This is an optimization exercise on Yosys and OpenROAD, whose aim is small area and a short achievable clock period, not a production implementation. Where RTL was checked, it was by simulation tests only, not by an equivalence proof against the original. Not every run is shown, and edits may drop behaviour that the tests do not exercise. Only the layout flow was run in runs 2 to 7 and 12; the RTL was not checked for function there. No activity file was given, so power comes from the tool's default toggle rates.

**run.sh**
```bash
#!/bin/bash
# synth_recipe.tcl (not shown) runs the flow's synth.tcl, then flattens the netlist and writes it again
# the make line also repeats each setting of config.mk as NAME=value (left out here)
make -C /OpenROAD-flow-scripts/flow DESIGN_CONFIG=/design/flow/config.mk WORK_HOME=/design/flow/orfs CLKGATE_MAP_FILE= SYNTH_SCRIPT=/design/flow/synth_recipe.tcl finish
```
**config.mk**
```make
export PLATFORM = sky130hd
export DESIGN_NAME = ALU_top
export DESIGN_NICKNAME = ALU_top
export VERILOG_FILES = /design/flow/design.v
export SDC_FILE = /design/flow/constraint.sdc
export NUM_CORES = 4
export LEC_CHECK = 0
export CAP_MARGIN = 20
export CORE_MARGIN = 2
export CORE_UTILIZATION = 40
export SLEW_MARGIN = 20
```
**constraint.sdc**
```tcl
create_clock -name core_clock -period 6.5 [get_ports {clk}]
set_input_delay 1.3000 -clock core_clock [delete_from_list [all_inputs] [get_ports {clk}]]
set_output_delay 1.3000 -clock core_clock [all_outputs]
set_load 0.01 [all_outputs]
```
**design.v**
```verilog
module ALU(
           input[63:0] A,
	   input[63:0] B,   
           input[3:0] OPERATION, 
           output[63:0] Out,  
	   output Z  
    );
    reg [63:0] Result;
    assign Out = Result;  
    assign Z = (Result == 64'd0);
    always @(A or B or OPERATION)
    begin
        case(OPERATION)
        	4'b0000:  
           		Result = A & B ; 
        	4'b0001:  
          		Result = A | B ;
        	4'b0010:  
           		Result = A + B;
        	4'b0110:  
           		Result = A-B;
        	4'b0111:  
           		Result = B;
         	4'b1100:  
			Result = ~(A | B);
		4'b0101 : 
			Result = -A-B;
          	default: Result = A + B ; 
        endcase
    end
endmodule
module ALU_top(
    input             clk,
    input      [63:0] A,
    input      [63:0] B,
    input      [3:0]  OPERATION,
    output reg [63:0] Out,
    output reg        Z
);
    reg [63:0] a_q, b_q;
    reg [3:0]  op_q;
    wire [63:0] alu_out;
    wire        alu_z;
    always @(posedge clk) begin
        a_q  <= A;
        b_q  <= B;
        op_q <= OPERATION;
        Out  <= alu_out;
        Z    <= alu_z;
    end
    ALU alu(.A(a_q), .B(b_q), .OPERATION(op_q), .Out(alu_out), .Z(alu_z));
endmodule
```
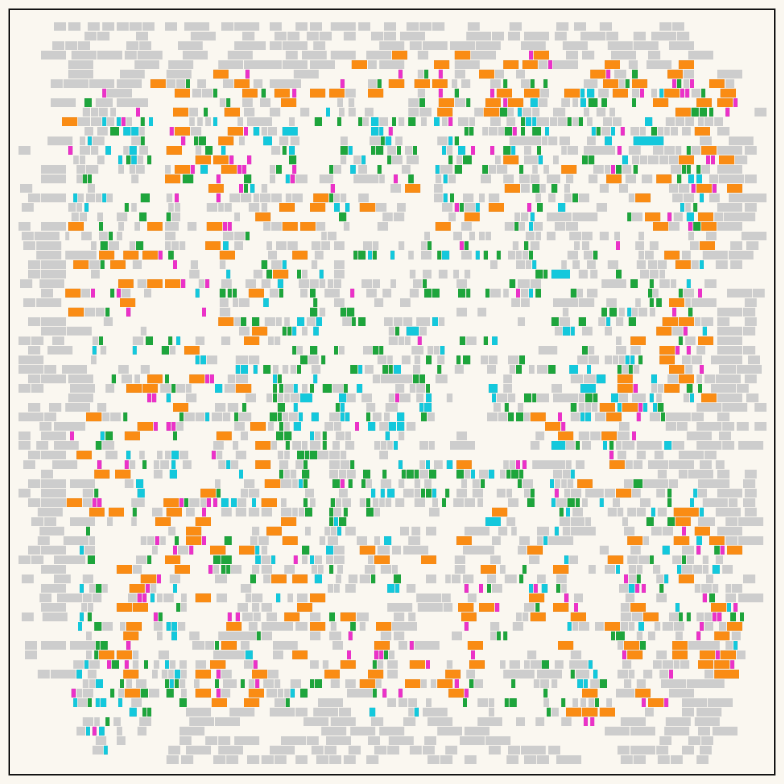
Figure 1: run 1, gate families picked out.
Green marks nand cells, cells 369, where spread over the die. Magenta marks inv cells, cells 165, where spread over the die. Cyan marks nor cells, cells 242, where spread over the die. Orange marks fa/ha/maj cells, cells 257, where spread over the die.
multi-input logic portion of the cell area: 61.6%
most common cell after layout, fill and taps aside: sky130_fd_sc_hd__ha_1
non-filler cells, final: 3138

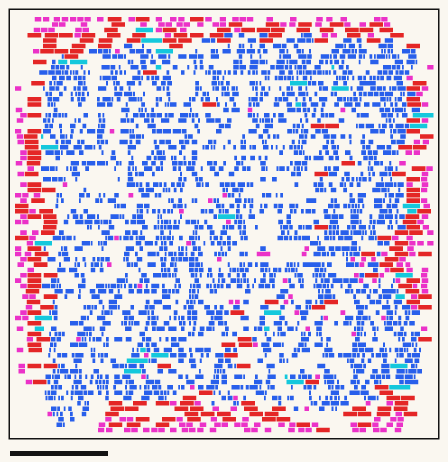
Figure 2: run 1, cell classes on the final placement.
The bar under the picture is 50 um long.
Magenta marks remaining buffers and delay cells, cells 248, share of their area 11%. Red marks sequential cells, cells 197, share of their area 19%. Cyan marks clock drivers and dummy loads, cells 32, share of their area 3.1%. Blue marks combinational and other logic, cells 2061, share of their area 67%.

==> reports/summary.log, run 1 <==
[grt] number of global-route vias before repair 18400
[sta] worst hold margin 0.678 ns
[synth] mean area per synthesized cell 7.67 um2
[grt] combined global-route utilization of all metal layers 33.0%
[setup_path] data arrival time of the critical path 6.64 ns
[synth] fraction of registers with async set/reset 0%
[placement] buffers added on ports 197
[setup_path] slack of the worst reg-to-reg path 0.29 ns
[grt] first-pass GRT wire length 117 mm
[synth] portion of the post-synthesis area used by sequential elements 21.5%
[synth] Post-Syn Nets 2783
[floorplanning] Row Count 78
[synth] Post-synth EDFFs 0
[placement] post-place setup slack -0.131 ns
[drt] first-pass detailed-route iteration total 6
[grt] global routing usage on met1 45.4%
[floorplanning] die width 218 um
[sta] highest achievable clock rate 0.161 GHz
[setup_path] ordered cell list for the critical path or4_1, nor4_1, and3_2, and3_1, and3_2, a31oi_1, xnor2_1, ha_1, a21oi_1, o21ai_0, nor3_1, o21ai_0, and2_1, o21a_1, mux2_2, o211ai_1, nor4_2, and4_1, nand4_1, nor4_2
[power_and_ir_drop] largest voltage drop on the vdd net 209 uV
[outcome] run status timing/DRC/antenna clean
[clock_network] Clock Sink Count 197
[synth] prevailing post-synth register cell sky130_fd_sc_hd__dfxtp_1
[setup_path] crit path kind reg2reg
[drt] total met2 wirelength after detailed routing 34.5 mm
[floorplanning] DIE HEIGHT 218 um
[finish] Layout area overhead 18.0%
[drt] Final ANT Viol Nets 0
[synth] gate count of the mapped netlist 2393
[finish] total of fill cells in the finished design 4557
[power_and_ir_drop] Power Total 0.00479 W
[floorplanning] effective utilization at floorplan 40.5%
[grt] maximum number of pins on one net before global-route repair 46
[drt] number of design rule violations left after detail routing 0
[grt] met3 Usage GRT 6.29%
[clock_network] number of buffers created by CTS 17
[clock_network] Clock Pin Slew Worst Setup and Hold Paths 0.08 ns
[clock_network] clock tree from TritonCTS yes
[clock_network] buffers from clock root to sink, at most 2
[synth] number of warnings reported in the yosys synthesis log 2
[grt] met2 Track Usage GR 50.3%
[grt] most utilized layer in the global route result met2
[setup_path] kind of cell adding the most delay to the critical path simple AND/OR/NAND/NOR gates
[drt] detailed-route wire length per cell 25.4 um
[drt] vias 19400
[sta] total count of hold-check failures in the final report 0
[grt] number of antenna violations at the first check in global routing 3
[sta] post-layout worst setup margin 0.292 ns
[floorplanning] Die Footprint 0.0476 mm2
[worst_hold_path] class of the worst hold path reg2reg
[drt] wire length on met3 6.76 mm
[sta] Max-Slew Margin vs Limit 28.4%
[setup_path] kind of launch point of the worst setup path flip-flop
[setup_path] buffers plus inverters on the worst setup path 0
[clock_network] total setup buffers inserted after CTS 0
[synth] Syn Std Cell Area 0.0184 mm2
[floorplanning] Core Box Area 0.0454 mm2
[placement] Placer Congestion 1.01
[drt] vias per std cell 6.17
[sta] number of slew-limit violations in the final report 0
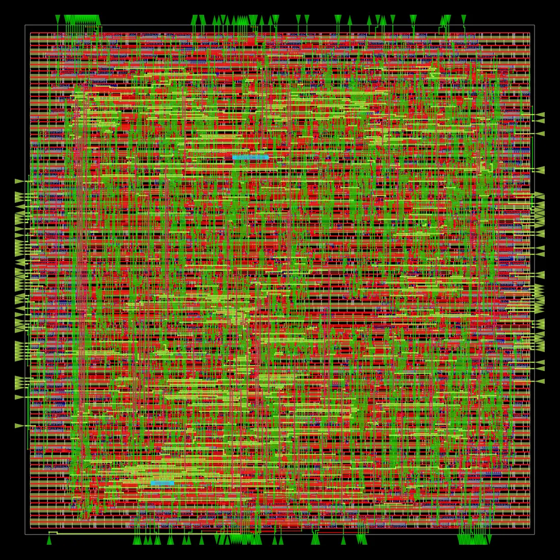
Figure 3: run 1, signal routing as the flow saved it.
Max Used Layer: met5
met1 wire length: 35.6 mm

-- run 1: layout make-up --
type | instances | area [um2] | share of cell area [%]
Tap cell | 600 | 751 | 3.47
Inverter | 165 | 619 | 2.86
Multi-Input combinational cell | 1896 | 13300 | 61.6
Clock buffer | 22 | 484 | 2.23
Sequential cell | 197 | 3940 | 18.2
Timing Repair Buffer | 248 | 2370 | 10.9
Clock inverter | 10 | 165 | 0.762
-- run 1: power by group --
part           switching (W)  internal [W]  total (W)
registers           0.000108       0.00136    0.00147
logic                0.00128      0.000849    0.00213
clock network       0.000508      0.000686    0.00119
total                0.00190       0.00289    0.00479
-- run 1: timing repair --
item                       4_1_cts  5_1_grt
resized for setup                1       12
setup endpoints to repair        1        1
hold buffers                     0        0
gates cloned                     0        0
-- run 1: kinds of logic (layout without fill, tap and decap cells) --
logic type,Yosys count,count (layout),synth area share (%)
buffers and inverters,300,445,6.29
AOI/OAI and AO/OA,773,773,28.1
DFF,197,197,21.5
xor gates and xnor gates,146,146,6.97
adders and majority gates,257,257,17.6
muxes,15,15,0.838
and+or+nand+nor,705,705,18.8
-- run 1: path summary, 6_finish.rpt --
kind	startpoint	endpoint	depth (start not counted)
setup / recovery	b_q[10]$_DFF_P_	Z$_DFF_P_	20
hold / removal	b_q[12]$_DFF_P_	Out[12]$_DFF_P_	2
setup reg to reg	b_q[10]$_DFF_P_	Z$_DFF_P_	20
hold reg to reg	b_q[12]$_DFF_P_	Out[12]$_DFF_P_	2
-- run 1: through the flow --
stage,instances,setup TNS [ns],utilization (%),instance area (um2)
final,3138,0,47.7,21700
after detailed placement,3106,-0.131,46.2,21000
after global routing,3138,0,47.7,21700
after global placement,3106,-0.0961,46.2,21000
after CTS,3138,0,47.6,21600
after floorplan,2393,0,-,18400
-- run 1: cells in the mapped netlist (all sizes together) (14+ instances only) --
cell	n	area, um2
o221ai	18	158
a21oi	208	1060
nand2	227	852
nand3	50	250
xnor2	113	990
ha	255	3190
a221oi	26	264
o31ai	21	158
nor2	148	556
o21a	21	158
nand2b	14	87.6
or3	17	106
clkbuf	111	417
buf	24	119
dfxtp	197	3940
nand4	68	425
a22oi	41	308
xor2	33	289
o21ai	148	741
inv	165	619
nor2b	17	106
and3	22	138
nor4	28	181
nor3	42	210
a31oi	33	206
o2111ai	16	140
o211ai	33	248
o21bai	17	128
a211oi	16	120
and2	21	131
a21o	61	458
Figure 4. Routed metal per tile (run 1).
The bar under the picture is 50 um long. The die is cut into 22 by 22 equal tiles; white is low, dark blue is high, scaled to the fullest tile. Values are wire area over tile area, all layers added.
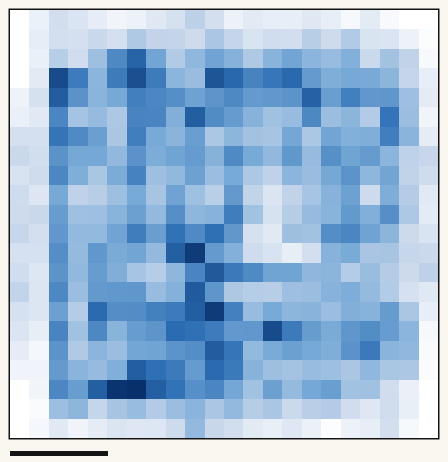

==> run 1 -> run 2 <==
==> design.v (replaced) <==
module ALU_pre #(parameter K = 4) (
    input  [63:0]       A,
    input  [63:0]       B,
    input  [3:0]        OPERATION,
    output [63:0]       S,       
    output [64/K-2:0]   G        
);
    localparam NB = 64 / K;
    wire op_and  = (OPERATION == 4'b0000);
    wire op_or   = (OPERATION == 4'b0001);
    wire op_pass = (OPERATION == 4'b0111);
    wire op_nor  = (OPERATION == 4'b1100);
    wire op_sub  = (OPERATION == 4'b0110);
    wire op_neg  = (OPERATION == 4'b0101);
    wire logic_op = op_and | op_or | op_pass | op_nor;
    wire [63:0] L = ({64{op_and}}  & (A & B))
                  | ({64{op_or}}   & (A | B))
                  | ({64{op_pass}} & B)
                  | ({64{op_nor}}  & ~(A | B));
    wire [63:0] An = A ^ B ^ 64'd1;
    wire [63:0] Bn = {~(A[62:1] | B[62:1]), ~(A[0] & B[0]), 1'b0};
    wire [63:0] X = logic_op ? L : (op_neg ? An : A);
    wire [63:0] Y = logic_op ? 64'd0 : (op_neg ? Bn : (op_sub ? ~B : B));
    wire cin = op_sub | op_neg;
    genvar j;
    generate
        for (j = 0; j < NB; j = j + 1) begin : blk
            wire [K:0] sum;
            if (j == 0) begin : b0
                assign sum = X[K-1:0] + Y[K-1:0] + cin;
            end else begin : bj
                assign sum = X[j*K +: K] + Y[j*K +: K];
            end
            assign S[j*K +: K] = sum[K-1:0];
            if (j < NB - 1) begin : g
                assign G[j] = sum[K];
            end
        end
    endgenerate
endmodule
module ALU_post #(parameter K = 4) (
    input  [63:0]       S,
    input  [64/K-2:0]   G,
    output [63:0]       Out,
    output              Z
);
    localparam NB = 64 / K;
    wire [NB-1:0] P, Zb;
    wire [NB-1:0] c;    
    genvar j, l;
    generate
        for (j = 0; j < NB; j = j + 1) begin : bp
            assign P[j]  = &S[j*K +: K];
            assign Zb[j] = ~|S[j*K +: K];
        end
    endgenerate
    localparam LV = (NB <= 2) ? 1 : $clog2(NB - 1) + 1;
    wire [NB-2:0] gg [0:LV];
    wire [NB-2:0] pp [0:LV];
    assign gg[0] = G;
    assign pp[0] = P[NB-2:0];
    generate
        for (l = 0; l < LV; l = l + 1) begin : lvl
            for (j = 0; j < NB - 1; j = j + 1) begin : node
                if (j >= (1 << l)) begin : comb
                    assign gg[l+1][j] = gg[l][j] | (pp[l][j] & gg[l][j - (1 << l)]);
                    assign pp[l+1][j] = pp[l][j] & pp[l][j - (1 << l)];
                end else begin : pass
                    assign gg[l+1][j] = gg[l][j];
                    assign pp[l+1][j] = pp[l][j];
                end
            end
        end
    endgenerate
    assign c = {gg[LV], 1'b0};
    wire [NB-1:0] zblk;
    generate
        for (j = 0; j < NB; j = j + 1) begin : inc
            assign Out[j*K +: K] = S[j*K +: K] + c[j];
            assign zblk[j] = c[j] ? P[j] : Zb[j];
        end
    endgenerate
    assign Z = &zblk;
endmodule
module ALU_top(
    input             clk,
    input      [63:0] A,
    input      [63:0] B,
    input      [3:0]  OPERATION,
    output reg [63:0] Out,
    output reg        Z
);
    localparam K = 4;
    wire [63:0]     s_d;
    wire [64/K-2:0] g_d;
    reg  [63:0]     s_q;
    reg  [64/K-2:0] g_q;
    wire [63:0]     alu_out;
    wire            alu_z;
    ALU_pre  #(.K(K)) pre (.A(A), .B(B), .OPERATION(OPERATION), .S(s_d), .G(g_d));
    ALU_post #(.K(K)) post(.S(s_q), .G(g_q), .Out(alu_out), .Z(alu_z));
    always @(posedge clk) begin
        s_q <= s_d;
        g_q <= g_d;
        Out <= alu_out;
        Z   <= alu_z;
    end
endmodule
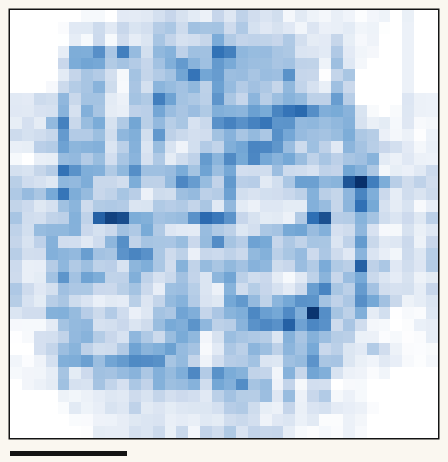
Figure 5: run 2, routed metal per tile.
The bar under the picture is 50 um long. The die is cut into 36 by 36 equal tiles; white is low, dark blue is high, scaled to the fullest tile. Values are wire area over tile area, all layers added.
The mean over all tiles is 0.18. 11% of the tiles are nearly empty. The densest ninth of the die: top middle. The fullest tile reaches 0.68. 10% of the tiles are over half the peak.

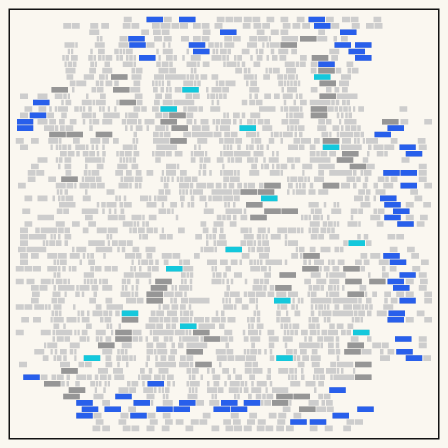
Figure 6: run 2, register map, names as in the netlist.
Other sequential cells in the stronger gray, the rest of the logic in the fainter gray.
Blue marks Out, flops 64, where spread over the die. Cyan marks g_q, flops 15.

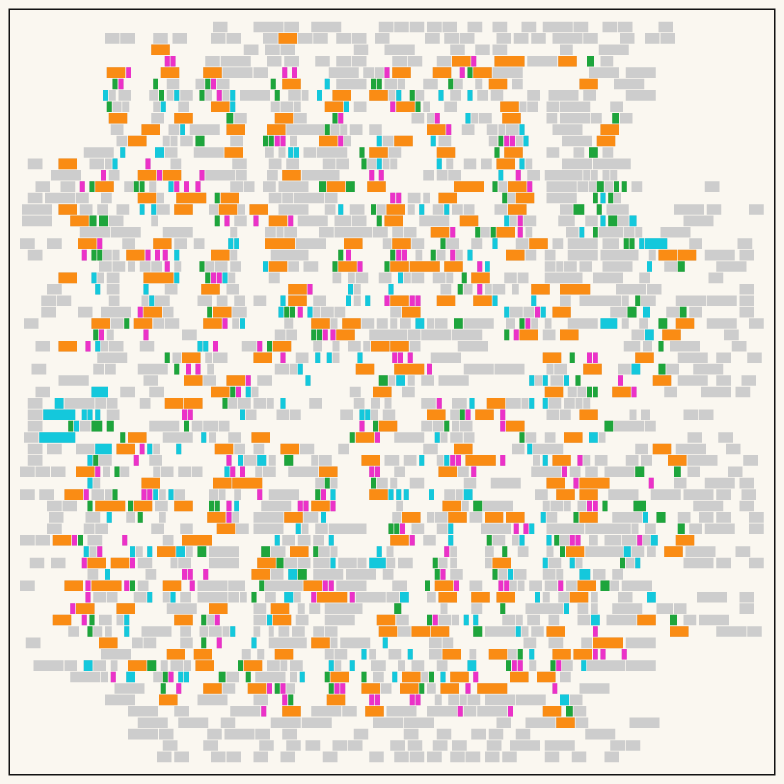
Figure 7: run 2, gate families picked out.
Orange marks fa/ha/maj cells, cells 237. Cyan marks nor cells, cells 183, where spread over the die. Green marks nand cells, cells 170, where spread over the die. Magenta marks inv cells, cells 180.

==> run 2 against run 1 <==
Effect of this change: register-to-register slack better by 3.1 ns; flip-flop and latch count is 53 lower; clock skew is 0.0062 ns lower; clock power is 18% lower; global-route usage is 10 points lower; largest cell class unchanged; largest power group unchanged.
==> reports/summary.log, run 2 <==
[setup_path] kind of launch point of the worst setup path input pin
[grt] combined global-route utilization of all metal layers 22.6%
[placement] post-place setup slack 1.58 ns
[power_and_ir_drop] Cell Int Power 0.00267 W
[synth] Compound-Gate Fraction of Synth Area 19.1%
[synth] number of warnings reported in the yosys synthesis log 2
[floorplanning] Core Box Area 0.0314 mm2
[drt] number of design rule violations left after detail routing 0
[setup_path] data arrival time of the critical path 4.81 ns
[setup_path] timing startpoint of the critical path OPERATION[2]
[sta] highest achievable clock rate 0.223 GHz
[synth] portion of the post-synthesis area used by sequential elements 22.7%
[power_and_ir_drop] power consumed by the clock network 0.000976 W
[synth] most numerous cell in the Yosys netlist sky130_fd_sc_hd__ha_1
[synth] xor and xnor area share after synthesis 8.76%
[grt] met3 Usage GRT 4.55%
[outcome] run status timing/DRC/antenna clean
[floorplanning] die width 182 um
[power_and_ir_drop] combinational group power 0.00163 W
[finish] Layout area overhead 23.2%
[power_and_ir_drop] clock share of power 23.8%
[setup_path] RR Startpoint s_q[6]$_DFF_P_
[clock_network] post-CTS resize count 0
[floorplanning] Die Footprint 0.0332 mm2
[setup_path] Worst setup endpoint g_q[9]$_DFF_P_
[drt] Final ANT Viol Nets 0
[clock_network] buffers from clock root to sink, at most 2
[run 2: cell types whose count changed after synthesis, moves of 38 or more]
cell                       previous run  this run
sky130_fd_sc_hd__nand2_1            227       130
sky130_fd_sc_hd__a22oi_1             41         0
sky130_fd_sc_hd__clkbuf_1           111        64
sky130_fd_sc_hd__nand4_1             68         6
sky130_fd_sc_hd__a21oi_1            205       150
sky130_fd_sc_hd__dfxtp_1            197       144
sky130_fd_sc_hd__o21ai_0            147        20
sky130_fd_sc_hd__nor3_1              42         4
[run 2: kinds of logic after synthesis]
logic type,Yosys count
AOI/OAI and AO/OA,358
xor gates and xnor gates,127
adders and majority gates,237
buffers and inverters,266
DFF,144
muxes,6
and+or+nand+nor,439
[run 2: critical path, stage by stage]
cell	delay [ns]
sky130_fd_sc_hd__clkdlybuf4s50_1	0.62
sky130_fd_sc_hd__nor2b_1	0.31
sky130_fd_sc_hd__and3_2	0.27
sky130_fd_sc_hd__or2_4	0.66
sky130_fd_sc_hd__buf_4	0.41
sky130_fd_sc_hd__a21oi_1	0.12
sky130_fd_sc_hd__ha_1	0.24
sky130_fd_sc_hd__fa_1	0.47
sky130_fd_sc_hd__a21o_1	0.20
sky130_fd_sc_hd__a21o_1	0.17
[run 2: cell type report]
cell class	count	area, um2	share of cell area (%)
antenna	3	7.51	0.0480
inverter	180	676	4.32
multi-input combinational	1167	8850	56.5
clock buffer	18	429	2.74
sequential	144	2880	18.4
clock inverter	14	145	0.927
tap	402	503	3.21
timing repair buffer	212	2160	13.8
[run 2: per-stage QoR]
stage,cell area [um2],util (%),hold slack (ns)
final,15700,49.9,0.356
after global routing,15600,49.8,0.364
after CTS,15600,49.8,0.357
after detailed placement,15100,48.0,0.343
after global placement,15100,48.0,0.342
after floorplan,12700,-,0.331
[run 2: worst min path at each step]
stage | from | end | slack, ns | cells after the start
floorplan | s_q[1]$_DFF_P_ | Out[1]$_DFF_P_ | 0.33 | 0
global placement | s_q[1]$_DFF_P_ | Out[1]$_DFF_P_ | 0.34 | 0
detailed placement | s_q[1]$_DFF_P_ | Out[1]$_DFF_P_ | 0.34 | 0
CTS | s_q[1]$_DFF_P_ | Out[1]$_DFF_P_ | 0.36 | 0
global route | s_q[1]$_DFF_P_ | Out[1]$_DFF_P_ | 0.36 | 0
finish | s_q[1]$_DFF_P_ | Out[1]$_DFF_P_ | 0.36 | 0
Figure 8. Signal routing as the flow saved it (run 2).
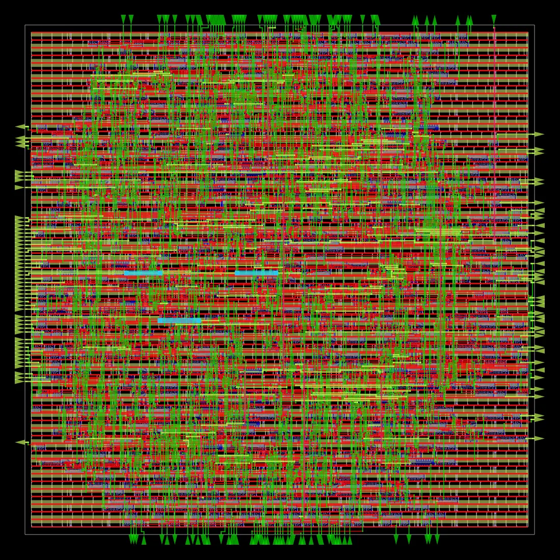

==> run 2 -> run 3 <==
--- a/design.v
+++ b/design.v
@@ -23,16 +23,21 @@
     wire [63:0] Y = logic_op ? 64'd0 : (op_neg ? Bn : (op_sub ? ~B : B));
     wire cin = op_sub | op_neg;
-    genvar j;
+    wire [63:0] p = X ^ Y;
+    wire [63:0] g = X & Y;
+    genvar j, i;
     generate
         for (j = 0; j < NB; j = j + 1) begin : blk
-            wire [K:0] sum;
+            wire [K:0] c;    
             if (j == 0) begin : b0
-                assign sum = X[K-1:0] + Y[K-1:0] + cin;
+                assign c[0] = cin;
             end else begin : bj
-                assign sum = X[j*K +: K] + Y[j*K +: K];
+                assign c[0] = 1'b0;
             end
-            assign S[j*K +: K] = sum[K-1:0];
-            if (j < NB - 1) begin : g
-                assign G[j] = sum[K];
+            for (i = 0; i < K; i = i + 1) begin : bt
+                assign c[i+1] = g[j*K+i] | (p[j*K+i] & c[i]);
+                assign S[j*K+i] = p[j*K+i] ^ c[i];
+            end
+            if (j < NB - 1) begin : gout
+                assign G[j] = c[K];
             end
         end
@@ -48,5 +53,5 @@
     wire [NB-1:0] P, Zb;
     wire [NB-1:0] c;    
-    genvar j, l;
+    genvar j, l, i;
     generate
         for (j = 0; j < NB; j = j + 1) begin : bp
@@ -55,15 +60,17 @@
         end
     endgenerate
-    localparam LV = (NB <= 2) ? 1 : $clog2(NB - 1) + 1;
-    wire [NB-2:0] gg [0:LV];
-    wire [NB-2:0] pp [0:LV];
+    localparam N = NB - 1;
+    localparam LV = (N <= 1) ? 1 : $clog2(N);
+    wire [N-1:0] gg [0:LV];
+    wire [N-1:0] pp [0:LV];
     assign gg[0] = G;
-    assign pp[0] = P[NB-2:0];
+    assign pp[0] = P[N-1:0];
     generate
         for (l = 0; l < LV; l = l + 1) begin : lvl
-            for (j = 0; j < NB - 1; j = j + 1) begin : node
-                if (j >= (1 << l)) begin : comb
-                    assign gg[l+1][j] = gg[l][j] | (pp[l][j] & gg[l][j - (1 << l)]);
-                    assign pp[l+1][j] = pp[l][j] & pp[l][j - (1 << l)];
+            for (j = 0; j < N; j = j + 1) begin : node
+                if ((j >> l) & 1) begin : comb
+                    localparam integer SRC = ((j >> l) << l) - 1;
+                    assign gg[l+1][j] = gg[l][j] | (pp[l][j] & gg[l][SRC]);
+                    assign pp[l+1][j] = pp[l][j] & pp[l][SRC];
                 end else begin : pass
                     assign gg[l+1][j] = gg[l][j];
@@ -77,5 +84,11 @@
     generate
         for (j = 0; j < NB; j = j + 1) begin : inc
-            assign Out[j*K +: K] = S[j*K +: K] + c[j];
+            for (i = 0; i < K; i = i + 1) begin : bt
+                if (i == 0) begin : b0
+                    assign Out[j*K] = S[j*K] ^ c[j];
+                end else begin : bi
+                    assign Out[j*K+i] = S[j*K+i] ^ (c[j] & (&S[j*K +: i]));
+                end
+            end
             assign zblk[j] = c[j] ? P[j] : Zb[j];
         end
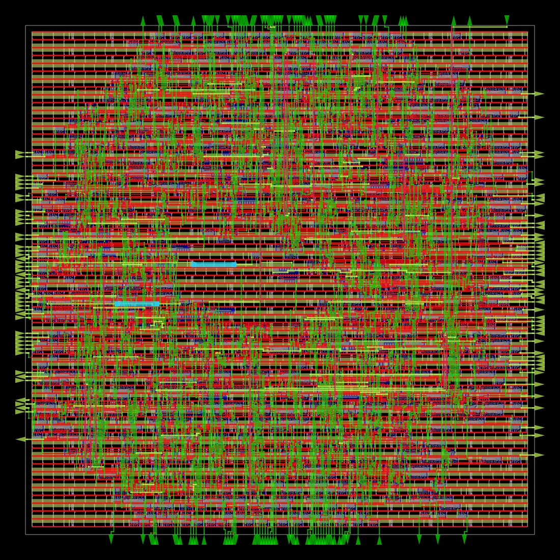
Figure 9: run 3, signal routing as the flow saved it.
aggregate routed wire length: 32.7 mm
detailed-route wire length per cell: 16.6 um
total met2 wirelength after detailed routing: 15.3 mm
combined global-route utilization of all metal layers: 21.4%
vias: 10400

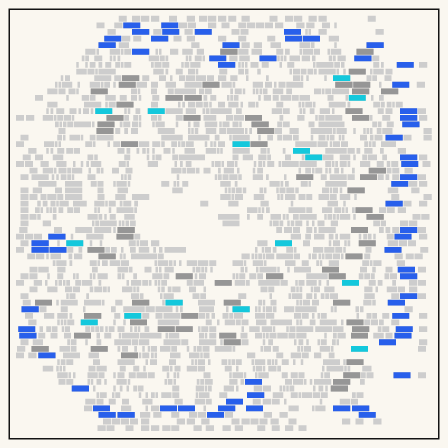
Figure 10: run 3, register map, names as in the netlist.
Other sequential cells in the stronger gray, the rest of the logic in the fainter gray.
Cyan marks g_q, flops 15. Blue marks Out, flops 64, where spread over the die.
Another 65 sequential cells are not colored.
fraction of the core area covered by cells at the end of the flow: 50.7%
combined flip-flop and latch cell area: 0.00288 mm2
sequential cell area share: 19.3%
sequential logic power: 0.00147 W

==> run 3 against run 2 <==
Effect of this change: synthesized cell count shrank 10%; clock skew is 0.0011 ns higher; cell count fell by 7.9%; clock power rose by 8%; flip-flop and latch count unchanged; sequential share of layout area up 0.93 points; design area is 4.8% lower; worst hold slack improved by 0.022 ns; setup slack worse by 0.46 ns; highest routed layer unchanged.
==> reports/summary.log, run 3 <==
[outcome] run status timing/DRC/antenna clean
[power_and_ir_drop] largest voltage drop on the vdd net 156 uV
[setup_path] kind of launch point of the worst setup path input pin
[grt] most utilized layer in the global route result met2
[setup_path] RR Startpoint s_q[18]$_DFF_P_
[synth] mean area per synthesized cell 8.40 um2
[finish] Layout Cell Area excl Fill 0.0149 mm2
[setup_path] timing startpoint of the critical path OPERATION[2]
[setup_path] endpoint of the most critical register-to-register path Z$_DFF_P_
[drt] Final ANT Viol Nets 0
[synth] Syn Std Cell Area 0.0119 mm2
[finish] Layout area overhead 25.4%
[drt] Max Used Layer met5
[clock_network] Clock Pin Slew Worst Setup and Hold Paths 0.06 ns
[setup_path] slack of the worst reg-to-reg path 3.63 ns
[clock_network] total setup buffers inserted after CTS 0
[sta] Post-Route Setup TNS 0 ns
[placement] buffers added on ports 197
[synth] share of the synthesized area in the top cell type 24.3%
[synth] prevailing post-synth register cell sky130_fd_sc_hd__dfxtp_1
[drt] number of design rule violations left after detail routing 0
[clock_network] CTS hold repair buffers 0
[synth] Post-Syn Nets 1753
[drt] vias per std cell 5.26
[synth] largest area contributor in the netlist sky130_fd_sc_hd__dfxtp_1
[sta] total count of hold-check failures in the final report 0
[setup_path] Worst setup endpoint s_q[3]$_DFF_P_
[setup_path] data arrival time of the critical path 5.27 ns
[clock_network] Clock Sink Count 144
[worst_hold_path] critical hold path startpoint s_q[2]$_DFF_P_
[synth] number of warnings reported in the yosys synthesis log 2
[synth] leading cell types by count after synthesis sky130_fd_sc_hd__inv_1, sky130_fd_sc_hd__nand2_1, sky130_fd_sc_hd__ha_1
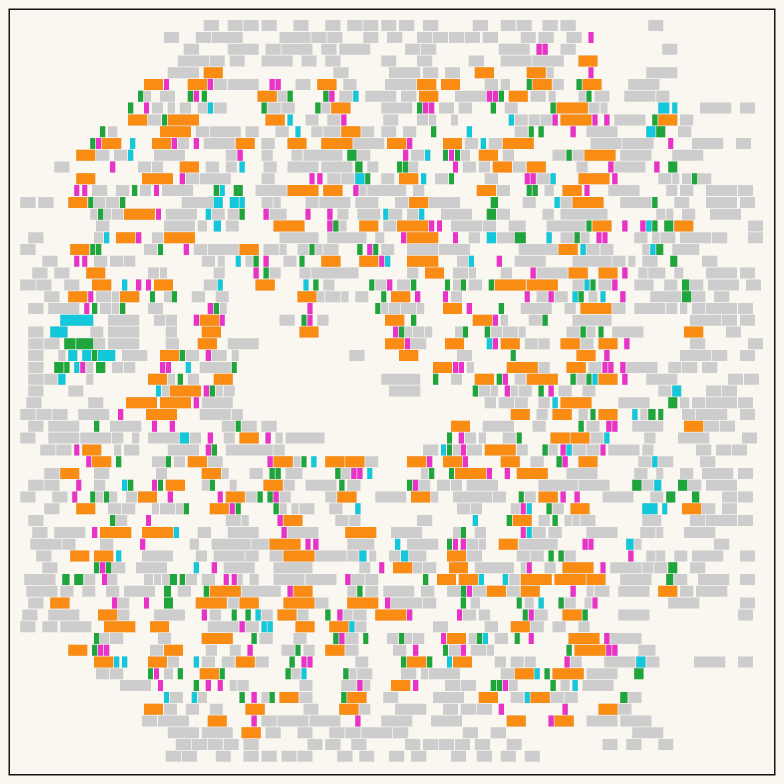
Figure 11: run 3, gate families picked out.
Cyan marks nor cells, cells 96, where spread over the die. Orange marks fa/ha/maj cells, cells 206, where spread over the die. Magenta marks inv cells, cells 200, where spread over the die. Green marks nand cells, cells 203, where spread over the die.
multi-input logic portion of the cell area: 53.6%
most common cell after layout, fill and taps aside: sky130_fd_sc_hd__inv_1
non-filler cells, final: 1970

run 3: critical path, cell delays in order:
cell,delay (ns)
sky130_fd_sc_hd__clkdlybuf4s50_1,0.61
sky130_fd_sc_hd__nor2b_1,0.38
sky130_fd_sc_hd__and3_2,0.32
sky130_fd_sc_hd__buf_12,0.35
sky130_fd_sc_hd__a22oi_1,0.15
sky130_fd_sc_hd__o2111ai_1,0.12
sky130_fd_sc_hd__o21ai_0,0.14
sky130_fd_sc_hd__fa_1,0.41
sky130_fd_sc_hd__fa_1,0.46
sky130_fd_sc_hd__fa_1,0.46
sky130_fd_sc_hd__fa_1,0.54
sky130_fd_sc_hd__inv_1,0.03
run 3: area by class of cell:
cell class              count  area [um2]  share of cell area (%)
diodes                      1        2.50                  0.0168
inverters                 200         751                    5.04
repair buffers            213        2180                    14.6
clock buffers              19         433                    2.91
flip-flops and latches    144        2880                    19.3
well taps                 390         488                    3.27
multi-input cells         990        7990                    53.6
clock inverters            13         179                    1.20
run 3: power breakdown:
part           switching (W)  leakage, nW  total, W  internal, W
Clock               0.000438        0.289   0.00105     0.000615
Sequential          0.000225         1.21   0.00147      0.00125
Combinational       0.000645         5.13   0.00141     0.000762
Total                0.00131         6.63   0.00393      0.00263
run 3: logic make-up (layout without fill, tap and decap cells):
group	count (synthesis)	after routing	share of synthesized area [%]
and+or+nand+nor	334	334	12.7
AOI/OAI and AO/OA	335	335	20.8
other	0	1	0
adders and majority gates	206	206	24.7
muxes	3	3	0.263
xor gates and xnor gates	112	112	8.26
buffers and inverters	280	445	8.91
DFF	144	144	24.3
run 3: through the flow:
stage	worst slack (ns)	std cells
floorplan	1.83	1414
global placement	1.15	1937
global route	1.40	1969
CTS	1.58	1969
finish	1.56	1970
detailed placement	1.12	1937
run 3: worst min-delay path by stage:
| stage | endpoint | slack [ns] | cells after the start |
|---|---|---|---|
| after global routing | Out[3]$_DFF_P_ | 0.38 | 0 |
| after detailed placement | Out[2]$_DFF_P_ | 0.36 | 0 |
| after CTS | Out[2]$_DFF_P_ | 0.38 | 0 |
| after global placement | Out[2]$_DFF_P_ | 0.37 | 0 |
| final | Out[2]$_DFF_P_ | 0.38 | 0 |
| after floorplan | Out[1]$_DFF_P_ | 0.33 | 0 |
Figure 12. Cell classes on the final placement (run 3).
The bar under the picture is 50 um long.
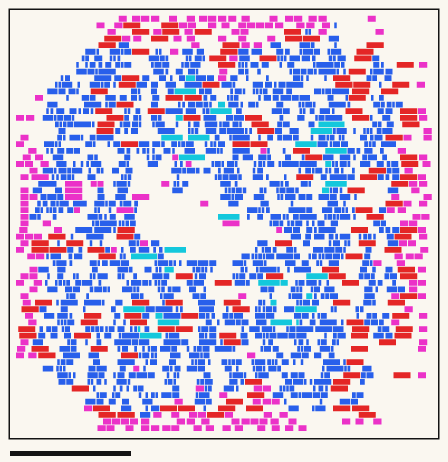

==> run 3 -> run 4 <==
--- a/config.mk
+++ b/config.mk
@@ -6,6 +6,8 @@
 export NUM_CORES = 4
 export LEC_CHECK = 0
+export ABC_CLOCK_PERIOD_IN_PS = 1500
 export CAP_MARGIN = 20
 export CORE_MARGIN = 2
 export CORE_UTILIZATION = 40
+export SETUP_SLACK_MARGIN = 4.0
 export SLEW_MARGIN = 20
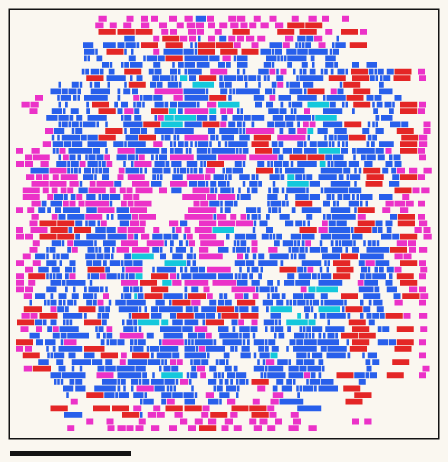
Figure 13: run 4, cell classes on the final placement.
The bar under the picture is 50 um long.
Magenta marks remaining buffers and delay cells, cells 363, share of their area 23%. Blue marks combinational and other logic, cells 1195, share of their area 57%. Cyan marks clock drivers and dummy loads, cells 32, share of their area 3.1%. Red marks sequential cells, cells 144, share of their area 16%.

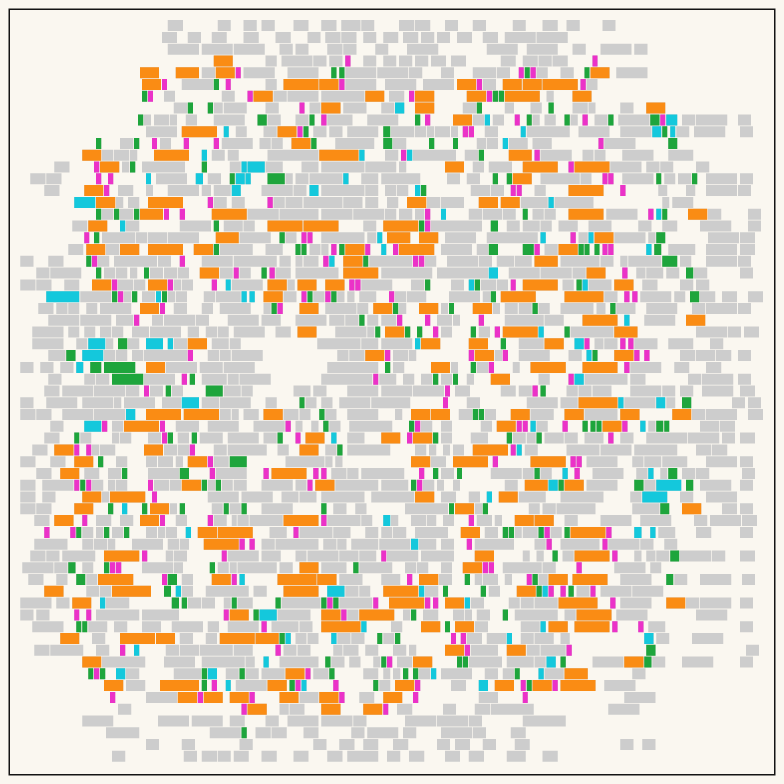
Figure 14: run 4, gate families picked out.
Green marks nand cells, cells 206, where spread over the die. Cyan marks nor cells, cells 96, where spread over the die. Magenta marks inv cells, cells 200, where spread over the die. Orange marks fa/ha/maj cells, cells 206, where spread over the die.

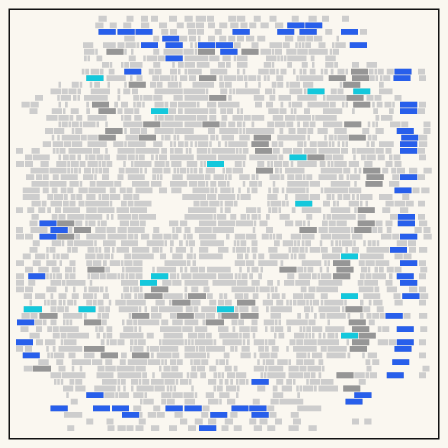
Figure 15: run 4, register map, names as in the netlist.
Other sequential cells in the stronger gray, the rest of the logic in the fainter gray.
Cyan marks g_q, flops 15. Blue marks Out, flops 64, where spread over the die.
Another 65 sequential cells are not colored.
combined flip-flop and latch cell area: 0.00290 mm2
fraction of the core area covered by cells at the end of the flow: 61.9%
sequential cell area share: 15.9%

==> run 4 against run 3 <==
Effect of this change: sequential power barely moved; non-clock buffer count up 150; via count increased by 15%; fmax grew 33%; combinational power increased by 16%; setup slack improved by 1.2 ns; sequential share of layout area decreased by 3.4 points; critical endpoint is now s_q[15]$_DFF_P_; count of clock-buffer cells in the layout fell by 1.
==> reports/summary.log, run 4 <==
[grt] maximum number of pins on one net before global-route repair 47
[setup_path] data arrival time of the critical path 4.06 ns
[clock_network] number of buffers created by CTS 17
[finish] multi-input combinational cell count 995
[drt] first-pass detailed-route iteration total 7
[floorplanning] Die Footprint 0.0311 mm2
[setup_path] kind of launch point of the worst setup path input pin
[worst_hold_path] critical hold path startpoint s_q[2]$_DFF_P_
[clock_network] Clock Sink Count 144
[sta] Max-Slew Margin vs Limit 51.8%
[setup_path] crit path kind in2reg
[grt] number of global-route vias before repair 11600
[finish] multi-input logic portion of the cell area 51.6%
[placement] post-place setup slack 1.09 ns
[setup_path] Max stage delay on crit path 0.53 ns
[finish] number of sequential cells 144
[setup_path] RR Startpoint s_q[16]$_DFF_P_
[sta] worst hold margin 0.361 ns
[synth] Post-Syn Nets 1753
[finish] bufs w/o clock 363
[worst_hold_path] class of the worst hold path reg2reg
[sta] post-layout worst setup margin 2.77 ns
[drt] vias 11900
[clock_network] CTS hold repair buffers 0
[floorplanning] DIE HEIGHT 176 um
[drt] vias per std cell 5.58
[synth] leading cell types by count after synthesis sky130_fd_sc_hd__inv_1, sky130_fd_sc_hd__nand2_1, sky130_fd_sc_hd__ha_1
[setup_path] ordered cell list for the critical path buf_12, nor2b_4, nand2_2, nor2_4, buf_4, buf_4, buf_12, buf_16, buf_4, xnor2_1, a211oi_2, fa_2, inv_2, fa_2, fa_2, inv_1
[synth] portion of the post-synthesis area used by sequential elements 24.3%
[finish] clk tree area frac 3.02%
[clock_network] clock tree from TritonCTS yes
[power_and_ir_drop] largest voltage drop on the vdd net 156 uV
[floorplanning] Row Count 63
[synth] number of warnings reported in the yosys synthesis log 2
[outcome] run status timing/DRC/antenna clean
[synth] mean area per synthesized cell 8.40 um2
[synth] prevailing post-synth register cell sky130_fd_sc_hd__dfxtp_1
[floorplanning] die width 176 um
[finish] Non-clk invs 200
[run 4: changes by cell type in the layout (fill, tap and decap cells not counted), moves of 24 or more]
cell / delta
sky130_fd_sc_hd__dlygate4sd2_1: +88
sky130_fd_sc_hd__a211oi_2: +24
sky130_fd_sc_hd__fa_1: -48
sky130_fd_sc_hd__clkdlybuf4s50_1: -96
sky130_fd_sc_hd__a2111oi_0: -28
sky130_fd_sc_hd__buf_4: +80
sky130_fd_sc_hd__inv_2: +34
sky130_fd_sc_hd__inv_1: -34
sky130_fd_sc_hd__fa_2: +48
sky130_fd_sc_hd__buf_12: +31
sky130_fd_sc_hd__a211oi_1: -26
[run 4: power breakdown]
group / internal (W) / switching [W] / leakage (nW)
Sequential: 0.00125 / 0.000222 / 1.21
Clock: 0.000502 / 0.000474 / 0.267
Combinational: 0.000820 / 0.000816 / 6.55
[run 4: worst paths after layout]
path	end	slack (ns)	cells past startpoint
worst max register to register	Z$_DFF_P_	3.91	9
worst min-delay path	Out[2]$_DFF_P_	0.36	0
worst min register to register	Out[2]$_DFF_P_	0.36	0
worst max-delay path	s_q[15]$_DFF_P_	2.77	16
[run 4: cell families after synthesis]
family | count (synthesis) | share of synthesized area, %
AOI/OAI and AO/OA | 335 | 20.8
xor gates and xnor gates | 112 | 8.26
adders and majority gates | 206 | 24.7
buffers and inverters | 280 | 8.91
DFF | 144 | 24.3
muxes | 3 | 0.263
and+or+nand+nor | 334 | 12.7
[run 4: what timing repair did]
| item | CTS | global route |
|---|---|---|
| setup endpoints to repair | 149 | 85 |
| setup buffers | 93 | 35 |
| gates resized for setup | 405 | 68 |
| pin swaps | 121 | 63 |
| cloned | 22 | 1 |
[run 4: per-layer routing]
layer	GRT usage, %	up-vias	routed length [um]	part of all wire, %
li1	-	5524	-	-
met1	37.1	5696	18800	42
met2	46.4	532	21000	47
met3	4.76	108	3330	7.5
met4	9.75	4	1550	3.5
met5	0	-	25	0.056
[run 4: metrics by stage]
step / cell area, um2 / cells
after CTS: 17600 / 2088
after global routing: 18200 / 2125
final: 18200 / 2126
after global placement: 14400 / 1941
after detailed placement: 14400 / 1941
after floorplan: 12100 / 1414
Figure 16. Routed metal per tile (run 4).
The bar under the picture is 50 um long. The die is cut into 35 by 35 equal tiles; white is low, dark blue is high, scaled to the fullest tile. Values are wire area over tile area, all layers added.
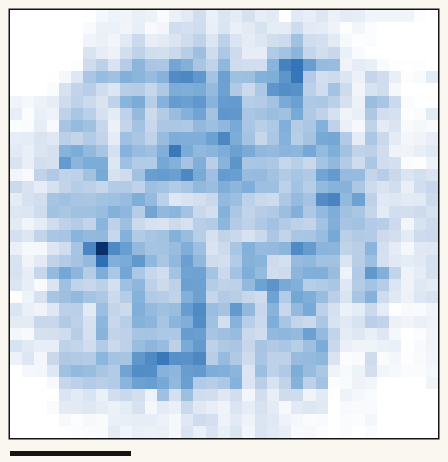

==> run 4 -> run 5 <==
==> design.v (replaced) <==
module ALU_operands (
    input  [63:0] A,
    input  [63:0] B,
    input  [3:0]  OPERATION,
    output [63:0] X,
    output [63:0] Y,
    output        cin
);
    wire op_and  = (OPERATION == 4'b0000);
    wire op_or   = (OPERATION == 4'b0001);
    wire op_pass = (OPERATION == 4'b0111);
    wire op_nor  = (OPERATION == 4'b1100);
    wire op_sub  = (OPERATION == 4'b0110);
    wire op_neg  = (OPERATION == 4'b0101);
    wire op_add  = ~(op_and | op_or | op_pass | op_nor | op_sub | op_neg);
    assign cin = op_sub | op_neg;
    wire x00 = op_nor;
    wire x01 = op_or | op_pass | op_neg;
    wire x10 = op_add | op_sub | op_or | op_neg;
    wire x11 = op_add | op_sub | op_and | op_or | op_pass;
    wire [63:0] Xr = (A & B & {64{x11}}) | (A & ~B & {64{x10}})
                   | (~A & B & {64{x01}}) | (~A & ~B & {64{x00}});
    assign X = {Xr[63:1], Xr[0] ^ op_neg};
    wire [63:0] tn = {~(A[62:1] | B[62:1]), ~(A[0] & B[0]), 1'b0};
    assign Y = ({64{op_add}} & B) | ({64{op_sub}} & ~B) | ({64{op_neg}} & tn);
endmodule
module ALU_add (
    input  [63:0] X,
    input  [63:0] Y,
    input         cin,
    output [63:0] Out
);
    wire [63:0] p = X ^ Y;
    wire [63:0] g0 = X & Y;
    wire [63:0] g = {g0[63:1], g0[0] | (p[0] & cin)};
    localparam LV = 6;
    wire [63:0] gg [0:LV];
    wire [63:0] pp [0:LV];
    assign gg[0] = g;
    assign pp[0] = p;
    genvar l, j;
    generate
        for (l = 0; l < LV; l = l + 1) begin : lvl
            for (j = 0; j < 64; j = j + 1) begin : node
                if ((j >> l) & 1) begin : comb
                    localparam integer SRC = ((j >> l) << l) - 1;
                    assign gg[l+1][j] = gg[l][j] | (pp[l][j] & gg[l][SRC]);
                    assign pp[l+1][j] = pp[l][j] & pp[l][SRC];
                end else begin : pass
                    assign gg[l+1][j] = gg[l][j];
                    assign pp[l+1][j] = pp[l][j];
                end
            end
        end
    endgenerate
    assign Out = p ^ {gg[LV][62:0], cin};
endmodule
module ALU_top(
    input             clk,
    input      [63:0] A,
    input      [63:0] B,
    input      [3:0]  OPERATION,
    output reg [63:0] Out,
    output            Z
);
    wire [63:0] x_d, y_d;
    wire        cin_d;
    reg  [63:0] x_q, y_q;
    reg         cin_q;
    wire [63:0] alu_out;
    ALU_operands ops(.A(A), .B(B), .OPERATION(OPERATION), .X(x_d), .Y(y_d), .cin(cin_d));
    ALU_add      add(.X(x_q), .Y(y_q), .cin(cin_q), .Out(alu_out));
    always @(posedge clk) begin
        x_q   <= x_d;
        y_q   <= y_d;
        cin_q <= cin_d;
        Out   <= alu_out;
    end
    assign Z = ~|Out;
endmodule
==> flow/run.sh (new file) <==
#!/bin/bash
# The standard layout (standard.sh), with three changes to synthesis and
# placement. Registers and their names are the standard synthesis's.
#  - abc maps the logic with flow/abc.script, an area-first script; the
#    resizer then sizes the critical paths;
#  - full/half adder cells are not extracted (abc maps that logic too);
#  - the port buffers start as buf_1 cells (the resizer sizes them up where
#    timing needs it).
# Each tool's output goes to flow.log; ORFS keeps its own logs under orfs/.
set -euo pipefail
W=$PWD
export ADDER_MAP_FILE=
export BUFFER_PORTS_ARGS="-buffer_cell sky130_fd_sc_hd__buf_1"
{
  head -n 1 synth_recipe.tcl
  cat <<EOT
proc abc {args} {
  set i [lsearch -exact \$args -script]
  if {\$i >= 0} { lset args [expr {\$i + 1}] $W/flow/abc.script }
  yosys abc {*}\$args
}
EOT
  tail -n +2 synth_recipe.tcl
} > my_synth.tcl
sed "s#SYNTH_SCRIPT=[^ ]*#SYNTH_SCRIPT=$W/my_synth.tcl#" standard.sh > my_standard.sh
grep -q "SYNTH_SCRIPT=$W/my_synth.tcl" my_standard.sh
bash my_standard.sh > flow.log 2>&1
==> flow/abc.script (new file) <==
strash
dch
map
topo
buffer
upsize
dnsize
==> standard.sh (new file) <==
#!/bin/bash
# synth_recipe.tcl (not shown) runs the flow's synth.tcl, then flattens the netlist and writes it again
# the make line also repeats each setting of config.mk as NAME=value (left out here)
make -C /OpenROAD-flow-scripts/flow DESIGN_CONFIG=/design/flow/config.mk WORK_HOME=/design/flow/orfs CLKGATE_MAP_FILE= SYNTH_SCRIPT=/design/flow/synth_recipe.tcl "${@:-finish}"
--- a/config.mk
+++ b/config.mk
@@ -6,8 +6,6 @@
 export NUM_CORES = 4
 export LEC_CHECK = 0
-export ABC_CLOCK_PERIOD_IN_PS = 1500
 export CAP_MARGIN = 20
 export CORE_MARGIN = 2
 export CORE_UTILIZATION = 40
-export SETUP_SLACK_MARGIN = 4.0
 export SLEW_MARGIN = 20
removed: run.sh
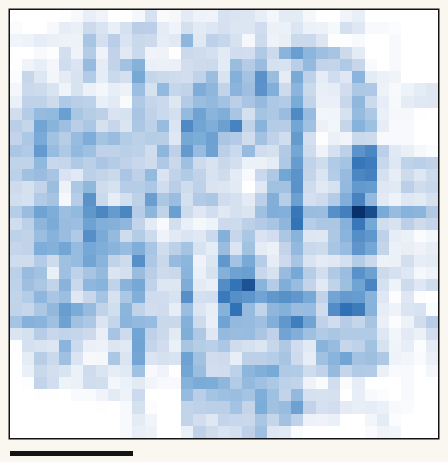
Figure 17: run 5, routed metal per tile.
The bar under the picture is 50 um long. The die is cut into 35 by 35 equal tiles; white is low, dark blue is high, scaled to the fullest tile. Values are wire area over tile area, all layers added.
The fullest tile reaches 0.78. 8.3% of the tiles are over half the peak. The emptiest ninth of the die: top right. The densest ninth of the die: left middle. 11% of the tiles are nearly empty. The mean over all tiles is 0.19.
combined global-route utilization of all metal layers: 23.3%
vias: 12200
detailed-route wire length per cell: 15.7 um
aggregate routed wire length: 35.6 mm

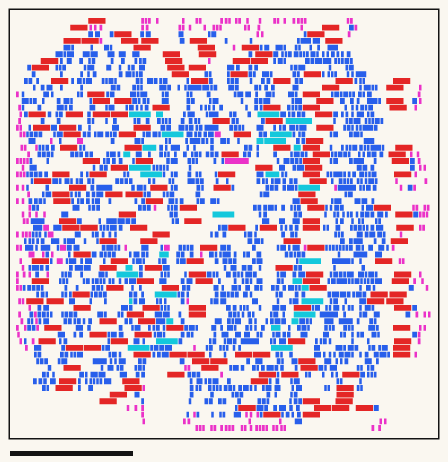
Figure 18: run 5, cell classes on the final placement.
The bar under the picture is 50 um long.
Magenta marks remaining buffers and delay cells, cells 206, share of their area 6.5%. Red marks sequential cells, cells 193, share of their area 30%. Cyan marks clock drivers and dummy loads, cells 32, share of their area 4.7%. Blue marks combinational and other logic, cells 1451, share of their area 59%.

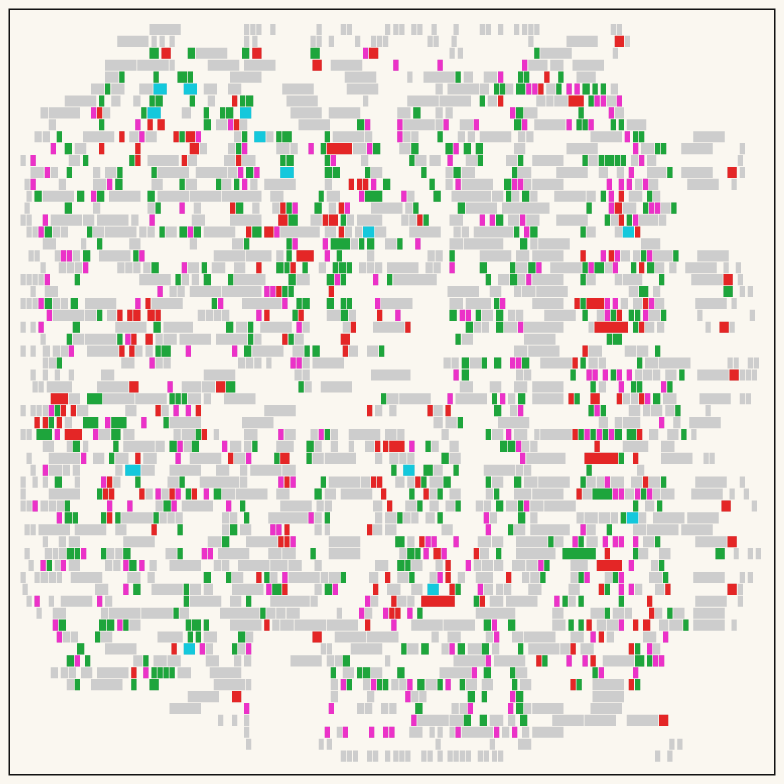
Figure 19: run 5, gate families picked out.
Magenta marks inv cells, cells 265, where spread over the die. Green marks nand cells, cells 437, where spread over the die. Red marks nor cells, cells 172, where spread over the die. Cyan marks non-inverting ao/oa cells, cells 13.

==> run 5 against run 4 <==
Effect of this change: first-iteration DRC count increased by 15%; critical path depth is 5 lower; wire length down 20%; die area shrank 2.1%; non-clock buffer count decreased by 157; flip-flop and latch count rose by 49; fmax shrank 6.8%; worst hold slack improved by 0.14 ns; clock power increased by 9.6%; sequential share of layout area grew 13 points; critical endpoint is now x_q[53]$_DFF_P_.
==> reports/summary.log, run 5 <==
[outcome] run status timing/DRC/antenna clean
[floorplanning] effective utilization at floorplan 40.6%
[worst_hold_path] class of the worst hold path reg2reg
[placement] Placer Congestion 0.928
[drt] vias per std cell 5.38
[placement] post-place setup slack 2.07 ns
[grt] first-pass GRT wire length 56.8 mm
[power_and_ir_drop] clock share of power 29.1%
[placement] cell total after placement 2234
[sta] post-layout worst setup margin 2.50 ns
[finish] Layout area overhead 14.3%
[synth] Post-synth EDFFs 0
[setup_path] endpoint of the most critical register-to-register path Out[62]$_DFF_P_
[setup_path] kind of launch point of the worst setup path input pin
[setup_path] buffers plus inverters on the worst setup path 4
[power_and_ir_drop] Power Total 0.00369 W
[drt] Final ANT Viol Nets 0
[floorplanning] DIE HEIGHT 174 um
[synth] gate count of the mapped netlist 1701
[grt] number of antenna violations at the first check in global routing 3
[grt] met3 Usage GRT 4.59%
[synth] portion of the post-synthesis area used by sequential elements 33.2%
[placement] buffers added on ports 197
[sta] Max-Slew Margin vs Limit 23.6%
[setup_path] Max stage delay on crit path 0.87 ns
[power_and_ir_drop] proportion of total power due to net switching 37.4%
[power_and_ir_drop] Cell Int Power 0.00231 W
[setup_path] ordered cell list for the critical path buf_1, nor2_1, nand3_2, buf_4, nand3_2, buf_4, nand3_2, inv_1, a21oi_1, o21ai_0, o311ai_0
[worst_hold_path] critical hold path startpoint cin_q$_DFF_P_
[clock_network] clock tree from TritonCTS yes
[drt] Max Used Layer met5
[clock_network] Clock Pin Slew Worst Setup and Hold Paths 0.08 ns
[drt] number of design rule violations left after detail routing 0
[synth] share of the synthesized area in the top cell type 33.2%
[clock_network] Clock Sink Count 193
[floorplanning] die width 174 um
[setup_path] kind of cell adding the most delay to the critical path buffers and inverters
[synth] dominant cells by area after synthesis sky130_fd_sc_hd__dfxtp_1, sky130_fd_sc_hd__nand2_1, sky130_fd_sc_hd__inv_1
[grt] number of global-route vias before repair 11400
[drt] wire length on met3 2.39 mm
[power_and_ir_drop] net load switching power 0.00138 W
[setup_path] data arrival time of the critical path 4.27 ns
[sta] number of slew-limit violations in the final report 0
[synth] fraction of registers with async set/reset 0%
[grt] maximum number of pins on one net before global-route repair 67
[setup_path] cell at the slowest stage of the critical path sky130_fd_sc_hd__inv_1
[drt] first-pass detailed-route iteration total 6
[synth] most numerous cell in the Yosys netlist sky130_fd_sc_hd__nand2_1
[floorplanning] Die Footprint 0.0304 mm2
[setup_path] slack of the worst reg-to-reg path 3.70 ns
[floorplanning] Row Count 62
[drt] total met2 wirelength after detailed routing 16.6 mm
[power_and_ir_drop] share of power burned in registers 41.0%
-- run 5: cell types whose count changed in the layout (fill, tap and decap cells not counted), moves of 81 or more --
cell	delta
sky130_fd_sc_hd__dlygate4sd2_1	-88
sky130_fd_sc_hd__buf_1	+197
sky130_fd_sc_hd__clkdlybuf4s50_1	-101
sky130_fd_sc_hd__a21oi_1	+168
sky130_fd_sc_hd__nand3_1	+113
sky130_fd_sc_hd__ha_1	-140
sky130_fd_sc_hd__buf_4	-81
sky130_fd_sc_hd__inv_1	+97
sky130_fd_sc_hd__nand2_1	+113
-- run 5: power by group through the flow --
stage	logic [W]	clock network, W	registers, W
6_report	0.00111	0.00107	0.00151
5_1_grt	0.00123	0.00114	0.00154
4_1_cts	0.00111	0.00110	0.00152
3_5_place_dp	0.00110	0	0.00154
3_3_place_gp	0.00107	0	0.00154
2_1_floorplan	0.000705	0	0.00158
-- run 5: kinds of logic after synthesis --
group	after synthesis	synth area share, %
AO/OA/AOI/OAI	522	28.8
XOR/XNOR	26	1.96
buffers and inverters	322	11.0
flip-flops	193	33.2
AND/OR/NAND/NOR	638	25.0
-- run 5: cell type report --
class / count / area [um2]
Clock inverter: 15 / 171
Inverter: 265 / 995
Clock buffer: 17 / 425
Antenna cell: 1 / 2.50
Tap cell: 384 / 480
Sequential cell: 193 / 3860
Timing Repair Buffer: 206 / 827
Fill cell: 2944 / 15300
Multi-Input combinational cell: 1186 / 6520
-- run 5: through the flow --
step                      area, um2  util (%)
final                         13300      46.4
after global routing          13300      46.4
after CTS                     13300      46.4
after detailed placement      12700      44.3
after global placement        12700      44.2
after floorplan               11600         -
-- run 5: how the worst max path moves through the flow --
stage                      endpoint  cells after the start  slack, ns          from
floorplan           x_q[17]$_DFF_P_                     11       3.73  OPERATION[1]
global placement    x_q[50]$_DFF_P_                     11       2.16  OPERATION[0]
detailed placement  x_q[53]$_DFF_P_                     11       2.07  OPERATION[0]
CTS                 x_q[53]$_DFF_P_                     11       2.53  OPERATION[0]
global route        x_q[12]$_DFF_P_                     11       2.27  OPERATION[0]
finish              x_q[53]$_DFF_P_                     11       2.50  OPERATION[0]
Figure 20. Signal routing as the flow saved it (run 5).
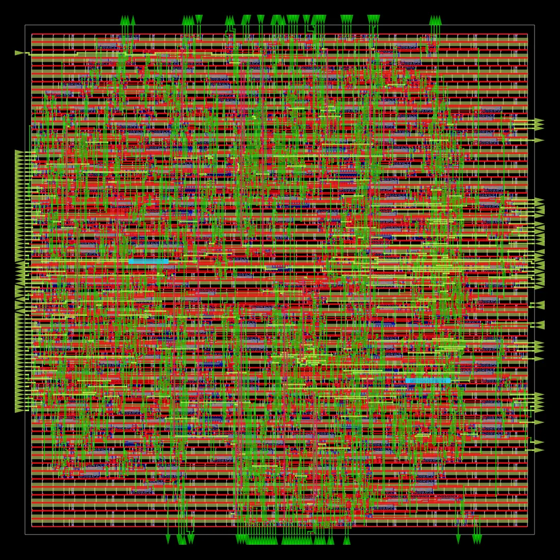

==> run 5 -> run 6 <==
--- a/config.mk
+++ b/config.mk
@@ -9,3 +9,4 @@
 export CORE_MARGIN = 2
 export CORE_UTILIZATION = 40
+export SETUP_SLACK_MARGIN = 3.3
 export SLEW_MARGIN = 20
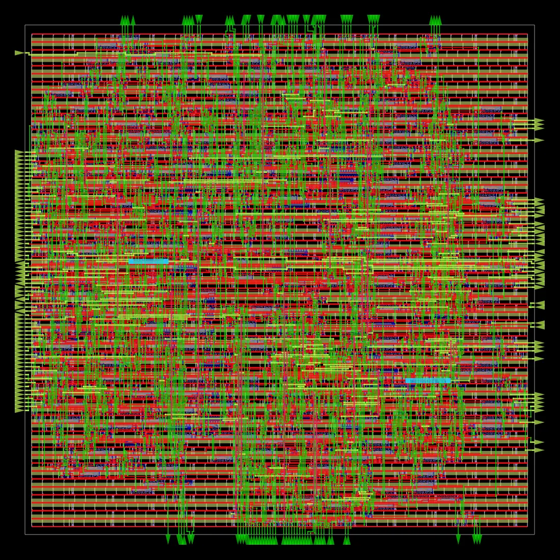
Figure 21: run 6, signal routing as the flow saved it.
aggregate routed wire length: 37.7 mm
met1 wire length: 16.6 mm

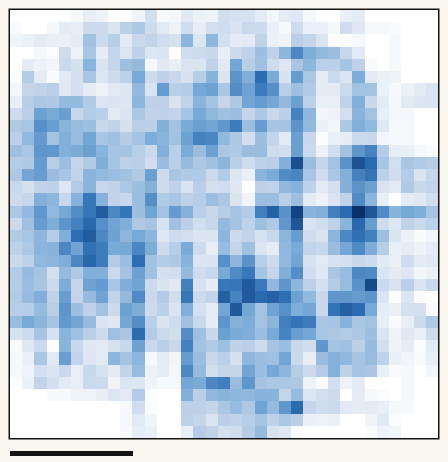
Figure 22: run 6, routed metal per tile.
The bar under the picture is 50 um long. The die is cut into 35 by 35 equal tiles; white is low, dark blue is high, scaled to the fullest tile. Values are wire area over tile area, all layers added.
10% of the tiles are nearly empty. The fullest tile reaches 0.71. The emptiest ninth of the die: top right. The mean over all tiles is 0.20. 15% of the tiles are over half the peak.

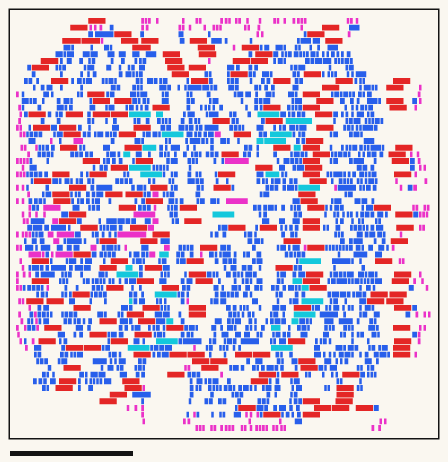
Figure 23: run 6, cell classes on the final placement.
The bar under the picture is 50 um long.
Cyan marks clock drivers and dummy loads, cells 32, share of their area 4.5%. Red marks sequential cells, cells 193, share of their area 29%. Blue marks combinational and other logic, cells 1454, share of their area 58%. Magenta marks remaining buffers and delay cells, cells 216, share of their area 7.7%.

==> run 6 against run 5 <==
Effect of this change: clock power is essentially flat; sequential power is essentially flat; highest routed layer unchanged; fmax grew 24%; wire length grew 5.9%; die area is the same.
==> reports/summary.log, run 6 <==
[outcome] run status timing/DRC/antenna clean
[synth] mean area per synthesized cell 6.83 um2
[synth] Post-Syn Nets 1834
[drt] vias 12300
[floorplanning] DIE HEIGHT 174 um
[synth] share of the synthesized area in the top cell type 33.2%
[setup_path] Max stage delay on crit path 0.37 ns
[drt] first-pass detailed-route iteration total 5
[power_and_ir_drop] largest voltage drop on the vdd net 138 uV
[synth] Syn Std Cell Area 0.0116 mm2
[power_and_ir_drop] Cell Int Power 0.00234 W
[synth] leading cell types by count after synthesis sky130_fd_sc_hd__nand2_1, sky130_fd_sc_hd__inv_1, sky130_fd_sc_hd__dfxtp_1
[sta] Max-Slew Margin vs Limit 45.7%
[drt] Final ANT Viol Nets 0
[grt] first-pass GRT wire length 58.1 mm
[synth] largest area contributor in the netlist sky130_fd_sc_hd__dfxtp_1
[setup_path] data arrival time of the critical path 1.93 ns
[sta] total count of hold-check failures in the final report 0
[sta] Post-Route Setup TNS 0 ns
[synth] dominant cells by area after synthesis sky130_fd_sc_hd__dfxtp_1, sky130_fd_sc_hd__nand2_1, sky130_fd_sc_hd__inv_1
[power_and_ir_drop] clock share of power 28.6%
[grt] maximum number of pins on one net before global-route repair 67
[sta] worst hold margin 0.506 ns
[grt] number of antenna violations at the first check in global routing 3
[power_and_ir_drop] net load switching power 0.00143 W
[setup_path] ordered cell list for the critical path nor4_4, nand4_1, nor4_1, buf_2
[setup_path] crit path kind reg2out
[synth] fraction of registers with async set/reset 0%
[drt] vias per std cell 5.39
[setup_path] Worst Reg2Reg Path Length in Cells 11
[sta] number of slew-limit violations in the final report 0
[floorplanning] Row Count 62
[synth] Post-synth EDFFs 0
[finish] Layout area overhead 17.2%
[clock_network] number of buffers created by CTS 17
[synth] prevailing post-synth register cell sky130_fd_sc_hd__dfxtp_1
[power_and_ir_drop] share of power burned in registers 40.8%
[finish] fraction of the core area covered by cells at the end of the flow 47.6%
[placement] Placer Congestion 0.928
[synth] number of warnings reported in the yosys synthesis log 2
[floorplanning] Die Footprint 0.0304 mm2
[grt] number of global-route vias before repair 11500
[clock_network] CTS hold repair buffers 0
[drt] number of design rule violations left after detail routing 0
[synth] most numerous cell in the Yosys netlist sky130_fd_sc_hd__nand2_1
[grt] combined global-route utilization of all metal layers 23.9%
[clock_network] buffers from clock root to sink, at most 2
[sta] post-layout worst setup margin 3.27 ns
[placement] post-place setup slack 2.07 ns
[worst_hold_path] instance count along the most critical hold path 1
==> run 6: cell counts after synthesis <==
No cell type changed its count.
==> run 6: what timing repair did <==
action | 4_1_cts | 5_1_grt
gates cloned | 3 | 3
gates resized for setup | 25 | 16
buffers inserted | 5 | 2
pin swaps | 6 | 7
setup endpoints to repair | 65 | 64
==> run 6: worst max-delay path: cells and delay by family, from the launching register on <==
kind                   cells  cell delay [ns]
AND/OR/NAND/NOR            3             0.95
flip-flops                 1             0.37
buffers and inverters      1             0.17
==> run 6: worst paths after layout <==
check | from | end | slack (ns)
max | Out[0]$_DFF_P_ | Z | 3.27
min | cin_q$_DFF_P_ | Out[0]$_DFF_P_ | 0.51
min reg2reg | cin_q$_DFF_P_ | Out[0]$_DFF_P_ | 0.51
max reg2reg | x_q[8]$_DFF_P_ | Out[62]$_DFF_P_ | 3.69
==> run 6: area by class of cell <==
class	instances	area, um2
multi-input cells	1188	6650
clock buffers	17	425
repair buffers	216	1010
fillers	2918	15000
well taps	384	480
diodes	1	2.50
inverters	265	1010
flip-flops and latches	193	3870
clock inverters	15	171
repair inverters	1	7.51
==> run 6: per-layer routing <==
metal / vias to the layer above / GRT usage, % / part of all wire, %
met5: - / 0 / 0.066
met4: 4 / 8.26 / 2.4
met3: 69 / 4.92 / 7.2
met2: 415 / 41.0 / 46
met1: 5605 / 29.8 / 44
li1: 6201 / - / -
==> run 6: power by group through the flow <==
stage / logic [W] / clock network (W) / registers [W]
after global placement: 0.00107 / 0 / 0.00154
after detailed placement: 0.00110 / 0 / 0.00154
after floorplan: 0.000705 / 0 / 0.00158
after global routing: 0.00128 / 0.00114 / 0.00156
final: 0.00115 / 0.00108 / 0.00154
after CTS: 0.00113 / 0.00110 / 0.00153
==> run 6: cell families after synthesis <==
group                  after synthesis  share of synthesized area, %
buffers and inverters              322                          11.0
XOR/XNOR                            26                          1.96
AO/OA/AOI/OAI                      522                          28.8
AND/OR/NAND/NOR                    638                          25.0
flip-flops                         193                          33.2
==> run 6: through the flow <==
stage / std cells / area (um2)
after floorplan: 1701 / 11600
final: 2280 / 13600
after global placement: 2233 / 12700
after detailed placement: 2234 / 12700
after global routing: 2279 / 13600
after CTS: 2274 / 13500
Figure 24. Gate families picked out (run 6).
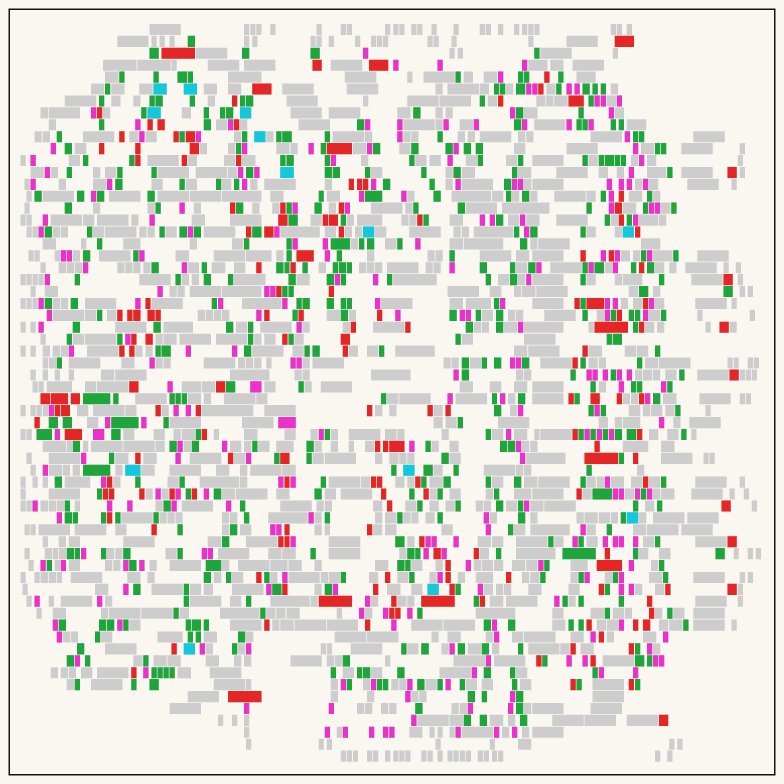

==> run 6 -> run 7 <==
--- a/config.mk
+++ b/config.mk
@@ -9,4 +9,4 @@
 export CORE_MARGIN = 2
 export CORE_UTILIZATION = 40
-export SETUP_SLACK_MARGIN = 3.3
+export SETUP_SLACK_MARGIN = 4.0
 export SLEW_MARGIN = 20
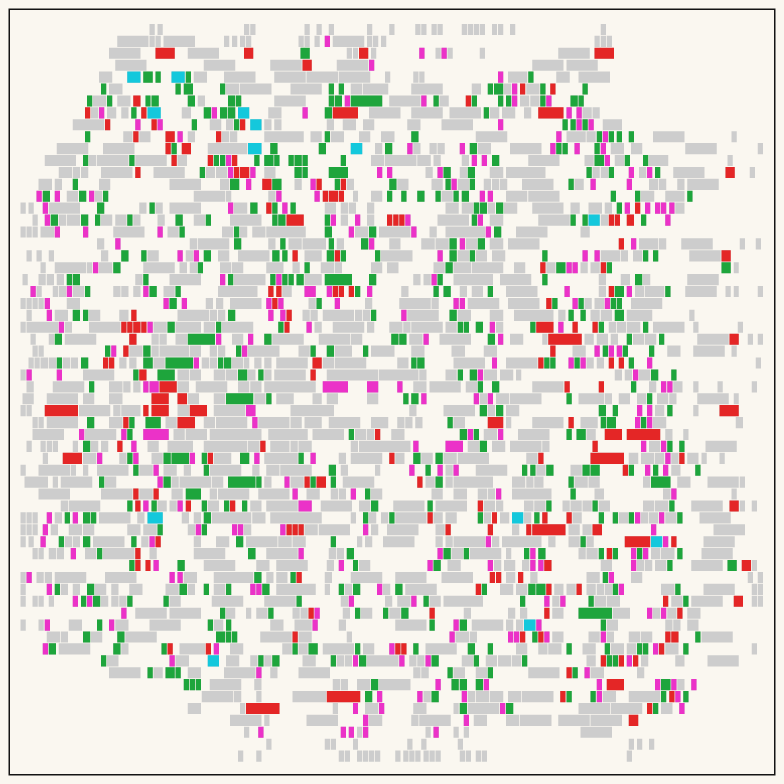
Figure 25: run 7, gate families picked out.
Magenta marks inv cells, cells 268, where spread over the die. Cyan marks non-inverting ao/oa cells, cells 13. Red marks nor cells, cells 172, where spread over the die. Green marks nand cells, cells 440, where spread over the die.

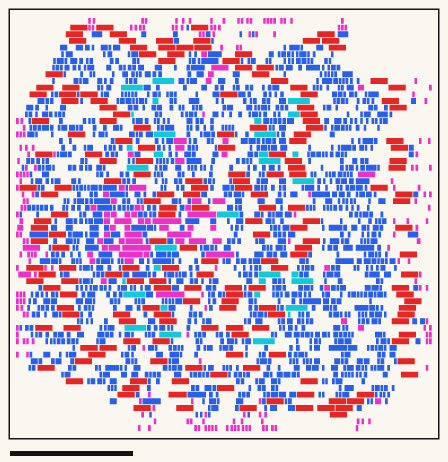
Figure 26: run 7, cell classes on the final placement.
The bar under the picture is 50 um long.
Blue marks combinational and other logic, cells 1459, share of their area 57%. Cyan marks clock drivers and dummy loads, cells 32, share of their area 3.9%. Red marks sequential cells, cells 193, share of their area 28%. Magenta marks remaining buffers and delay cells, cells 258, share of their area 11%.

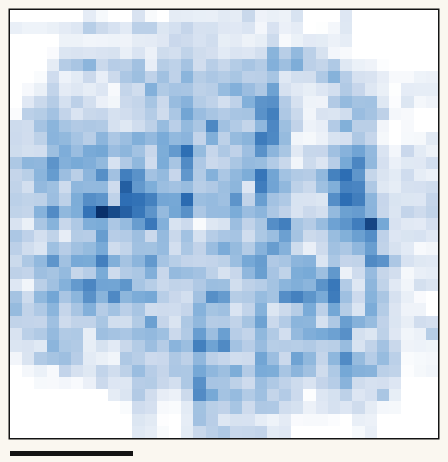
Figure 27: run 7, routed metal per tile.
The bar under the picture is 50 um long. The die is cut into 35 by 35 equal tiles; white is low, dark blue is high, scaled to the fullest tile. Values are wire area over tile area, all layers added.
The mean over all tiles is 0.21. The fullest tile reaches 0.79. 12% of the tiles are nearly empty. 9.9% of the tiles are over half the peak. The emptiest ninth of the die: top right.
combined global-route utilization of all metal layers: 25.5%
vias: 12600

==> run 7 against run 6 <==
Effect of this change: worst hold slack got worse by 0.034 ns; setup slack got worse by 0.073 ns; critical path depth unchanged; via count increased by 2.9%; wire length increased by 5.5%; cell count increased by 2.1%; synthesized area unchanged; still clean; utilization increased by 2.7 points; sequential power about the same; fmax decreased by 2.2%; clock skew increased by 0.0010 ns; critical path type unchanged.
==> reports/summary.log, run 7 <==
[synth] share of the synthesized area in the top cell type 33.2%
[synth] mean area per synthesized cell 6.83 um2
[placement] Placer Congestion 0.931
[clock_network] clock tree from TritonCTS yes
[finish] Layout Cell Area excl Fill 0.0144 mm2
[setup_path] RR Startpoint x_q[32]$_DFF_P_
[synth] most numerous cell in the Yosys netlist sky130_fd_sc_hd__nand2_1
[sta] Max-Slew Margin vs Limit 54.4%
[floorplanning] die width 174 um
[grt] number of global-route vias before repair 11500
[synth] number of warnings reported in the yosys synthesis log 2
[clock_network] Clock Pin Slew Worst Setup and Hold Paths 0.07 ns
[clock_network] Clock Sink Count 193
[clock_network] buffers from clock root to sink, at most 2
[floorplanning] DIE HEIGHT 174 um
[floorplanning] Core Box Area 0.0286 mm2
[setup_path] data arrival time of the critical path 2.00 ns
[synth] leading cell types by count after synthesis sky130_fd_sc_hd__nand2_1, sky130_fd_sc_hd__inv_1, sky130_fd_sc_hd__dfxtp_1
[placement] Area after DPL 0.0127 mm2
[drt] Final ANT Viol Nets 0
[setup_path] Max stage delay on crit path 0.46 ns
[setup_path] timing startpoint of the critical path Out[21]$_DFF_P_
[setup_path] kind of cell adding the most delay to the critical path simple AND/OR/NAND/NOR gates
[sta] post-layout worst setup margin 3.20 ns
[outcome] run status timing/DRC/antenna clean
[grt] first-pass GRT wire length 61.1 mm
[clock_network] number of buffers created by CTS 17
[setup_path] cell at the slowest stage of the critical path sky130_fd_sc_hd__nand4_1
[placement] post-place setup slack 1.72 ns
[setup_path] buffers plus inverters on the worst setup path 1
[drt] vias per std cell 5.43
[sta] Post-Route Setup TNS 0 ns
[synth] largest area contributor in the netlist sky130_fd_sc_hd__dfxtp_1
[drt] detailed-route wire length per cell 17.1 um
[sta] total count of hold-check failures in the final report 0
-- run 7: cell counts after synthesis --
No cell type changed its count.
-- run 7: where the power goes --
part	switching (W)	internal (W)	leakage [nW]	total [W]
Sequential	0.000129	0.00140	1.63	0.00153
Combinational	0.000808	0.000455	4.28	0.00126
Clock	0.000501	0.000509	0.257	0.00101
Total	0.00144	0.00236	6.16	0.00380
-- run 7: cell type report --
cell class | count | area [um2]
well taps | 384 | 480
repair inverters | 3 | 27.5
inverters | 265 | 1030
diodes | 3 | 7.51
multi-input cells | 1191 | 6920
clock buffers | 20 | 447
flip-flops and latches | 193 | 3860
fillers | 2841 | 14200
clock inverters | 12 | 101
repair buffers | 258 | 1530
-- run 7: kinds of logic after synthesis --
logic type	share of synthesized area, %
compound gates	28.8
xor+xnor	1.96
buf+inv	11.0
flops	33.2
simple gates	25.0
-- run 7: metrics by stage --
stage | util [%] | hold WS (ns) | instances | total power [W]
after detailed placement | 44.5 | 0.470 | 2233 | 0.00264
final | 50.3 | 0.472 | 2329 | 0.00380
after global placement | 44.4 | 0.470 | 2232 | 0.00262
after global routing | 50.3 | 0.488 | 2328 | 0.00402
after floorplan | - | 0.431 | 1701 | 0.00230
after CTS | 48.9 | 0.479 | 2303 | 0.00376
-- run 7: final timing paths --
kind                          end  slack (ns)  depth (start not counted)
setup / recovery                Z        3.20                          4
hold / removal     Out[0]$_DFF_P_        0.47                          1
setup reg to reg  Out[63]$_DFF_P_        4.07                         10
hold reg to reg    Out[0]$_DFF_P_        0.47                          1
-- run 7: layer usage --
metal	global-route usage (%)	vias to the layer above	routed length, um
li1	-	6314	-
met1	33.6	5794	17700
met2	41.7	464	18300
met3	4.44	74	2670
met4	9.80	2	1100
met5	0	-	11
-- run 7: what timing repair did --
action | 4_1_cts | 5_1_grt
pin swaps | 15 | 31
gates resized for setup | 59 | 71
gates cloned | 13 | 1
setup buffers | 25 | 22
hold buffers | 0 | 0
endpoints found under the setup margin | 161 | 154
-- run 7: worst register-to-register path: cells and delay by family (launching register included) --
family	cells	cell delay [ns]
AOI/OAI and AO/OA	6	1.48
DFF	1	0.34
and+or+nand+nor	4	0.48
Figure 28. Signal routing as the flow saved it (run 7).
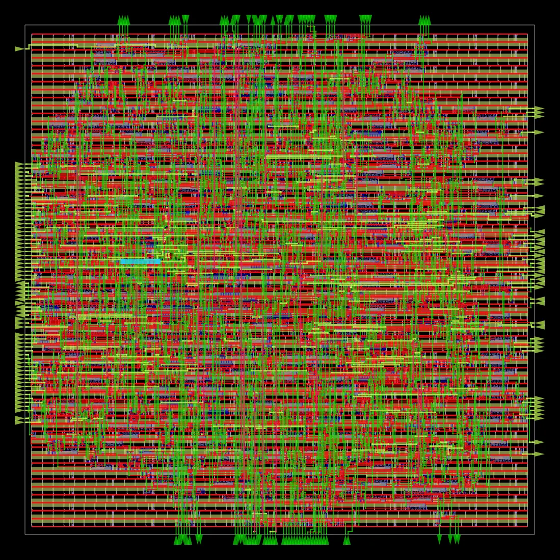

==> run 7 -> run 8 <==
--- a/design.v
+++ b/design.v
@@ -29,5 +29,6 @@
     input  [63:0] Y,
     input         cin,
-    output [63:0] Out
+    output [63:0] Out,
+    output        Z
 );
     wire [63:0] p = X ^ Y;
@@ -55,4 +56,6 @@
     endgenerate
     assign Out = p ^ {gg[LV][62:0], cin};
+    wire [63:0] t = X | Y;
+    assign Z = &(p ~^ {t[62:0], cin});
 endmodule
 module ALU_top(
@@ -62,5 +65,5 @@
     input      [3:0]  OPERATION,
     output reg [63:0] Out,
-    output            Z
+    output reg        Z
 );
     wire [63:0] x_d, y_d;
@@ -69,6 +72,7 @@
     reg         cin_q;
     wire [63:0] alu_out;
+    wire        alu_z;
     ALU_operands ops(.A(A), .B(B), .OPERATION(OPERATION), .X(x_d), .Y(y_d), .cin(cin_d));
-    ALU_add      add(.X(x_q), .Y(y_q), .cin(cin_q), .Out(alu_out));
+    ALU_add      add(.X(x_q), .Y(y_q), .cin(cin_q), .Out(alu_out), .Z(alu_z));
     always @(posedge clk) begin
         x_q   <= x_d;
@@ -76,5 +80,5 @@
         cin_q <= cin_d;
         Out   <= alu_out;
+        Z     <= alu_z;
     end
-    assign Z = ~|Out;
 endmodule
==> flow/abc.script (replaced) <==
strash
dc2
dch -f
map -a
topo
--- a/config.mk
+++ b/config.mk
@@ -9,4 +9,4 @@
 export CORE_MARGIN = 2
 export CORE_UTILIZATION = 40
-export SETUP_SLACK_MARGIN = 4.0
+export SETUP_SLACK_MARGIN = 4.2
 export SLEW_MARGIN = 20
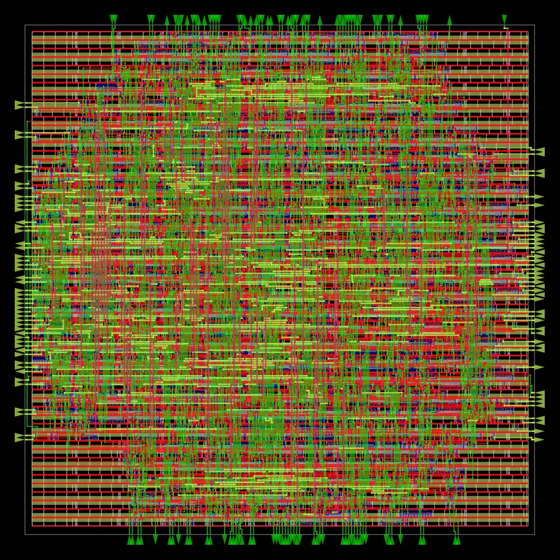
Figure 29: run 8, signal routing as the flow saved it.
aggregate routed wire length: 46.5 mm
vias: 12600
wire length on met3: 4.19 mm
detailed-route wire length per cell: 20.5 um

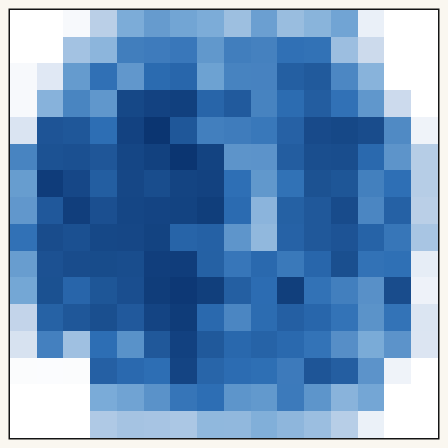
Figure 30: run 8, cell area per tile.
The die is cut into 16 by 16 equal tiles; white is low, dark blue is high, 0 to 100% covered.
The fullest tile reaches 98%. 9.0% of the tiles are nearly empty. 43% of the tiles are over 75% full. The mean over all tiles is 61%.

==> run 8 against run 7 <==
Effect of this change: the layout now fails its checks (setup timing); highest routed layer is now met4; via count fell by 0.52%; non-clock buffer count rose by 219; sequential power barely moved; largest power group is now combinational logic; critical path type is now reg2reg; die area fell by 13%; clock power rose by 9%; critical path depth rose by 75; design area rose by 15%; synthesized cell count fell by 16%.
==> reports/summary.log, run 8 <==
[synth] Syn Std Cell Area 0.0101 mm2
[drt] number of design rule violations left after detail routing 0
[setup_path] total stage count of the critical path 79
[grt] first-pass GRT wire length 62.3 mm
[sta] post-layout worst setup margin -2.42 ns
[drt] first-pass detailed-route iteration total 5
[synth] portion of the post-synthesis area used by sequential elements 38.6%
[sta] highest achievable clock rate 0.112 GHz
[sta] number of slew-limit violations in the final report 0
[grt] number of antenna violations at the first check in global routing 2
[placement] Area after DPL 0.0121 mm2
[placement] buffers added on ports 197
[setup_path] crit path kind reg2reg
[outcome] Layout Check Fail Reasons setup timing
[setup_path] Worst Reg2Reg Path Length in Cells 79
[setup_path] RR Startpoint y_q[0]$_DFF_P_
[power_and_ir_drop] largest voltage drop on the vdd net 168 uV
[synth] dominant cells by area after synthesis sky130_fd_sc_hd__dfxtp_1, sky130_fd_sc_hd__nor2_1, sky130_fd_sc_hd__clkinv_1
[finish] fraction of the core area covered by cells at the end of the flow 66.1%
[finish] Layout area overhead 64.2%
[setup_path] slack of the worst reg-to-reg path -2.42 ns
[setup_path] Max stage delay on crit path 0.33 ns
[worst_hold_path] instance count along the most critical hold path 2
[clock_network] clock tree from TritonCTS yes
[setup_path] most used cell along the critical path sky130_fd_sc_hd__buf_4
[synth] number of warnings reported in the yosys synthesis log 2
[setup_path] kind of launch point of the worst setup path flip-flop
[placement] post-place setup slack -1.99 ns
[setup_path] buffers plus inverters on the worst setup path 27
[synth] fraction of registers with async set/reset 0%
[drt] Final ANT Viol Nets 0
[synth] mean area per synthesized cell 7.08 um2
[placement] Placer Congestion 0.908
[floorplanning] Die Footprint 0.0264 mm2
[worst_hold_path] endpoint of the worst hold-timing path Out[63]$_DFF_P_
[clock_network] buffers from clock root to sink, at most 2
[sta] Post-Route Setup TNS -51.66 ns
[sta] number of failing setup endpoints in the final timing report 35
[setup_path] endpoint of the most critical register-to-register path Out[28]$_DFF_P_
[power_and_ir_drop] Power Total 0.00459 W
[floorplanning] Row Count 58
[drt] vias per std cell 5.55
[outcome] run status complete, but fails checks
[setup_path] cell at the slowest stage of the critical path sky130_fd_sc_hd__dfxtp_2
[finish] most common cell after layout, fill and taps aside sky130_fd_sc_hd__nor2_1
[worst_hold_path] class of the worst hold path reg2reg
[sta] Max-Slew Margin vs Limit 46.7%
[floorplanning] Core Box Area 0.0250 mm2
[clock_network] Clock Sink Count 194
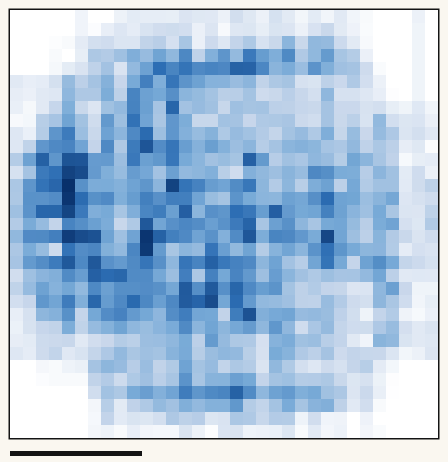
Figure 31: run 8, routed metal per tile.
The bar under the picture is 50 um long. The die is cut into 33 by 33 equal tiles; white is low, dark blue is high, scaled to the fullest tile. Values are wire area over tile area, all layers added.
The fullest tile reaches 0.85. The mean over all tiles is 0.30. 27% of the tiles are over half the peak. 9.7% of the tiles are nearly empty.

==> run 8: cell count changes after synthesis, moves of 45 or more <==
cell,delta
sky130_fd_sc_hd__inv_1,-263
sky130_fd_sc_hd__clkinv_1,+225
sky130_fd_sc_hd__nand2_1,-137
sky130_fd_sc_hd__nor2_1,+124
sky130_fd_sc_hd__nand3_1,-75
sky130_fd_sc_hd__xor2_1,+45
==> run 8: worst max-delay path by stage <==
| stage | startpoint | slack (ns) | endpoint |
|---|---|---|---|
| 3_3_place_gp | x_q[0]$_DFF_P_ | -1.85 | Out[62]$_DFF_P_ |
| 6_report | y_q[0]$_DFF_P_ | -2.42 | Out[28]$_DFF_P_ |
| 3_5_place_dp | y_q[0]$_DFF_P_ | -1.99 | Out[62]$_DFF_P_ |
| 2_1_floorplan | x_q[0]$_DFF_P_ | -1.65 | Out[62]$_DFF_P_ |
| 5_1_grt | x_q[0]$_DFF_P_ | -2.79 | Out[62]$_DFF_P_ |
| 4_1_cts | y_q[0]$_DFF_P_ | -1.74 | Out[63]$_DFF_P_ |
==> run 8: per-layer routing <==
layer  track usage, %  share of wire (%)  up-vias  wire [um]
met3             6.39                9.0      172       4190
met1             38.2                 38     5870      17700
met4             13.8                5.4        0       2500
met5                0                  0        -          0
li1                 -                  -     5825          -
met2             52.9                 48      715      22100
==> run 8: logic make-up after synthesis <==
logic type / count (synthesis) / share of synthesized area [%]
AOI/OAI and AO/OA: 389 / 23.5
xor gates and xnor gates: 78 / 6.79
buffers and inverters: 225 / 8.40
and+or+nand+nor: 535 / 22.7
DFF: 194 / 38.6
==> run 8: what timing repair did <==
| action | in CTS | in global routing |
|---|---|---|
| hold buffers | 0 | 0 |
| setup endpoints to repair | 182 | 187 |
| gates resized for setup | 224 | 242 |
| cloned | 12 | 7 |
| setup buffers | 135 | 39 |
| pin swaps | 103 | 120 |
==> run 8: area by class of cell <==
| type | instances | area (um2) |
|---|---|---|
| tap | 330 | 413 |
| multi-input combinational | 1005 | 6980 |
| timing repair inverter | 2 | 50.0 |
| timing repair buffer | 477 | 3660 |
| inverter | 225 | 938 |
| clock inverter | 11 | 126 |
| clock buffer | 21 | 460 |
| antenna | 2 | 5.00 |
| sequential | 194 | 3890 |
| fill | 1993 | 8450 |
==> run 8: where the power goes <==
group          internal [W]  switching, W
Sequential          0.00142     0.0000955
Combinational      0.000875       0.00110
Clock              0.000592      0.000506
Figure 32. Gate families picked out (run 8).
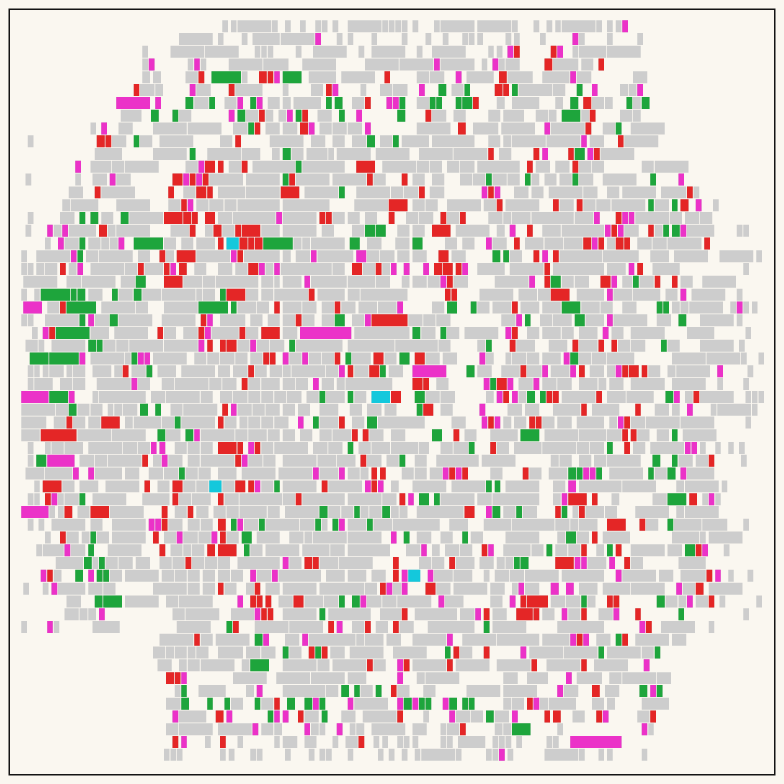

==> run 8 -> run 9 <==
==> flow/abc.script (replaced) <==
strash
dch
map
topo
buffer
upsize
dnsize
--- a/config.mk
+++ b/config.mk
@@ -9,4 +9,4 @@
 export CORE_MARGIN = 2
 export CORE_UTILIZATION = 40
-export SETUP_SLACK_MARGIN = 4.2
+export SETUP_SLACK_MARGIN = 3.6
 export SLEW_MARGIN = 20
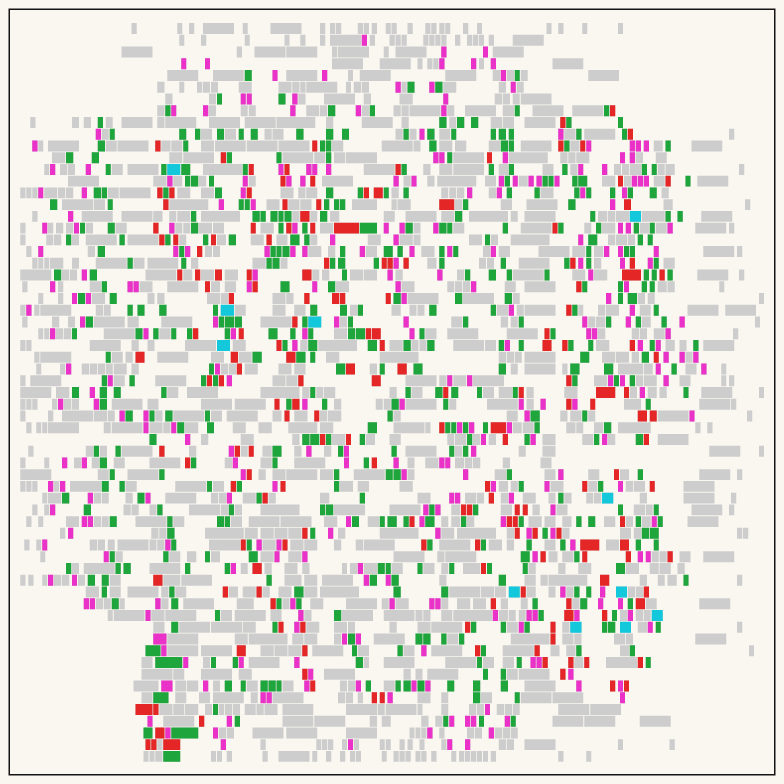
Figure 33: run 9, gate families picked out.
Cyan marks non-inverting ao/oa cells, cells 11. Green marks nand cells, cells 447, where spread over the die. Magenta marks inv cells, cells 293, where spread over the die. Red marks nor cells, cells 178.

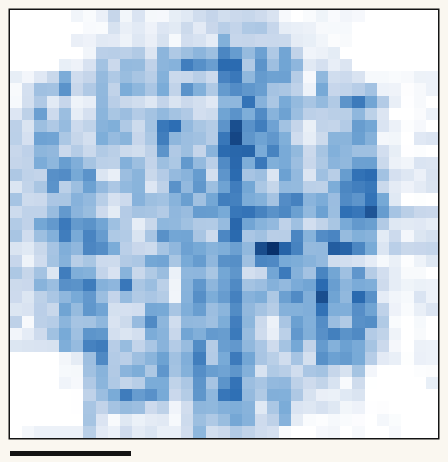
Figure 34: run 9, routed metal per tile.
The bar under the picture is 50 um long. The die is cut into 35 by 35 equal tiles; white is low, dark blue is high, scaled to the fullest tile. Values are wire area over tile area, all layers added.
20% of the tiles are over half the peak. The emptiest ninth of the die: top right. 12% of the tiles are nearly empty.

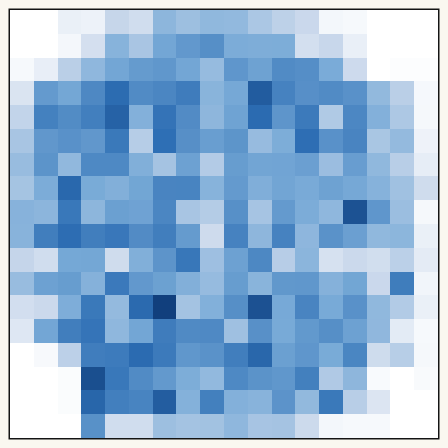
Figure 35: run 9, cell area per tile.
The die is cut into 18 by 18 equal tiles; white is low, dark blue is high, 0 to 100% covered.
The fullest tile reaches 94%. 4.6% of the tiles are over 75% full. The mean over all tiles is 43%. 8.0% of the tiles are nearly empty.
fraction of the core area covered by cells at the end of the flow: 47.2%
Core Box Area: 0.0296 mm2
effective utilization at floorplan: 40.5%

==> run 9 against run 8 <==
Effect of this change: the run now finishes clean; setup slack better by 6.0 ns; wire length is 11% lower; combinational power is 33% lower.
==> reports/summary.log, run 9 <==
[clock_network] Clock Pin Slew Worst Setup and Hold Paths 0.07 ns
[setup_path] Max stage delay on crit path 0.32 ns
[grt] number of antenna violations at the first check in global routing 1
[outcome] run status timing/DRC/antenna clean
[synth] dominant cells by area after synthesis sky130_fd_sc_hd__dfxtp_1, sky130_fd_sc_hd__inv_1, sky130_fd_sc_hd__nand2_1
[setup_path] total stage count of the critical path 10
[power_and_ir_drop] Cell Int Power 0.00232 W
[setup_path] RR Startpoint x_q[13]$_DFF_P_
[synth] gate count of the mapped netlist 1798
[synth] number of warnings reported in the yosys synthesis log 2
[synth] share of the synthesized area in the top cell type 32.4%
[synth] prevailing post-synth register cell sky130_fd_sc_hd__dfxtp_1
[synth] leading cell types by count after synthesis sky130_fd_sc_hd__inv_1, sky130_fd_sc_hd__nand2_1, sky130_fd_sc_hd__a21oi_1
[clock_network] buffers from clock root to sink, at most 2
[finish] Layout Cell Area excl Fill 0.0139 mm2
[synth] fraction of registers with async set/reset 0%
[finish] Layout area overhead 16.4%
[setup_path] crit path kind in2reg
[synth] portion of the post-synthesis area used by sequential elements 32.4%
[synth] Post-synth EDFFs 0
[sta] worst hold margin 0.629 ns
[drt] vias 12900
[power_and_ir_drop] net load switching power 0.00152 W
[power_and_ir_drop] proportion of total power due to net switching 39.5%
[drt] first-pass detailed-route iteration total 7
[clock_network] Clock Sink Count 194
[sta] total count of hold-check failures in the final report 0
[drt] aggregate routed wire length 41.5 mm
[drt] Final ANT Viol Nets 0
[run 9: routing by layer]
layer / GRT usage [%] / wire length, um / vias up
met5: 0 / 9 / -
met4: 8.51 / 1310 / 2
met3: 3.54 / 2900 / 84
met2: 41.3 / 18900 / 515
met1: 34.7 / 18400 / 5802
li1: - / - / 6488
[run 9: cell families (layout without fill, tap and decap cells)]
group	after synthesis	in the layout	synth area share (%)
buffers and inverters	350	546	11.4
and+or+nand+nor	640	641	23.2
DFF	194	194	32.4
xor gates and xnor gates	79	79	5.78
AOI/OAI and AO/OA	535	537	27.2
[run 9: cell type report]
cell class                 count  area [um2]
fill                        3035       15600
multi-input combinational   1257        6860
sequential                   194        3880
inverter                     293        1110
timing repair buffer         221        1050
tap                          390         488
clock buffer                  17         425
clock inverter                15         121
[run 9: what timing repair did]
item                                    CTS  global route
gates resized for setup                  15            16
cloned                                    3             3
hold buffers                              0             0
endpoints found under the setup margin  104            93
buffers inserted                          4             9
pin swaps                                 3             3
[run 9: tightest hold or removal path: stages, from the launching register on]
cell                      delay (ns)
sky130_fd_sc_hd__dfxtp_1        0.31
sky130_fd_sc_hd__nor2_1         0.14
sky130_fd_sc_hd__o22ai_1        0.09
sky130_fd_sc_hd__nand2_1        0.06
[run 9: final timing paths]
kind / endpoint / slack [ns]
max: x_q[0]$_DFF_P_ / 3.63
min: Out[38]$_DFF_P_ / 0.63
max reg2reg: Out[34]$_DFF_P_ / 3.76
min reg2reg: Out[38]$_DFF_P_ / 0.63
[run 9: power by group through the flow]
stage	logic, W	clock network, W	registers [W]
3_3_place_gp	0.00125	0	0.00151
5_1_grt	0.00147	0.00109	0.00151
4_1_cts	0.00128	0.00104	0.00149
3_5_place_dp	0.00126	0	0.00151
2_1_floorplan	0.000769	0	0.00156
6_report	0.00133	0.00102	0.00148
[run 9: through the flow]
step / worst slack [ns] / utilization [%]
5_1_grt: 3.54 / 47.2
3_3_place_gp: 2.22 / 44.2
2_1_floorplan: 3.73 / -
6_report: 3.63 / 47.2
3_5_place_dp: 2.10 / 44.2
4_1_cts: 3.60 / 46.4
Figure 36. Signal routing as the flow saved it (run 9).
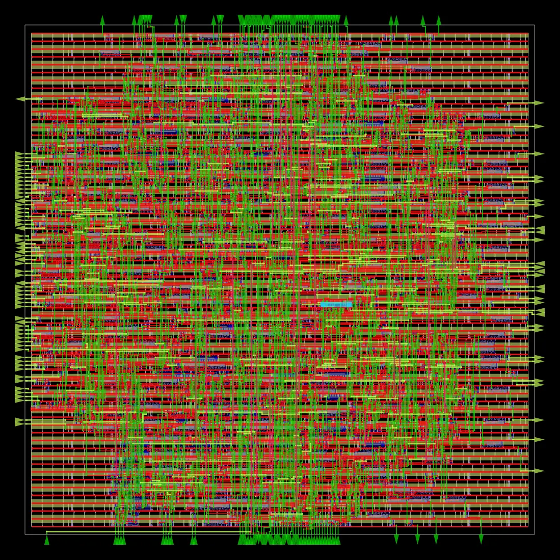

==> run 9 -> run 10 <==
--- a/config.mk
+++ b/config.mk
@@ -9,4 +9,4 @@
 export CORE_MARGIN = 2
 export CORE_UTILIZATION = 40
-export SETUP_SLACK_MARGIN = 3.6
+export SETUP_SLACK_MARGIN = 4.2
 export SLEW_MARGIN = 20
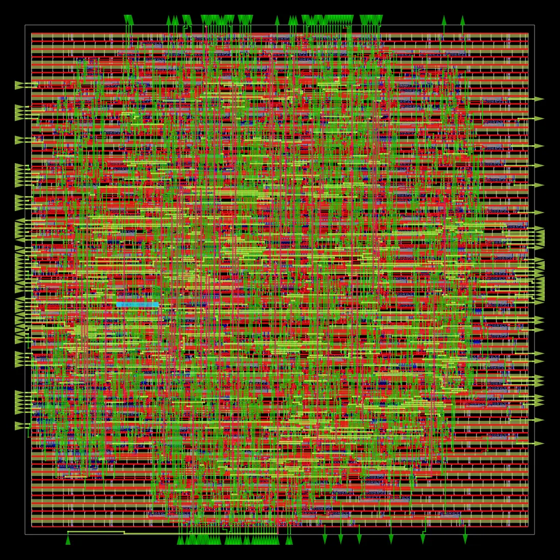
Figure 37: run 10, signal routing as the flow saved it.
detailed-route wire length per cell: 20.2 um
aggregate routed wire length: 50.1 mm
vias: 14000
met1 wire length: 20.8 mm

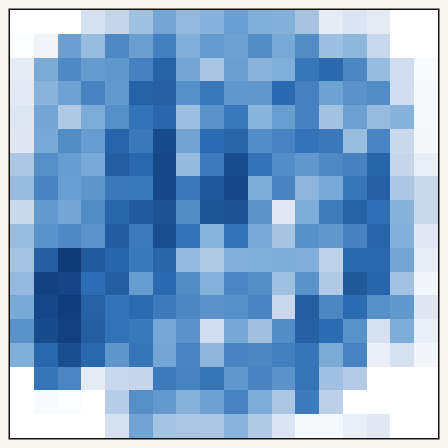
Figure 38: run 10, cell area per tile.
The die is cut into 18 by 18 equal tiles; white is low, dark blue is high, 0 to 100% covered.
The mean over all tiles is 50%. The fullest tile reaches 95%. 17% of the tiles are over 75% full. The emptiest ninth of the die: bottom right. 7.7% of the tiles are nearly empty.

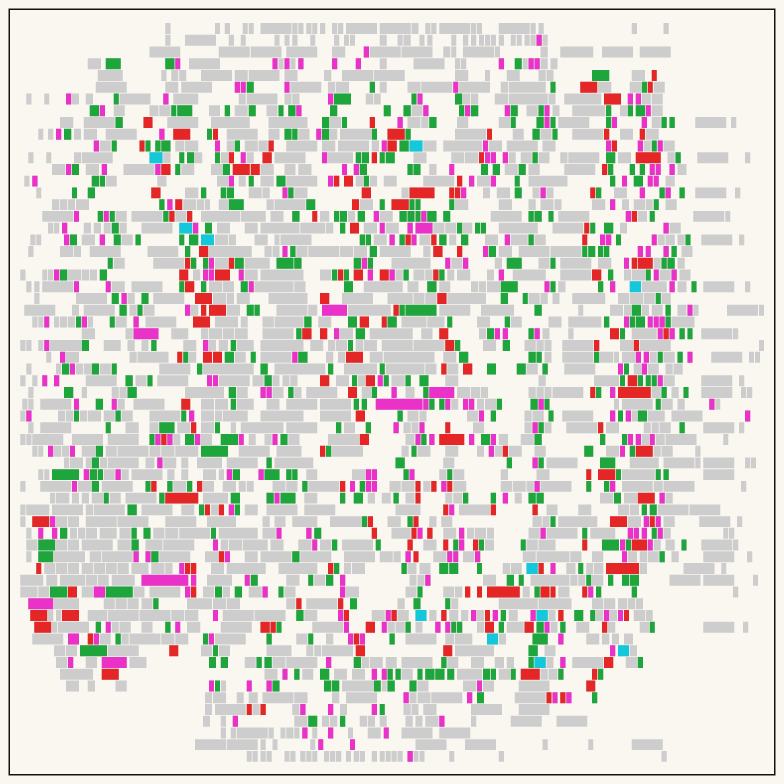
Figure 39: run 10, gate families picked out.
Red marks nor cells, cells 177. Green marks nand cells, cells 449, where spread over the die. Magenta marks inv cells, cells 297, where spread over the die. Cyan marks non-inverting ao/oa cells, cells 11.

==> run 10 against run 9 <==
Effect of this change: combinational power up 24%; clock power about the same; critical path depth is 3 higher; sequential power about the same; wire length up 21%; synthesized area unchanged; design area rose by 16%; count of clock-buffer cells in the layout is 1 higher; die area did not move; non-clock buffer count is 80 higher; critical path type unchanged; largest cell class unchanged.
==> reports/summary.log, run 10 <==
[placement] post-place setup slack 1.68 ns
[synth] Syn Std Cell Area 0.0120 mm2
[sta] highest achievable clock rate 0.392 GHz
[synth] adder-cell share of the synthesized area 0%
[setup_path] kind of launch point of the worst setup path input pin
[synth] prevailing post-synth register cell sky130_fd_sc_hd__dfxtp_1
[power_and_ir_drop] largest voltage drop on the vdd net 194 uV
[synth] number of warnings reported in the yosys synthesis log 2
[clock_network] Clock Pin Slew Worst Setup and Hold Paths 0.08 ns
[sta] number of slew-limit violations in the final report 0
[synth] Post-synth EDFFs 0
[floorplanning] die width 177 um
[drt] vias per std cell 5.64
[synth] gate count of the mapped netlist 1798
[outcome] run status timing/DRC/antenna clean
[drt] Max Used Layer met5
[finish] Layout area overhead 34.9%
[synth] largest area contributor in the netlist sky130_fd_sc_hd__dfxtp_1
[synth] mean area per synthesized cell 6.66 um2
[floorplanning] Die Footprint 0.0313 mm2
[grt] number of antenna violations at the first check in global routing 2
[synth] fraction of registers with async set/reset 0%
[clock_network] CTS hold repair buffers 0
[clock_network] number of buffers created by CTS 17
[synth] dominant cells by area after synthesis sky130_fd_sc_hd__dfxtp_1, sky130_fd_sc_hd__inv_1, sky130_fd_sc_hd__nand2_1
[sta] post-layout worst setup margin 3.95 ns
[sta] total count of hold-check failures in the final report 0
[setup_path] Max stage delay on crit path 0.18 ns
[power_and_ir_drop] proportion of total power due to net switching 40.8%
[worst_hold_path] class of the worst hold path reg2reg
[floorplanning] DIE HEIGHT 177 um
[grt] number of global-route vias before repair 12200
[grt] combined global-route utilization of all metal layers 29.3%
[finish] total of fill cells in the finished design 2823
[clock_network] Clock Sink Count 194
[finish] Layout Cell Area excl Fill 0.0162 mm2
[synth] share of the synthesized area in the top cell type 32.4%
[power_and_ir_drop] net load switching power 0.00170 W
[sta] worst hold margin 0.603 ns
[grt] first-pass GRT wire length 69.6 mm
[floorplanning] Row Count 63
[drt] total met2 wirelength after detailed routing 22.2 mm
[synth] leading cell types by count after synthesis sky130_fd_sc_hd__inv_1, sky130_fd_sc_hd__nand2_1, sky130_fd_sc_hd__a21oi_1
[setup_path] cell at the slowest stage of the critical path sky130_fd_sc_hd__buf_6
[synth] main combinational cell family by area after synthesis compound AO/OA/AOI/OAI gates
[synth] xor and xnor area share after synthesis 5.78%
[finish] fraction of the core area covered by cells at the end of the flow 54.7%
[drt] wire length on met3 4.58 mm
[drt] Final ANT Viol Nets 0
[floorplanning] effective utilization at floorplan 40.5%
[placement] cell total after placement 2335
[sta] Max-Slew Margin vs Limit 56.3%
[synth] Simple-Gate Fraction of Synth Area 23.2%
[run 10: cell types whose count changed in the layout (fill, tap and decap cells not counted), sizes merged]
cell,before,now
bufbuf,0,3
a31oi,5,7
buf,218,292
nand3,125,127
inv,299,295
diode,0,1
clkinv,5,10
clkinvlp,4,6
clkbuf,20,24
nor2,156,155
[run 10: power by group through the flow]
stage	clock, W	combinational (W)	sequential [W]
floorplan	0	0.000792	0.00156
global placement	0	0.00126	0.00151
detailed placement	0	0.00127	0.00151
CTS	0.00104	0.00144	0.00148
global route	0.00109	0.00177	0.00151
finish	0.00104	0.00165	0.00149
[run 10: layout make-up]
type	instances	area (um2)	area share, %
tap	390	488	3.02
inverter	293	1170	7.22
timing repair inverter	4	78.8	0.488
timing repair buffer	301	2150	13.3
clock buffer	18	429	2.66
multi-input combinational	1260	7820	48.4
antenna	1	2.50	0.0155
clock inverter	14	121	0.751
sequential	194	3900	24.1
[run 10: worst paths after layout]
check	start	to	slack, ns	depth (start not counted)
worst max-delay path	OPERATION[1]	x_q[0]$_DFF_P_	3.95	13
worst min-delay path	y_q[20]$_DFF_P_	Out[21]$_DFF_P_	0.60	3
worst min register to register	y_q[20]$_DFF_P_	Out[21]$_DFF_P_	0.60	3
worst max register to register	x_q[21]$_DFF_P_	Out[51]$_DFF_P_	4.21	11
[run 10: worst max-delay path, delay by kind of cell]
kind	cells	cell delay [ns]
AND/OR/NAND/NOR	6	0.63
XOR/XNOR	1	0.16
buffers and inverters	4	0.52
AO/OA/AOI/OAI	2	0.27
[run 10: logic make-up (layout without fill, tap and decap cells)]
| logic type | after synthesis | after routing |
|---|---|---|
| and+or+nand+nor | 640 | 642 |
| AOI/OAI and AO/OA | 535 | 539 |
| buffers and inverters | 350 | 630 |
| DFF | 194 | 194 |
| xor gates and xnor gates | 79 | 79 |
| other | 0 | 1 |
[run 10: what timing repair did]
| action | CTS | global route |
|---|---|---|
| pin swaps | 27 | 66 |
| gates resized for setup | 113 | 215 |
| endpoints found under the hold margin | 0 | 0 |
| endpoints found under the setup margin | 165 | 169 |
| cloned | 18 | 11 |
| buffers inserted | 45 | 33 |
[run 10: routing by layer]
layer  GRT usage [%]  up-vias
met5               0        -
met2            46.4      754
met3            4.55      148
li1                -     6665
met1            39.3     6384
met4            13.1        2
Figure 40. Cell classes on the final placement (run 10).
The bar under the picture is 50 um long.
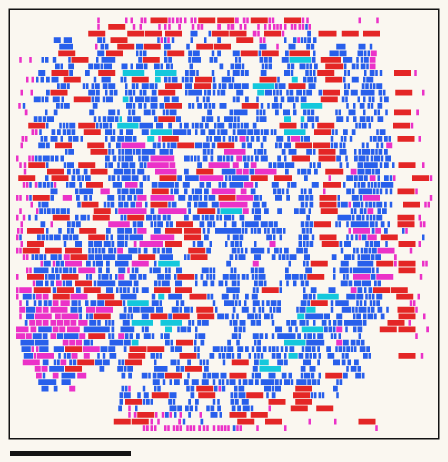

==> run 10 -> run 11 <==
--- a/config.mk
+++ b/config.mk
@@ -9,4 +9,6 @@
 export CORE_MARGIN = 2
 export CORE_UTILIZATION = 40
-export SETUP_SLACK_MARGIN = 4.2
+export SETUP_SLACK_MARGIN = 3.7
 export SLEW_MARGIN = 20
+export SYNTH_HIERARCHICAL = 1
+export SYNTH_MINIMUM_KEEP_SIZE = 0
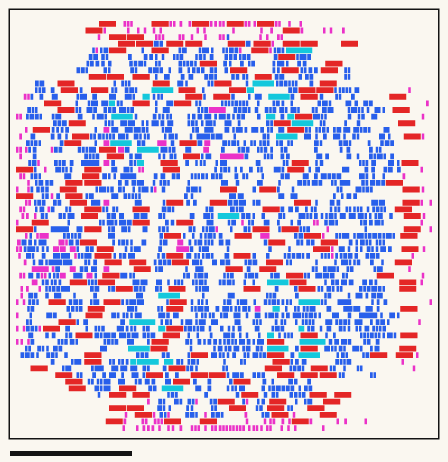
Figure 41: run 11, cell classes on the final placement.
The bar under the picture is 50 um long.
Cyan marks clock drivers and dummy loads, cells 32, share of their area 4.7%. Red marks sequential cells, cells 194, share of their area 29%. Magenta marks remaining buffers and delay cells, cells 222, share of their area 7.5%. Blue marks combinational and other logic, cells 1545, share of their area 59%.
Core Box Area: 0.0289 mm2
Layout Cell Area excl Fill: 0.0137 mm2
Row Count: 62
sequential cell area share: 28.3%
fraction of the core area covered by cells at the end of the flow: 47.6%

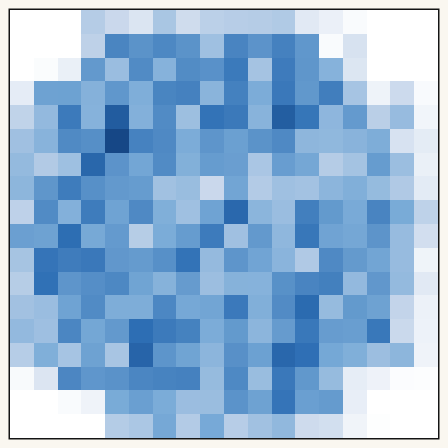
Figure 42: run 11, cell area per tile.
The die is cut into 18 by 18 equal tiles; white is low, dark blue is high, 0 to 100% covered.
The fullest tile reaches 91%. The mean over all tiles is 43%. The emptiest ninth of the die: top right. 3.1% of the tiles are over 75% full.
effective utilization at floorplan: 40.9%

==> run 11 against run 10 <==
Effect of this change: count of clock-buffer cells in the layout down 1; via count fell by 7.3%; fmax decreased by 7.1%; wire length fell by 16%; total power is 5.1% lower; die area down 1.5%; largest power group is now registers.
==> reports/summary.log, run 11 <==
[setup_path] cell at the slowest stage of the critical path sky130_fd_sc_hd__buf_12
[synth] share of the synthesized area in the top cell type 32.9%
[grt] global routing usage on met1 36.0%
[synth] main combinational cell family by area after synthesis compound AO/OA/AOI/OAI gates
[synth] Compound-Gate Fraction of Synth Area 26.9%
[outcome] run status timing/DRC/antenna clean
[setup_path] endpoint of the most critical register-to-register path Out[57]$_DFF_P_
[power_and_ir_drop] net load switching power 0.00151 W
[power_and_ir_drop] combinational group power 0.00133 W
[sta] worst hold margin 0.596 ns
[sta] post-layout worst setup margin 3.76 ns
[floorplanning] die width 176 um
[placement] buffers added on ports 197
[drt] vias 12900
[power_and_ir_drop] power consumed by the clock network 0.00113 W
[finish] non-filler cells, final 2380
[placement] Placer Congestion 0.887
[setup_path] kind of cell adding the most delay to the critical path buffers and inverters
[drt] vias per std cell 5.43
[sta] number of slew-limit violations in the final report 0
[drt] detailed-route wire length per cell 17.6 um
[synth] portion of the post-synthesis area used by sequential elements 32.9%
[synth] mux contribution to synthesized area 0%
[synth] largest area contributor in the netlist sky130_fd_sc_hd__dfxtp_1
[power_and_ir_drop] sequential logic power 0.00150 W
[setup_path] data arrival time of the critical path 3.10 ns
[grt] combined global-route utilization of all metal layers 26.4%
[setup_path] buffers plus inverters on the worst setup path 5
[setup_path] Worst Reg2Reg Path Length in Cells 9
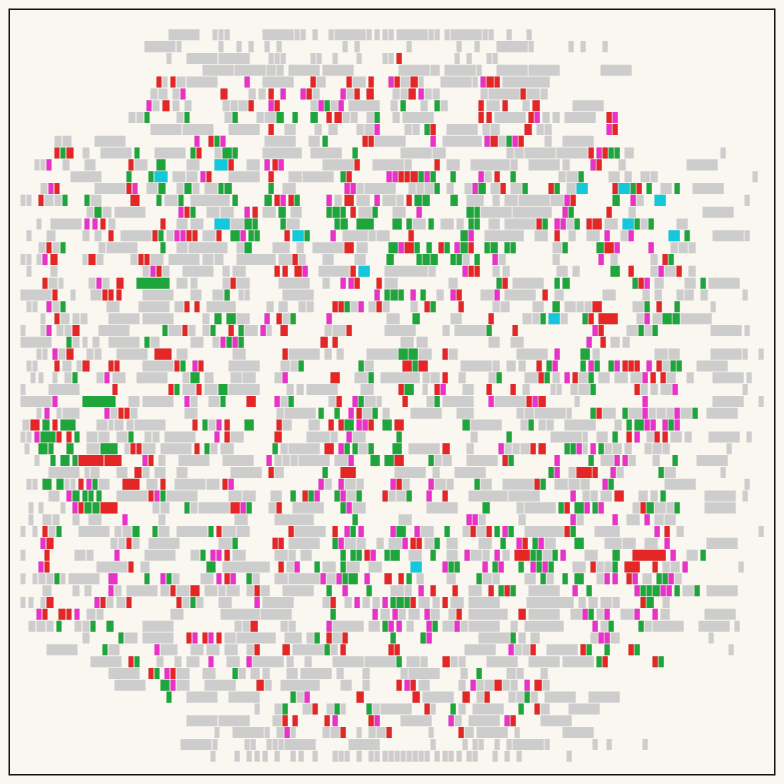
Figure 43: run 11, gate families picked out.
Red marks nor cells, cells 324, where spread over the die. Cyan marks non-inverting ao/oa cells, cells 12. Magenta marks inv cells, cells 243, where spread over the die. Green marks nand cells, cells 350.

## run 11: cell count changes in the layout (fill, tap and decap cells not counted), moves of 16 or more
| cell | delta |
|---|---|
| sky130_fd_sc_hd__a21oi_1 | -27 |
| sky130_fd_sc_hd__nor2_1 | +155 |
| sky130_fd_sc_hd__o311ai_1 | -27 |
| sky130_fd_sc_hd__nand3_1 | -67 |
| sky130_fd_sc_hd__nor3_1 | +37 |
| sky130_fd_sc_hd__o22ai_1 | +50 |
| sky130_fd_sc_hd__a21oi_2 | -47 |
| sky130_fd_sc_hd__o21ai_0 | +122 |
| sky130_fd_sc_hd__buf_4 | -41 |
| sky130_fd_sc_hd__a21oi_4 | -16 |
| sky130_fd_sc_hd__inv_1 | -43 |
| sky130_fd_sc_hd__o211ai_1 | -55 |
| sky130_fd_sc_hd__nor2_2 | -28 |
| sky130_fd_sc_hd__a22oi_1 | +17 |
## run 11: area by class of cell
cell class | instances | area, um2 | share of cell area [%]
antenna | 3 | 7.51 | 0.0546
tap | 384 | 480 | 3.50
sequential | 194 | 3880 | 28.3
timing repair buffer | 222 | 992 | 7.22
clock buffer | 17 | 425 | 3.09
inverter | 243 | 915 | 6.65
clock inverter | 15 | 196 | 1.43
multi-input combinational | 1302 | 6850 | 49.8
## run 11: how the worst min path moves through the flow
stage	start	end	slack, ns	cells past startpoint
2_1_floorplan	cin_q$_DFF_P_	Out[0]$_DFF_P_	0.46	2
3_3_place_gp	cin_q$_DFF_P_	Out[0]$_DFF_P_	0.55	2
3_5_place_dp	cin_q$_DFF_P_	Out[0]$_DFF_P_	0.56	2
4_1_cts	cin_q$_DFF_P_	Out[0]$_DFF_P_	0.58	2
5_1_grt	cin_q$_DFF_P_	Out[0]$_DFF_P_	0.62	2
6_report	cin_q$_DFF_P_	Out[0]$_DFF_P_	0.60	2
## run 11: repair_timing
action / CTS / global route
setup buffers: 5 / 11
cloned: 4 / 0
gates resized for setup: 14 / 9
setup endpoints to repair: 132 / 105
pin swaps: 4 / 3
## run 11: per-layer routing
| layer | share of wire [%] | vias to the layer above | wire [um] |
|---|---|---|---|
| met5 | 0.060 | - | 25 |
| met3 | 7.5 | 60 | 3140 |
| met2 | 46 | 517 | 19100 |
| li1 | - | 6437 | - |
| met4 | 2.3 | 4 | 963 |
| met1 | 45 | 5916 | 18700 |
Figure 44. Routed metal per tile (run 11).
The bar under the picture is 50 um long. The die is cut into 35 by 35 equal tiles; white is low, dark blue is high, scaled to the fullest tile. Values are wire area over tile area, all layers added.
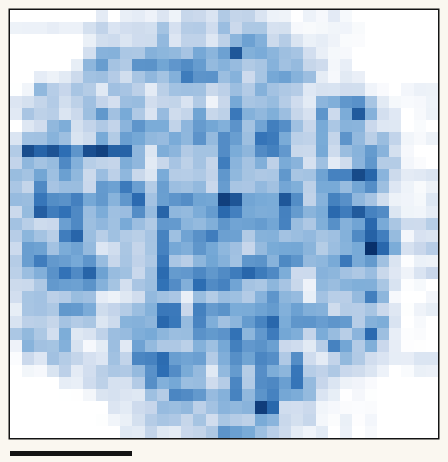

==> run 11 -> run 12 <==
--- a/design.v
+++ b/design.v
@@ -56,6 +56,5 @@
     endgenerate
     assign Out = p ^ {gg[LV][62:0], cin};
-    wire [63:0] t = X | Y;
-    assign Z = &(p ~^ {t[62:0], cin});
+    assign Z = ~|Out;
 endmodule
 module ALU_top(
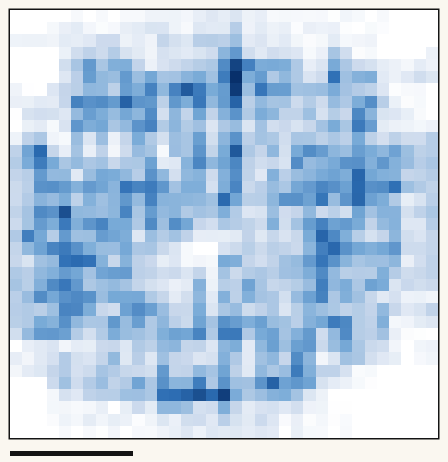
Figure 45: run 12, routed metal per tile.
The bar under the picture is 50 um long. The die is cut into 35 by 35 equal tiles; white is low, dark blue is high, scaled to the fullest tile. Values are wire area over tile area, all layers added.
11% of the tiles are nearly empty. 18% of the tiles are over half the peak. The mean over all tiles is 0.22.
combined global-route utilization of all metal layers: 24.6%
aggregate routed wire length: 40.0 mm
detailed-route wire length per cell: 16.8 um
vias: 13100

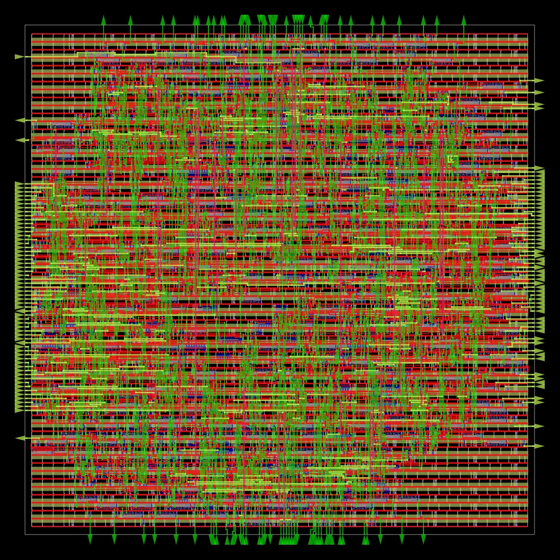
Figure 46: run 12, signal routing as the flow saved it.
wire length on met3: 3.22 mm
Max Used Layer: met4
total met2 wirelength after detailed routing: 17.9 mm

==> run 12 against run 11 <==
Effect of this change: cell count hardly changed; wire length is 4.8% lower; setup slack worse by 0.30 ns; first-iteration DRC count is 19% lower; worst hold slack better by 0.0094 ns; critical path depth is 2 higher; synthesized area is 1.5% lower; design area is 3.1% higher; non-clock buffer count is 26 higher; sequential power hardly changed; fmax is 9.8% lower; critical endpoint is now Z$_DFF_P_; largest power group unchanged.
==> reports/summary.log, run 12 <==
[sta] total count of hold-check failures in the final report 0
[synth] prevailing post-synth register cell sky130_fd_sc_hd__dfxtp_1
[setup_path] crit path kind reg2reg
[synth] Post-Syn Nets 1897
[setup_path] kind of cell adding the most delay to the critical path simple AND/OR/NAND/NOR gates
[setup_path] slack of the worst reg-to-reg path 3.46 ns
[drt] first-pass detailed-route iteration total 5
[synth] Syn Std Cell Area 0.0116 mm2
[synth] largest area contributor in the netlist sky130_fd_sc_hd__dfxtp_1
[synth] main combinational cell family by area after synthesis simple AND/OR/NAND/NOR gates
[clock_network] CTS hold repair buffers 0
[clock_network] Clock Pin Slew Worst Setup and Hold Paths 0.08 ns
[outcome] run status timing/DRC/antenna clean
[synth] gate count of the mapped netlist 1764
[synth] Compound-Gate Fraction of Synth Area 27.3%
[drt] number of design rule violations left after detail routing 0
[drt] Final ANT Viol Nets 0
[synth] Simple-Gate Fraction of Synth Area 29.7%
[synth] dominant cells by area after synthesis sky130_fd_sc_hd__dfxtp_1, sky130_fd_sc_hd__o21ai_0, sky130_fd_sc_hd__nand2_1
[setup_path] kind of launch point of the worst setup path flip-flop
[setup_path] cell at the slowest stage of the critical path sky130_fd_sc_hd__nand4_1
[sta] number of slew-limit violations in the final report 0
[sta] Max-Slew Margin vs Limit 35.0%
[setup_path] data arrival time of the critical path 3.41 ns
[power_and_ir_drop] largest voltage drop on the vdd net 181 uV
[setup_path] Max stage delay on crit path 0.45 ns
[synth] most numerous cell in the Yosys netlist sky130_fd_sc_hd__nand2_1
[synth] leading cell types by count after synthesis sky130_fd_sc_hd__nand2_1, sky130_fd_sc_hd__nor2_1, sky130_fd_sc_hd__inv_1
[sta] Post-Route Setup TNS 0 ns
[synth] mean area per synthesized cell 6.58 um2
[sta] highest achievable clock rate 0.329 GHz
[synth] number of warnings reported in the yosys synthesis log 8
[grt] first-pass GRT wire length 59.7 mm
[synth] adder-cell share of the synthesized area 0%
[floorplanning] die width 174 um
[synth] portion of the post-synthesis area used by sequential elements 33.4%
[setup_path] ordered cell list for the critical path nand2_2, nand4_1, nor3_4, a21oi_4, buf_8, buf_6, o211ai_1, nand4_1, nor3_2, nand4_1, nor3_2, nand4_1, nor2_1
[synth] share of the synthesized area in the top cell type 33.4%
[floorplanning] Die Footprint 0.0304 mm2
[synth] Post-synth EDFFs 0
[floorplanning] Row Count 62
[grt] number of global-route vias before repair 11900
[synth] fraction of registers with async set/reset 0%
[finish] most common cell after layout, fill and taps aside sky130_fd_sc_hd__nand2_1
[drt] vias per std cell 5.49
[floorplanning] DIE HEIGHT 174 um
[clock_network] number of buffers created by CTS 17
[worst_hold_path] class of the worst hold path reg2reg
[setup_path] buffers plus inverters on the worst setup path 2
[clock_network] Clock Sink Count 194
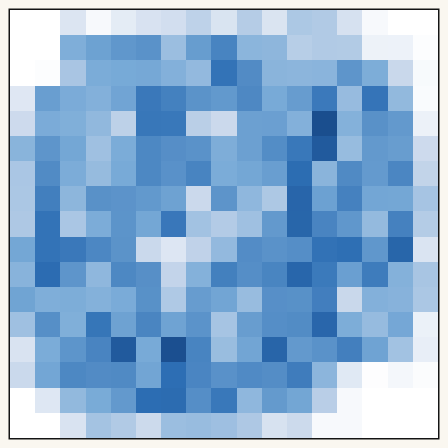
Figure 47: run 12, cell area per tile.
The die is cut into 17 by 17 equal tiles; white is low, dark blue is high, 0 to 100% covered.
4.8% of the tiles are over 75% full. The mean over all tiles is 45%. 6.9% of the tiles are nearly empty. The emptiest ninth of the die: bottom right. The fullest tile reaches 88%.
fraction of the core area covered by cells at the end of the flow: 49.5%
effective utilization at floorplan: 40.6%
Core Box Area: 0.0286 mm2

-- run 12: changes by cell type after synthesis, sizes merged, moves of 12 or more --
cell	change
o21ai	+25
xor2	-64
inv	-25
a21oi	-30
o22ai	-25
and2	+13
xnor2	-12
nor2	+27
nand3	+19
-- run 12: per-module statistics from Yosys, one instance, submodules excluded --
module,flops+latches,cells
ALU_add,0,906
ALU_top,194,194
ALU_operands,0,664
-- run 12: layer usage --
metal / GRT usage (%) / routed length (um)
met5: 0 / 0
met4: 11.4 / 1440
met3: 4.35 / 3220
met2: 39.6 / 17900
met1: 32.1 / 17400
-- run 12: through the flow --
stage | area, um2 | hold slack [ns] | cells | utilization (%) | setup WS, ns
after floorplan | 11600 | 0.505 | 1764 | - | 4.04
after global placement | 12600 | 0.568 | 2300 | 44.2 | 2.32
after detailed placement | 12600 | 0.586 | 2300 | 44.2 | 2.23
after CTS | 13700 | 0.605 | 2354 | 47.9 | 3.49
after global routing | 14200 | 0.631 | 2380 | 49.5 | 3.35
final | 14200 | 0.606 | 2381 | 49.5 | 3.46
-- run 12: worst paths after layout --
kind | start | endpoint | depth (start not counted)
min reg2reg | x_q[1]$_DFF_P_ | Out[1]$_DFF_P_ | 3
max | x_q[6]$_DFF_P_ | Z$_DFF_P_ | 13
min | x_q[1]$_DFF_P_ | Out[1]$_DFF_P_ | 3
max reg2reg | x_q[6]$_DFF_P_ | Z$_DFF_P_ | 13
-- run 12: area by class of cell --
cell class | count | area (um2)
fill | 2954 | 14400
multi-input combinational | 1303 | 7010
sequential | 194 | 3900
timing repair buffer | 248 | 1340
inverter | 219 | 825
tap | 384 | 480
clock buffer | 17 | 425
clock inverter | 15 | 193
antenna | 1 | 2.50
-- run 12: timing repair --
action,in CTS,in global routing
buffers inserted,17,22
endpoints found under the setup margin,129,107
cloned,5,4
gates resized for setup,47,62
pin swaps,21,37
-- run 12: where the power goes --
part / switching [W] / internal (W) / leakage (nW)
logic: 0.000888 / 0.000485 / 4.21
clock network: 0.000533 / 0.000589 / 0.301
registers: 0.0000769 / 0.00139 / 1.64
total: 0.00150 / 0.00247 / 6.14

==> port drivers added, routing unchanged <==
No port has a modelled driver above. Below, the same layouts with a new extraction and two added sets of constraints. Step 1, drivers: a clkbuf_16 drives clk and a buf_2 each remaining input, both assumed. Step 2 times the ports against the registers' clock, not the clock port: input delays grow and output delays shrink by t, the midpoint of the rising clock arrivals with the driver on. Slacks: ideal ports / drivers / drivers and shift; pairs: ideal ports / drivers.
| run | t, ns | slack for setup (ns) | latest minus earliest clock arrival (ns) | worst data-port slew with drivers (ns) |
|---|---|---|---|---|
| run 1 | 0.567 | 0.292 / 0.292 / 0.292 | 0.019 / 0.019 | 0.06 |
| run 2 | 0.484 | 2.015 / 2.040 / 1.556 | 0.014 / 0.014 | 0.11 |
| run 3 | 0.475 | 1.560 / 1.583 / 1.108 | 0.015 / 0.015 | 0.08 |
| run 4 | 0.490 | 2.774 / 2.767 / 2.277 | 0.012 / 0.013 | 0.08 |
| run 5 | 0.487 | 2.504 / 2.534 / 2.047 | 0.012 / 0.012 | 0.07 |
| run 6 | 0.487 | 3.270 / 3.220 / 2.968 | 0.013 / 0.013 | 0.07 |
| run 7 | 0.490 | 3.197 / 3.146 / 3.509 | 0.014 / 0.014 | 0.08 |
| run 8 | 0.493 | -2.419 / -2.419 / -2.419 | 0.020 / 0.020 | 0.08 |
| run 9 | 0.497 | 3.625 / 3.657 / 3.160 | 0.018 / 0.018 | 0.10 |
| run 10 | 0.504 | 3.952 / 3.963 / 3.459 | 0.017 / 0.018 | 0.08 |
| run 11 | 0.490 | 3.758 / 3.787 / 3.297 | 0.017 / 0.017 | 0.10 |
| run 12 | 0.486 | 3.460 / 3.460 / 3.317 | 0.019 / 0.019 | 0.09 |
The setup slack of run 4, which loses most, moves by -0.007 ns with the drivers and by -0.497 ns with both steps.
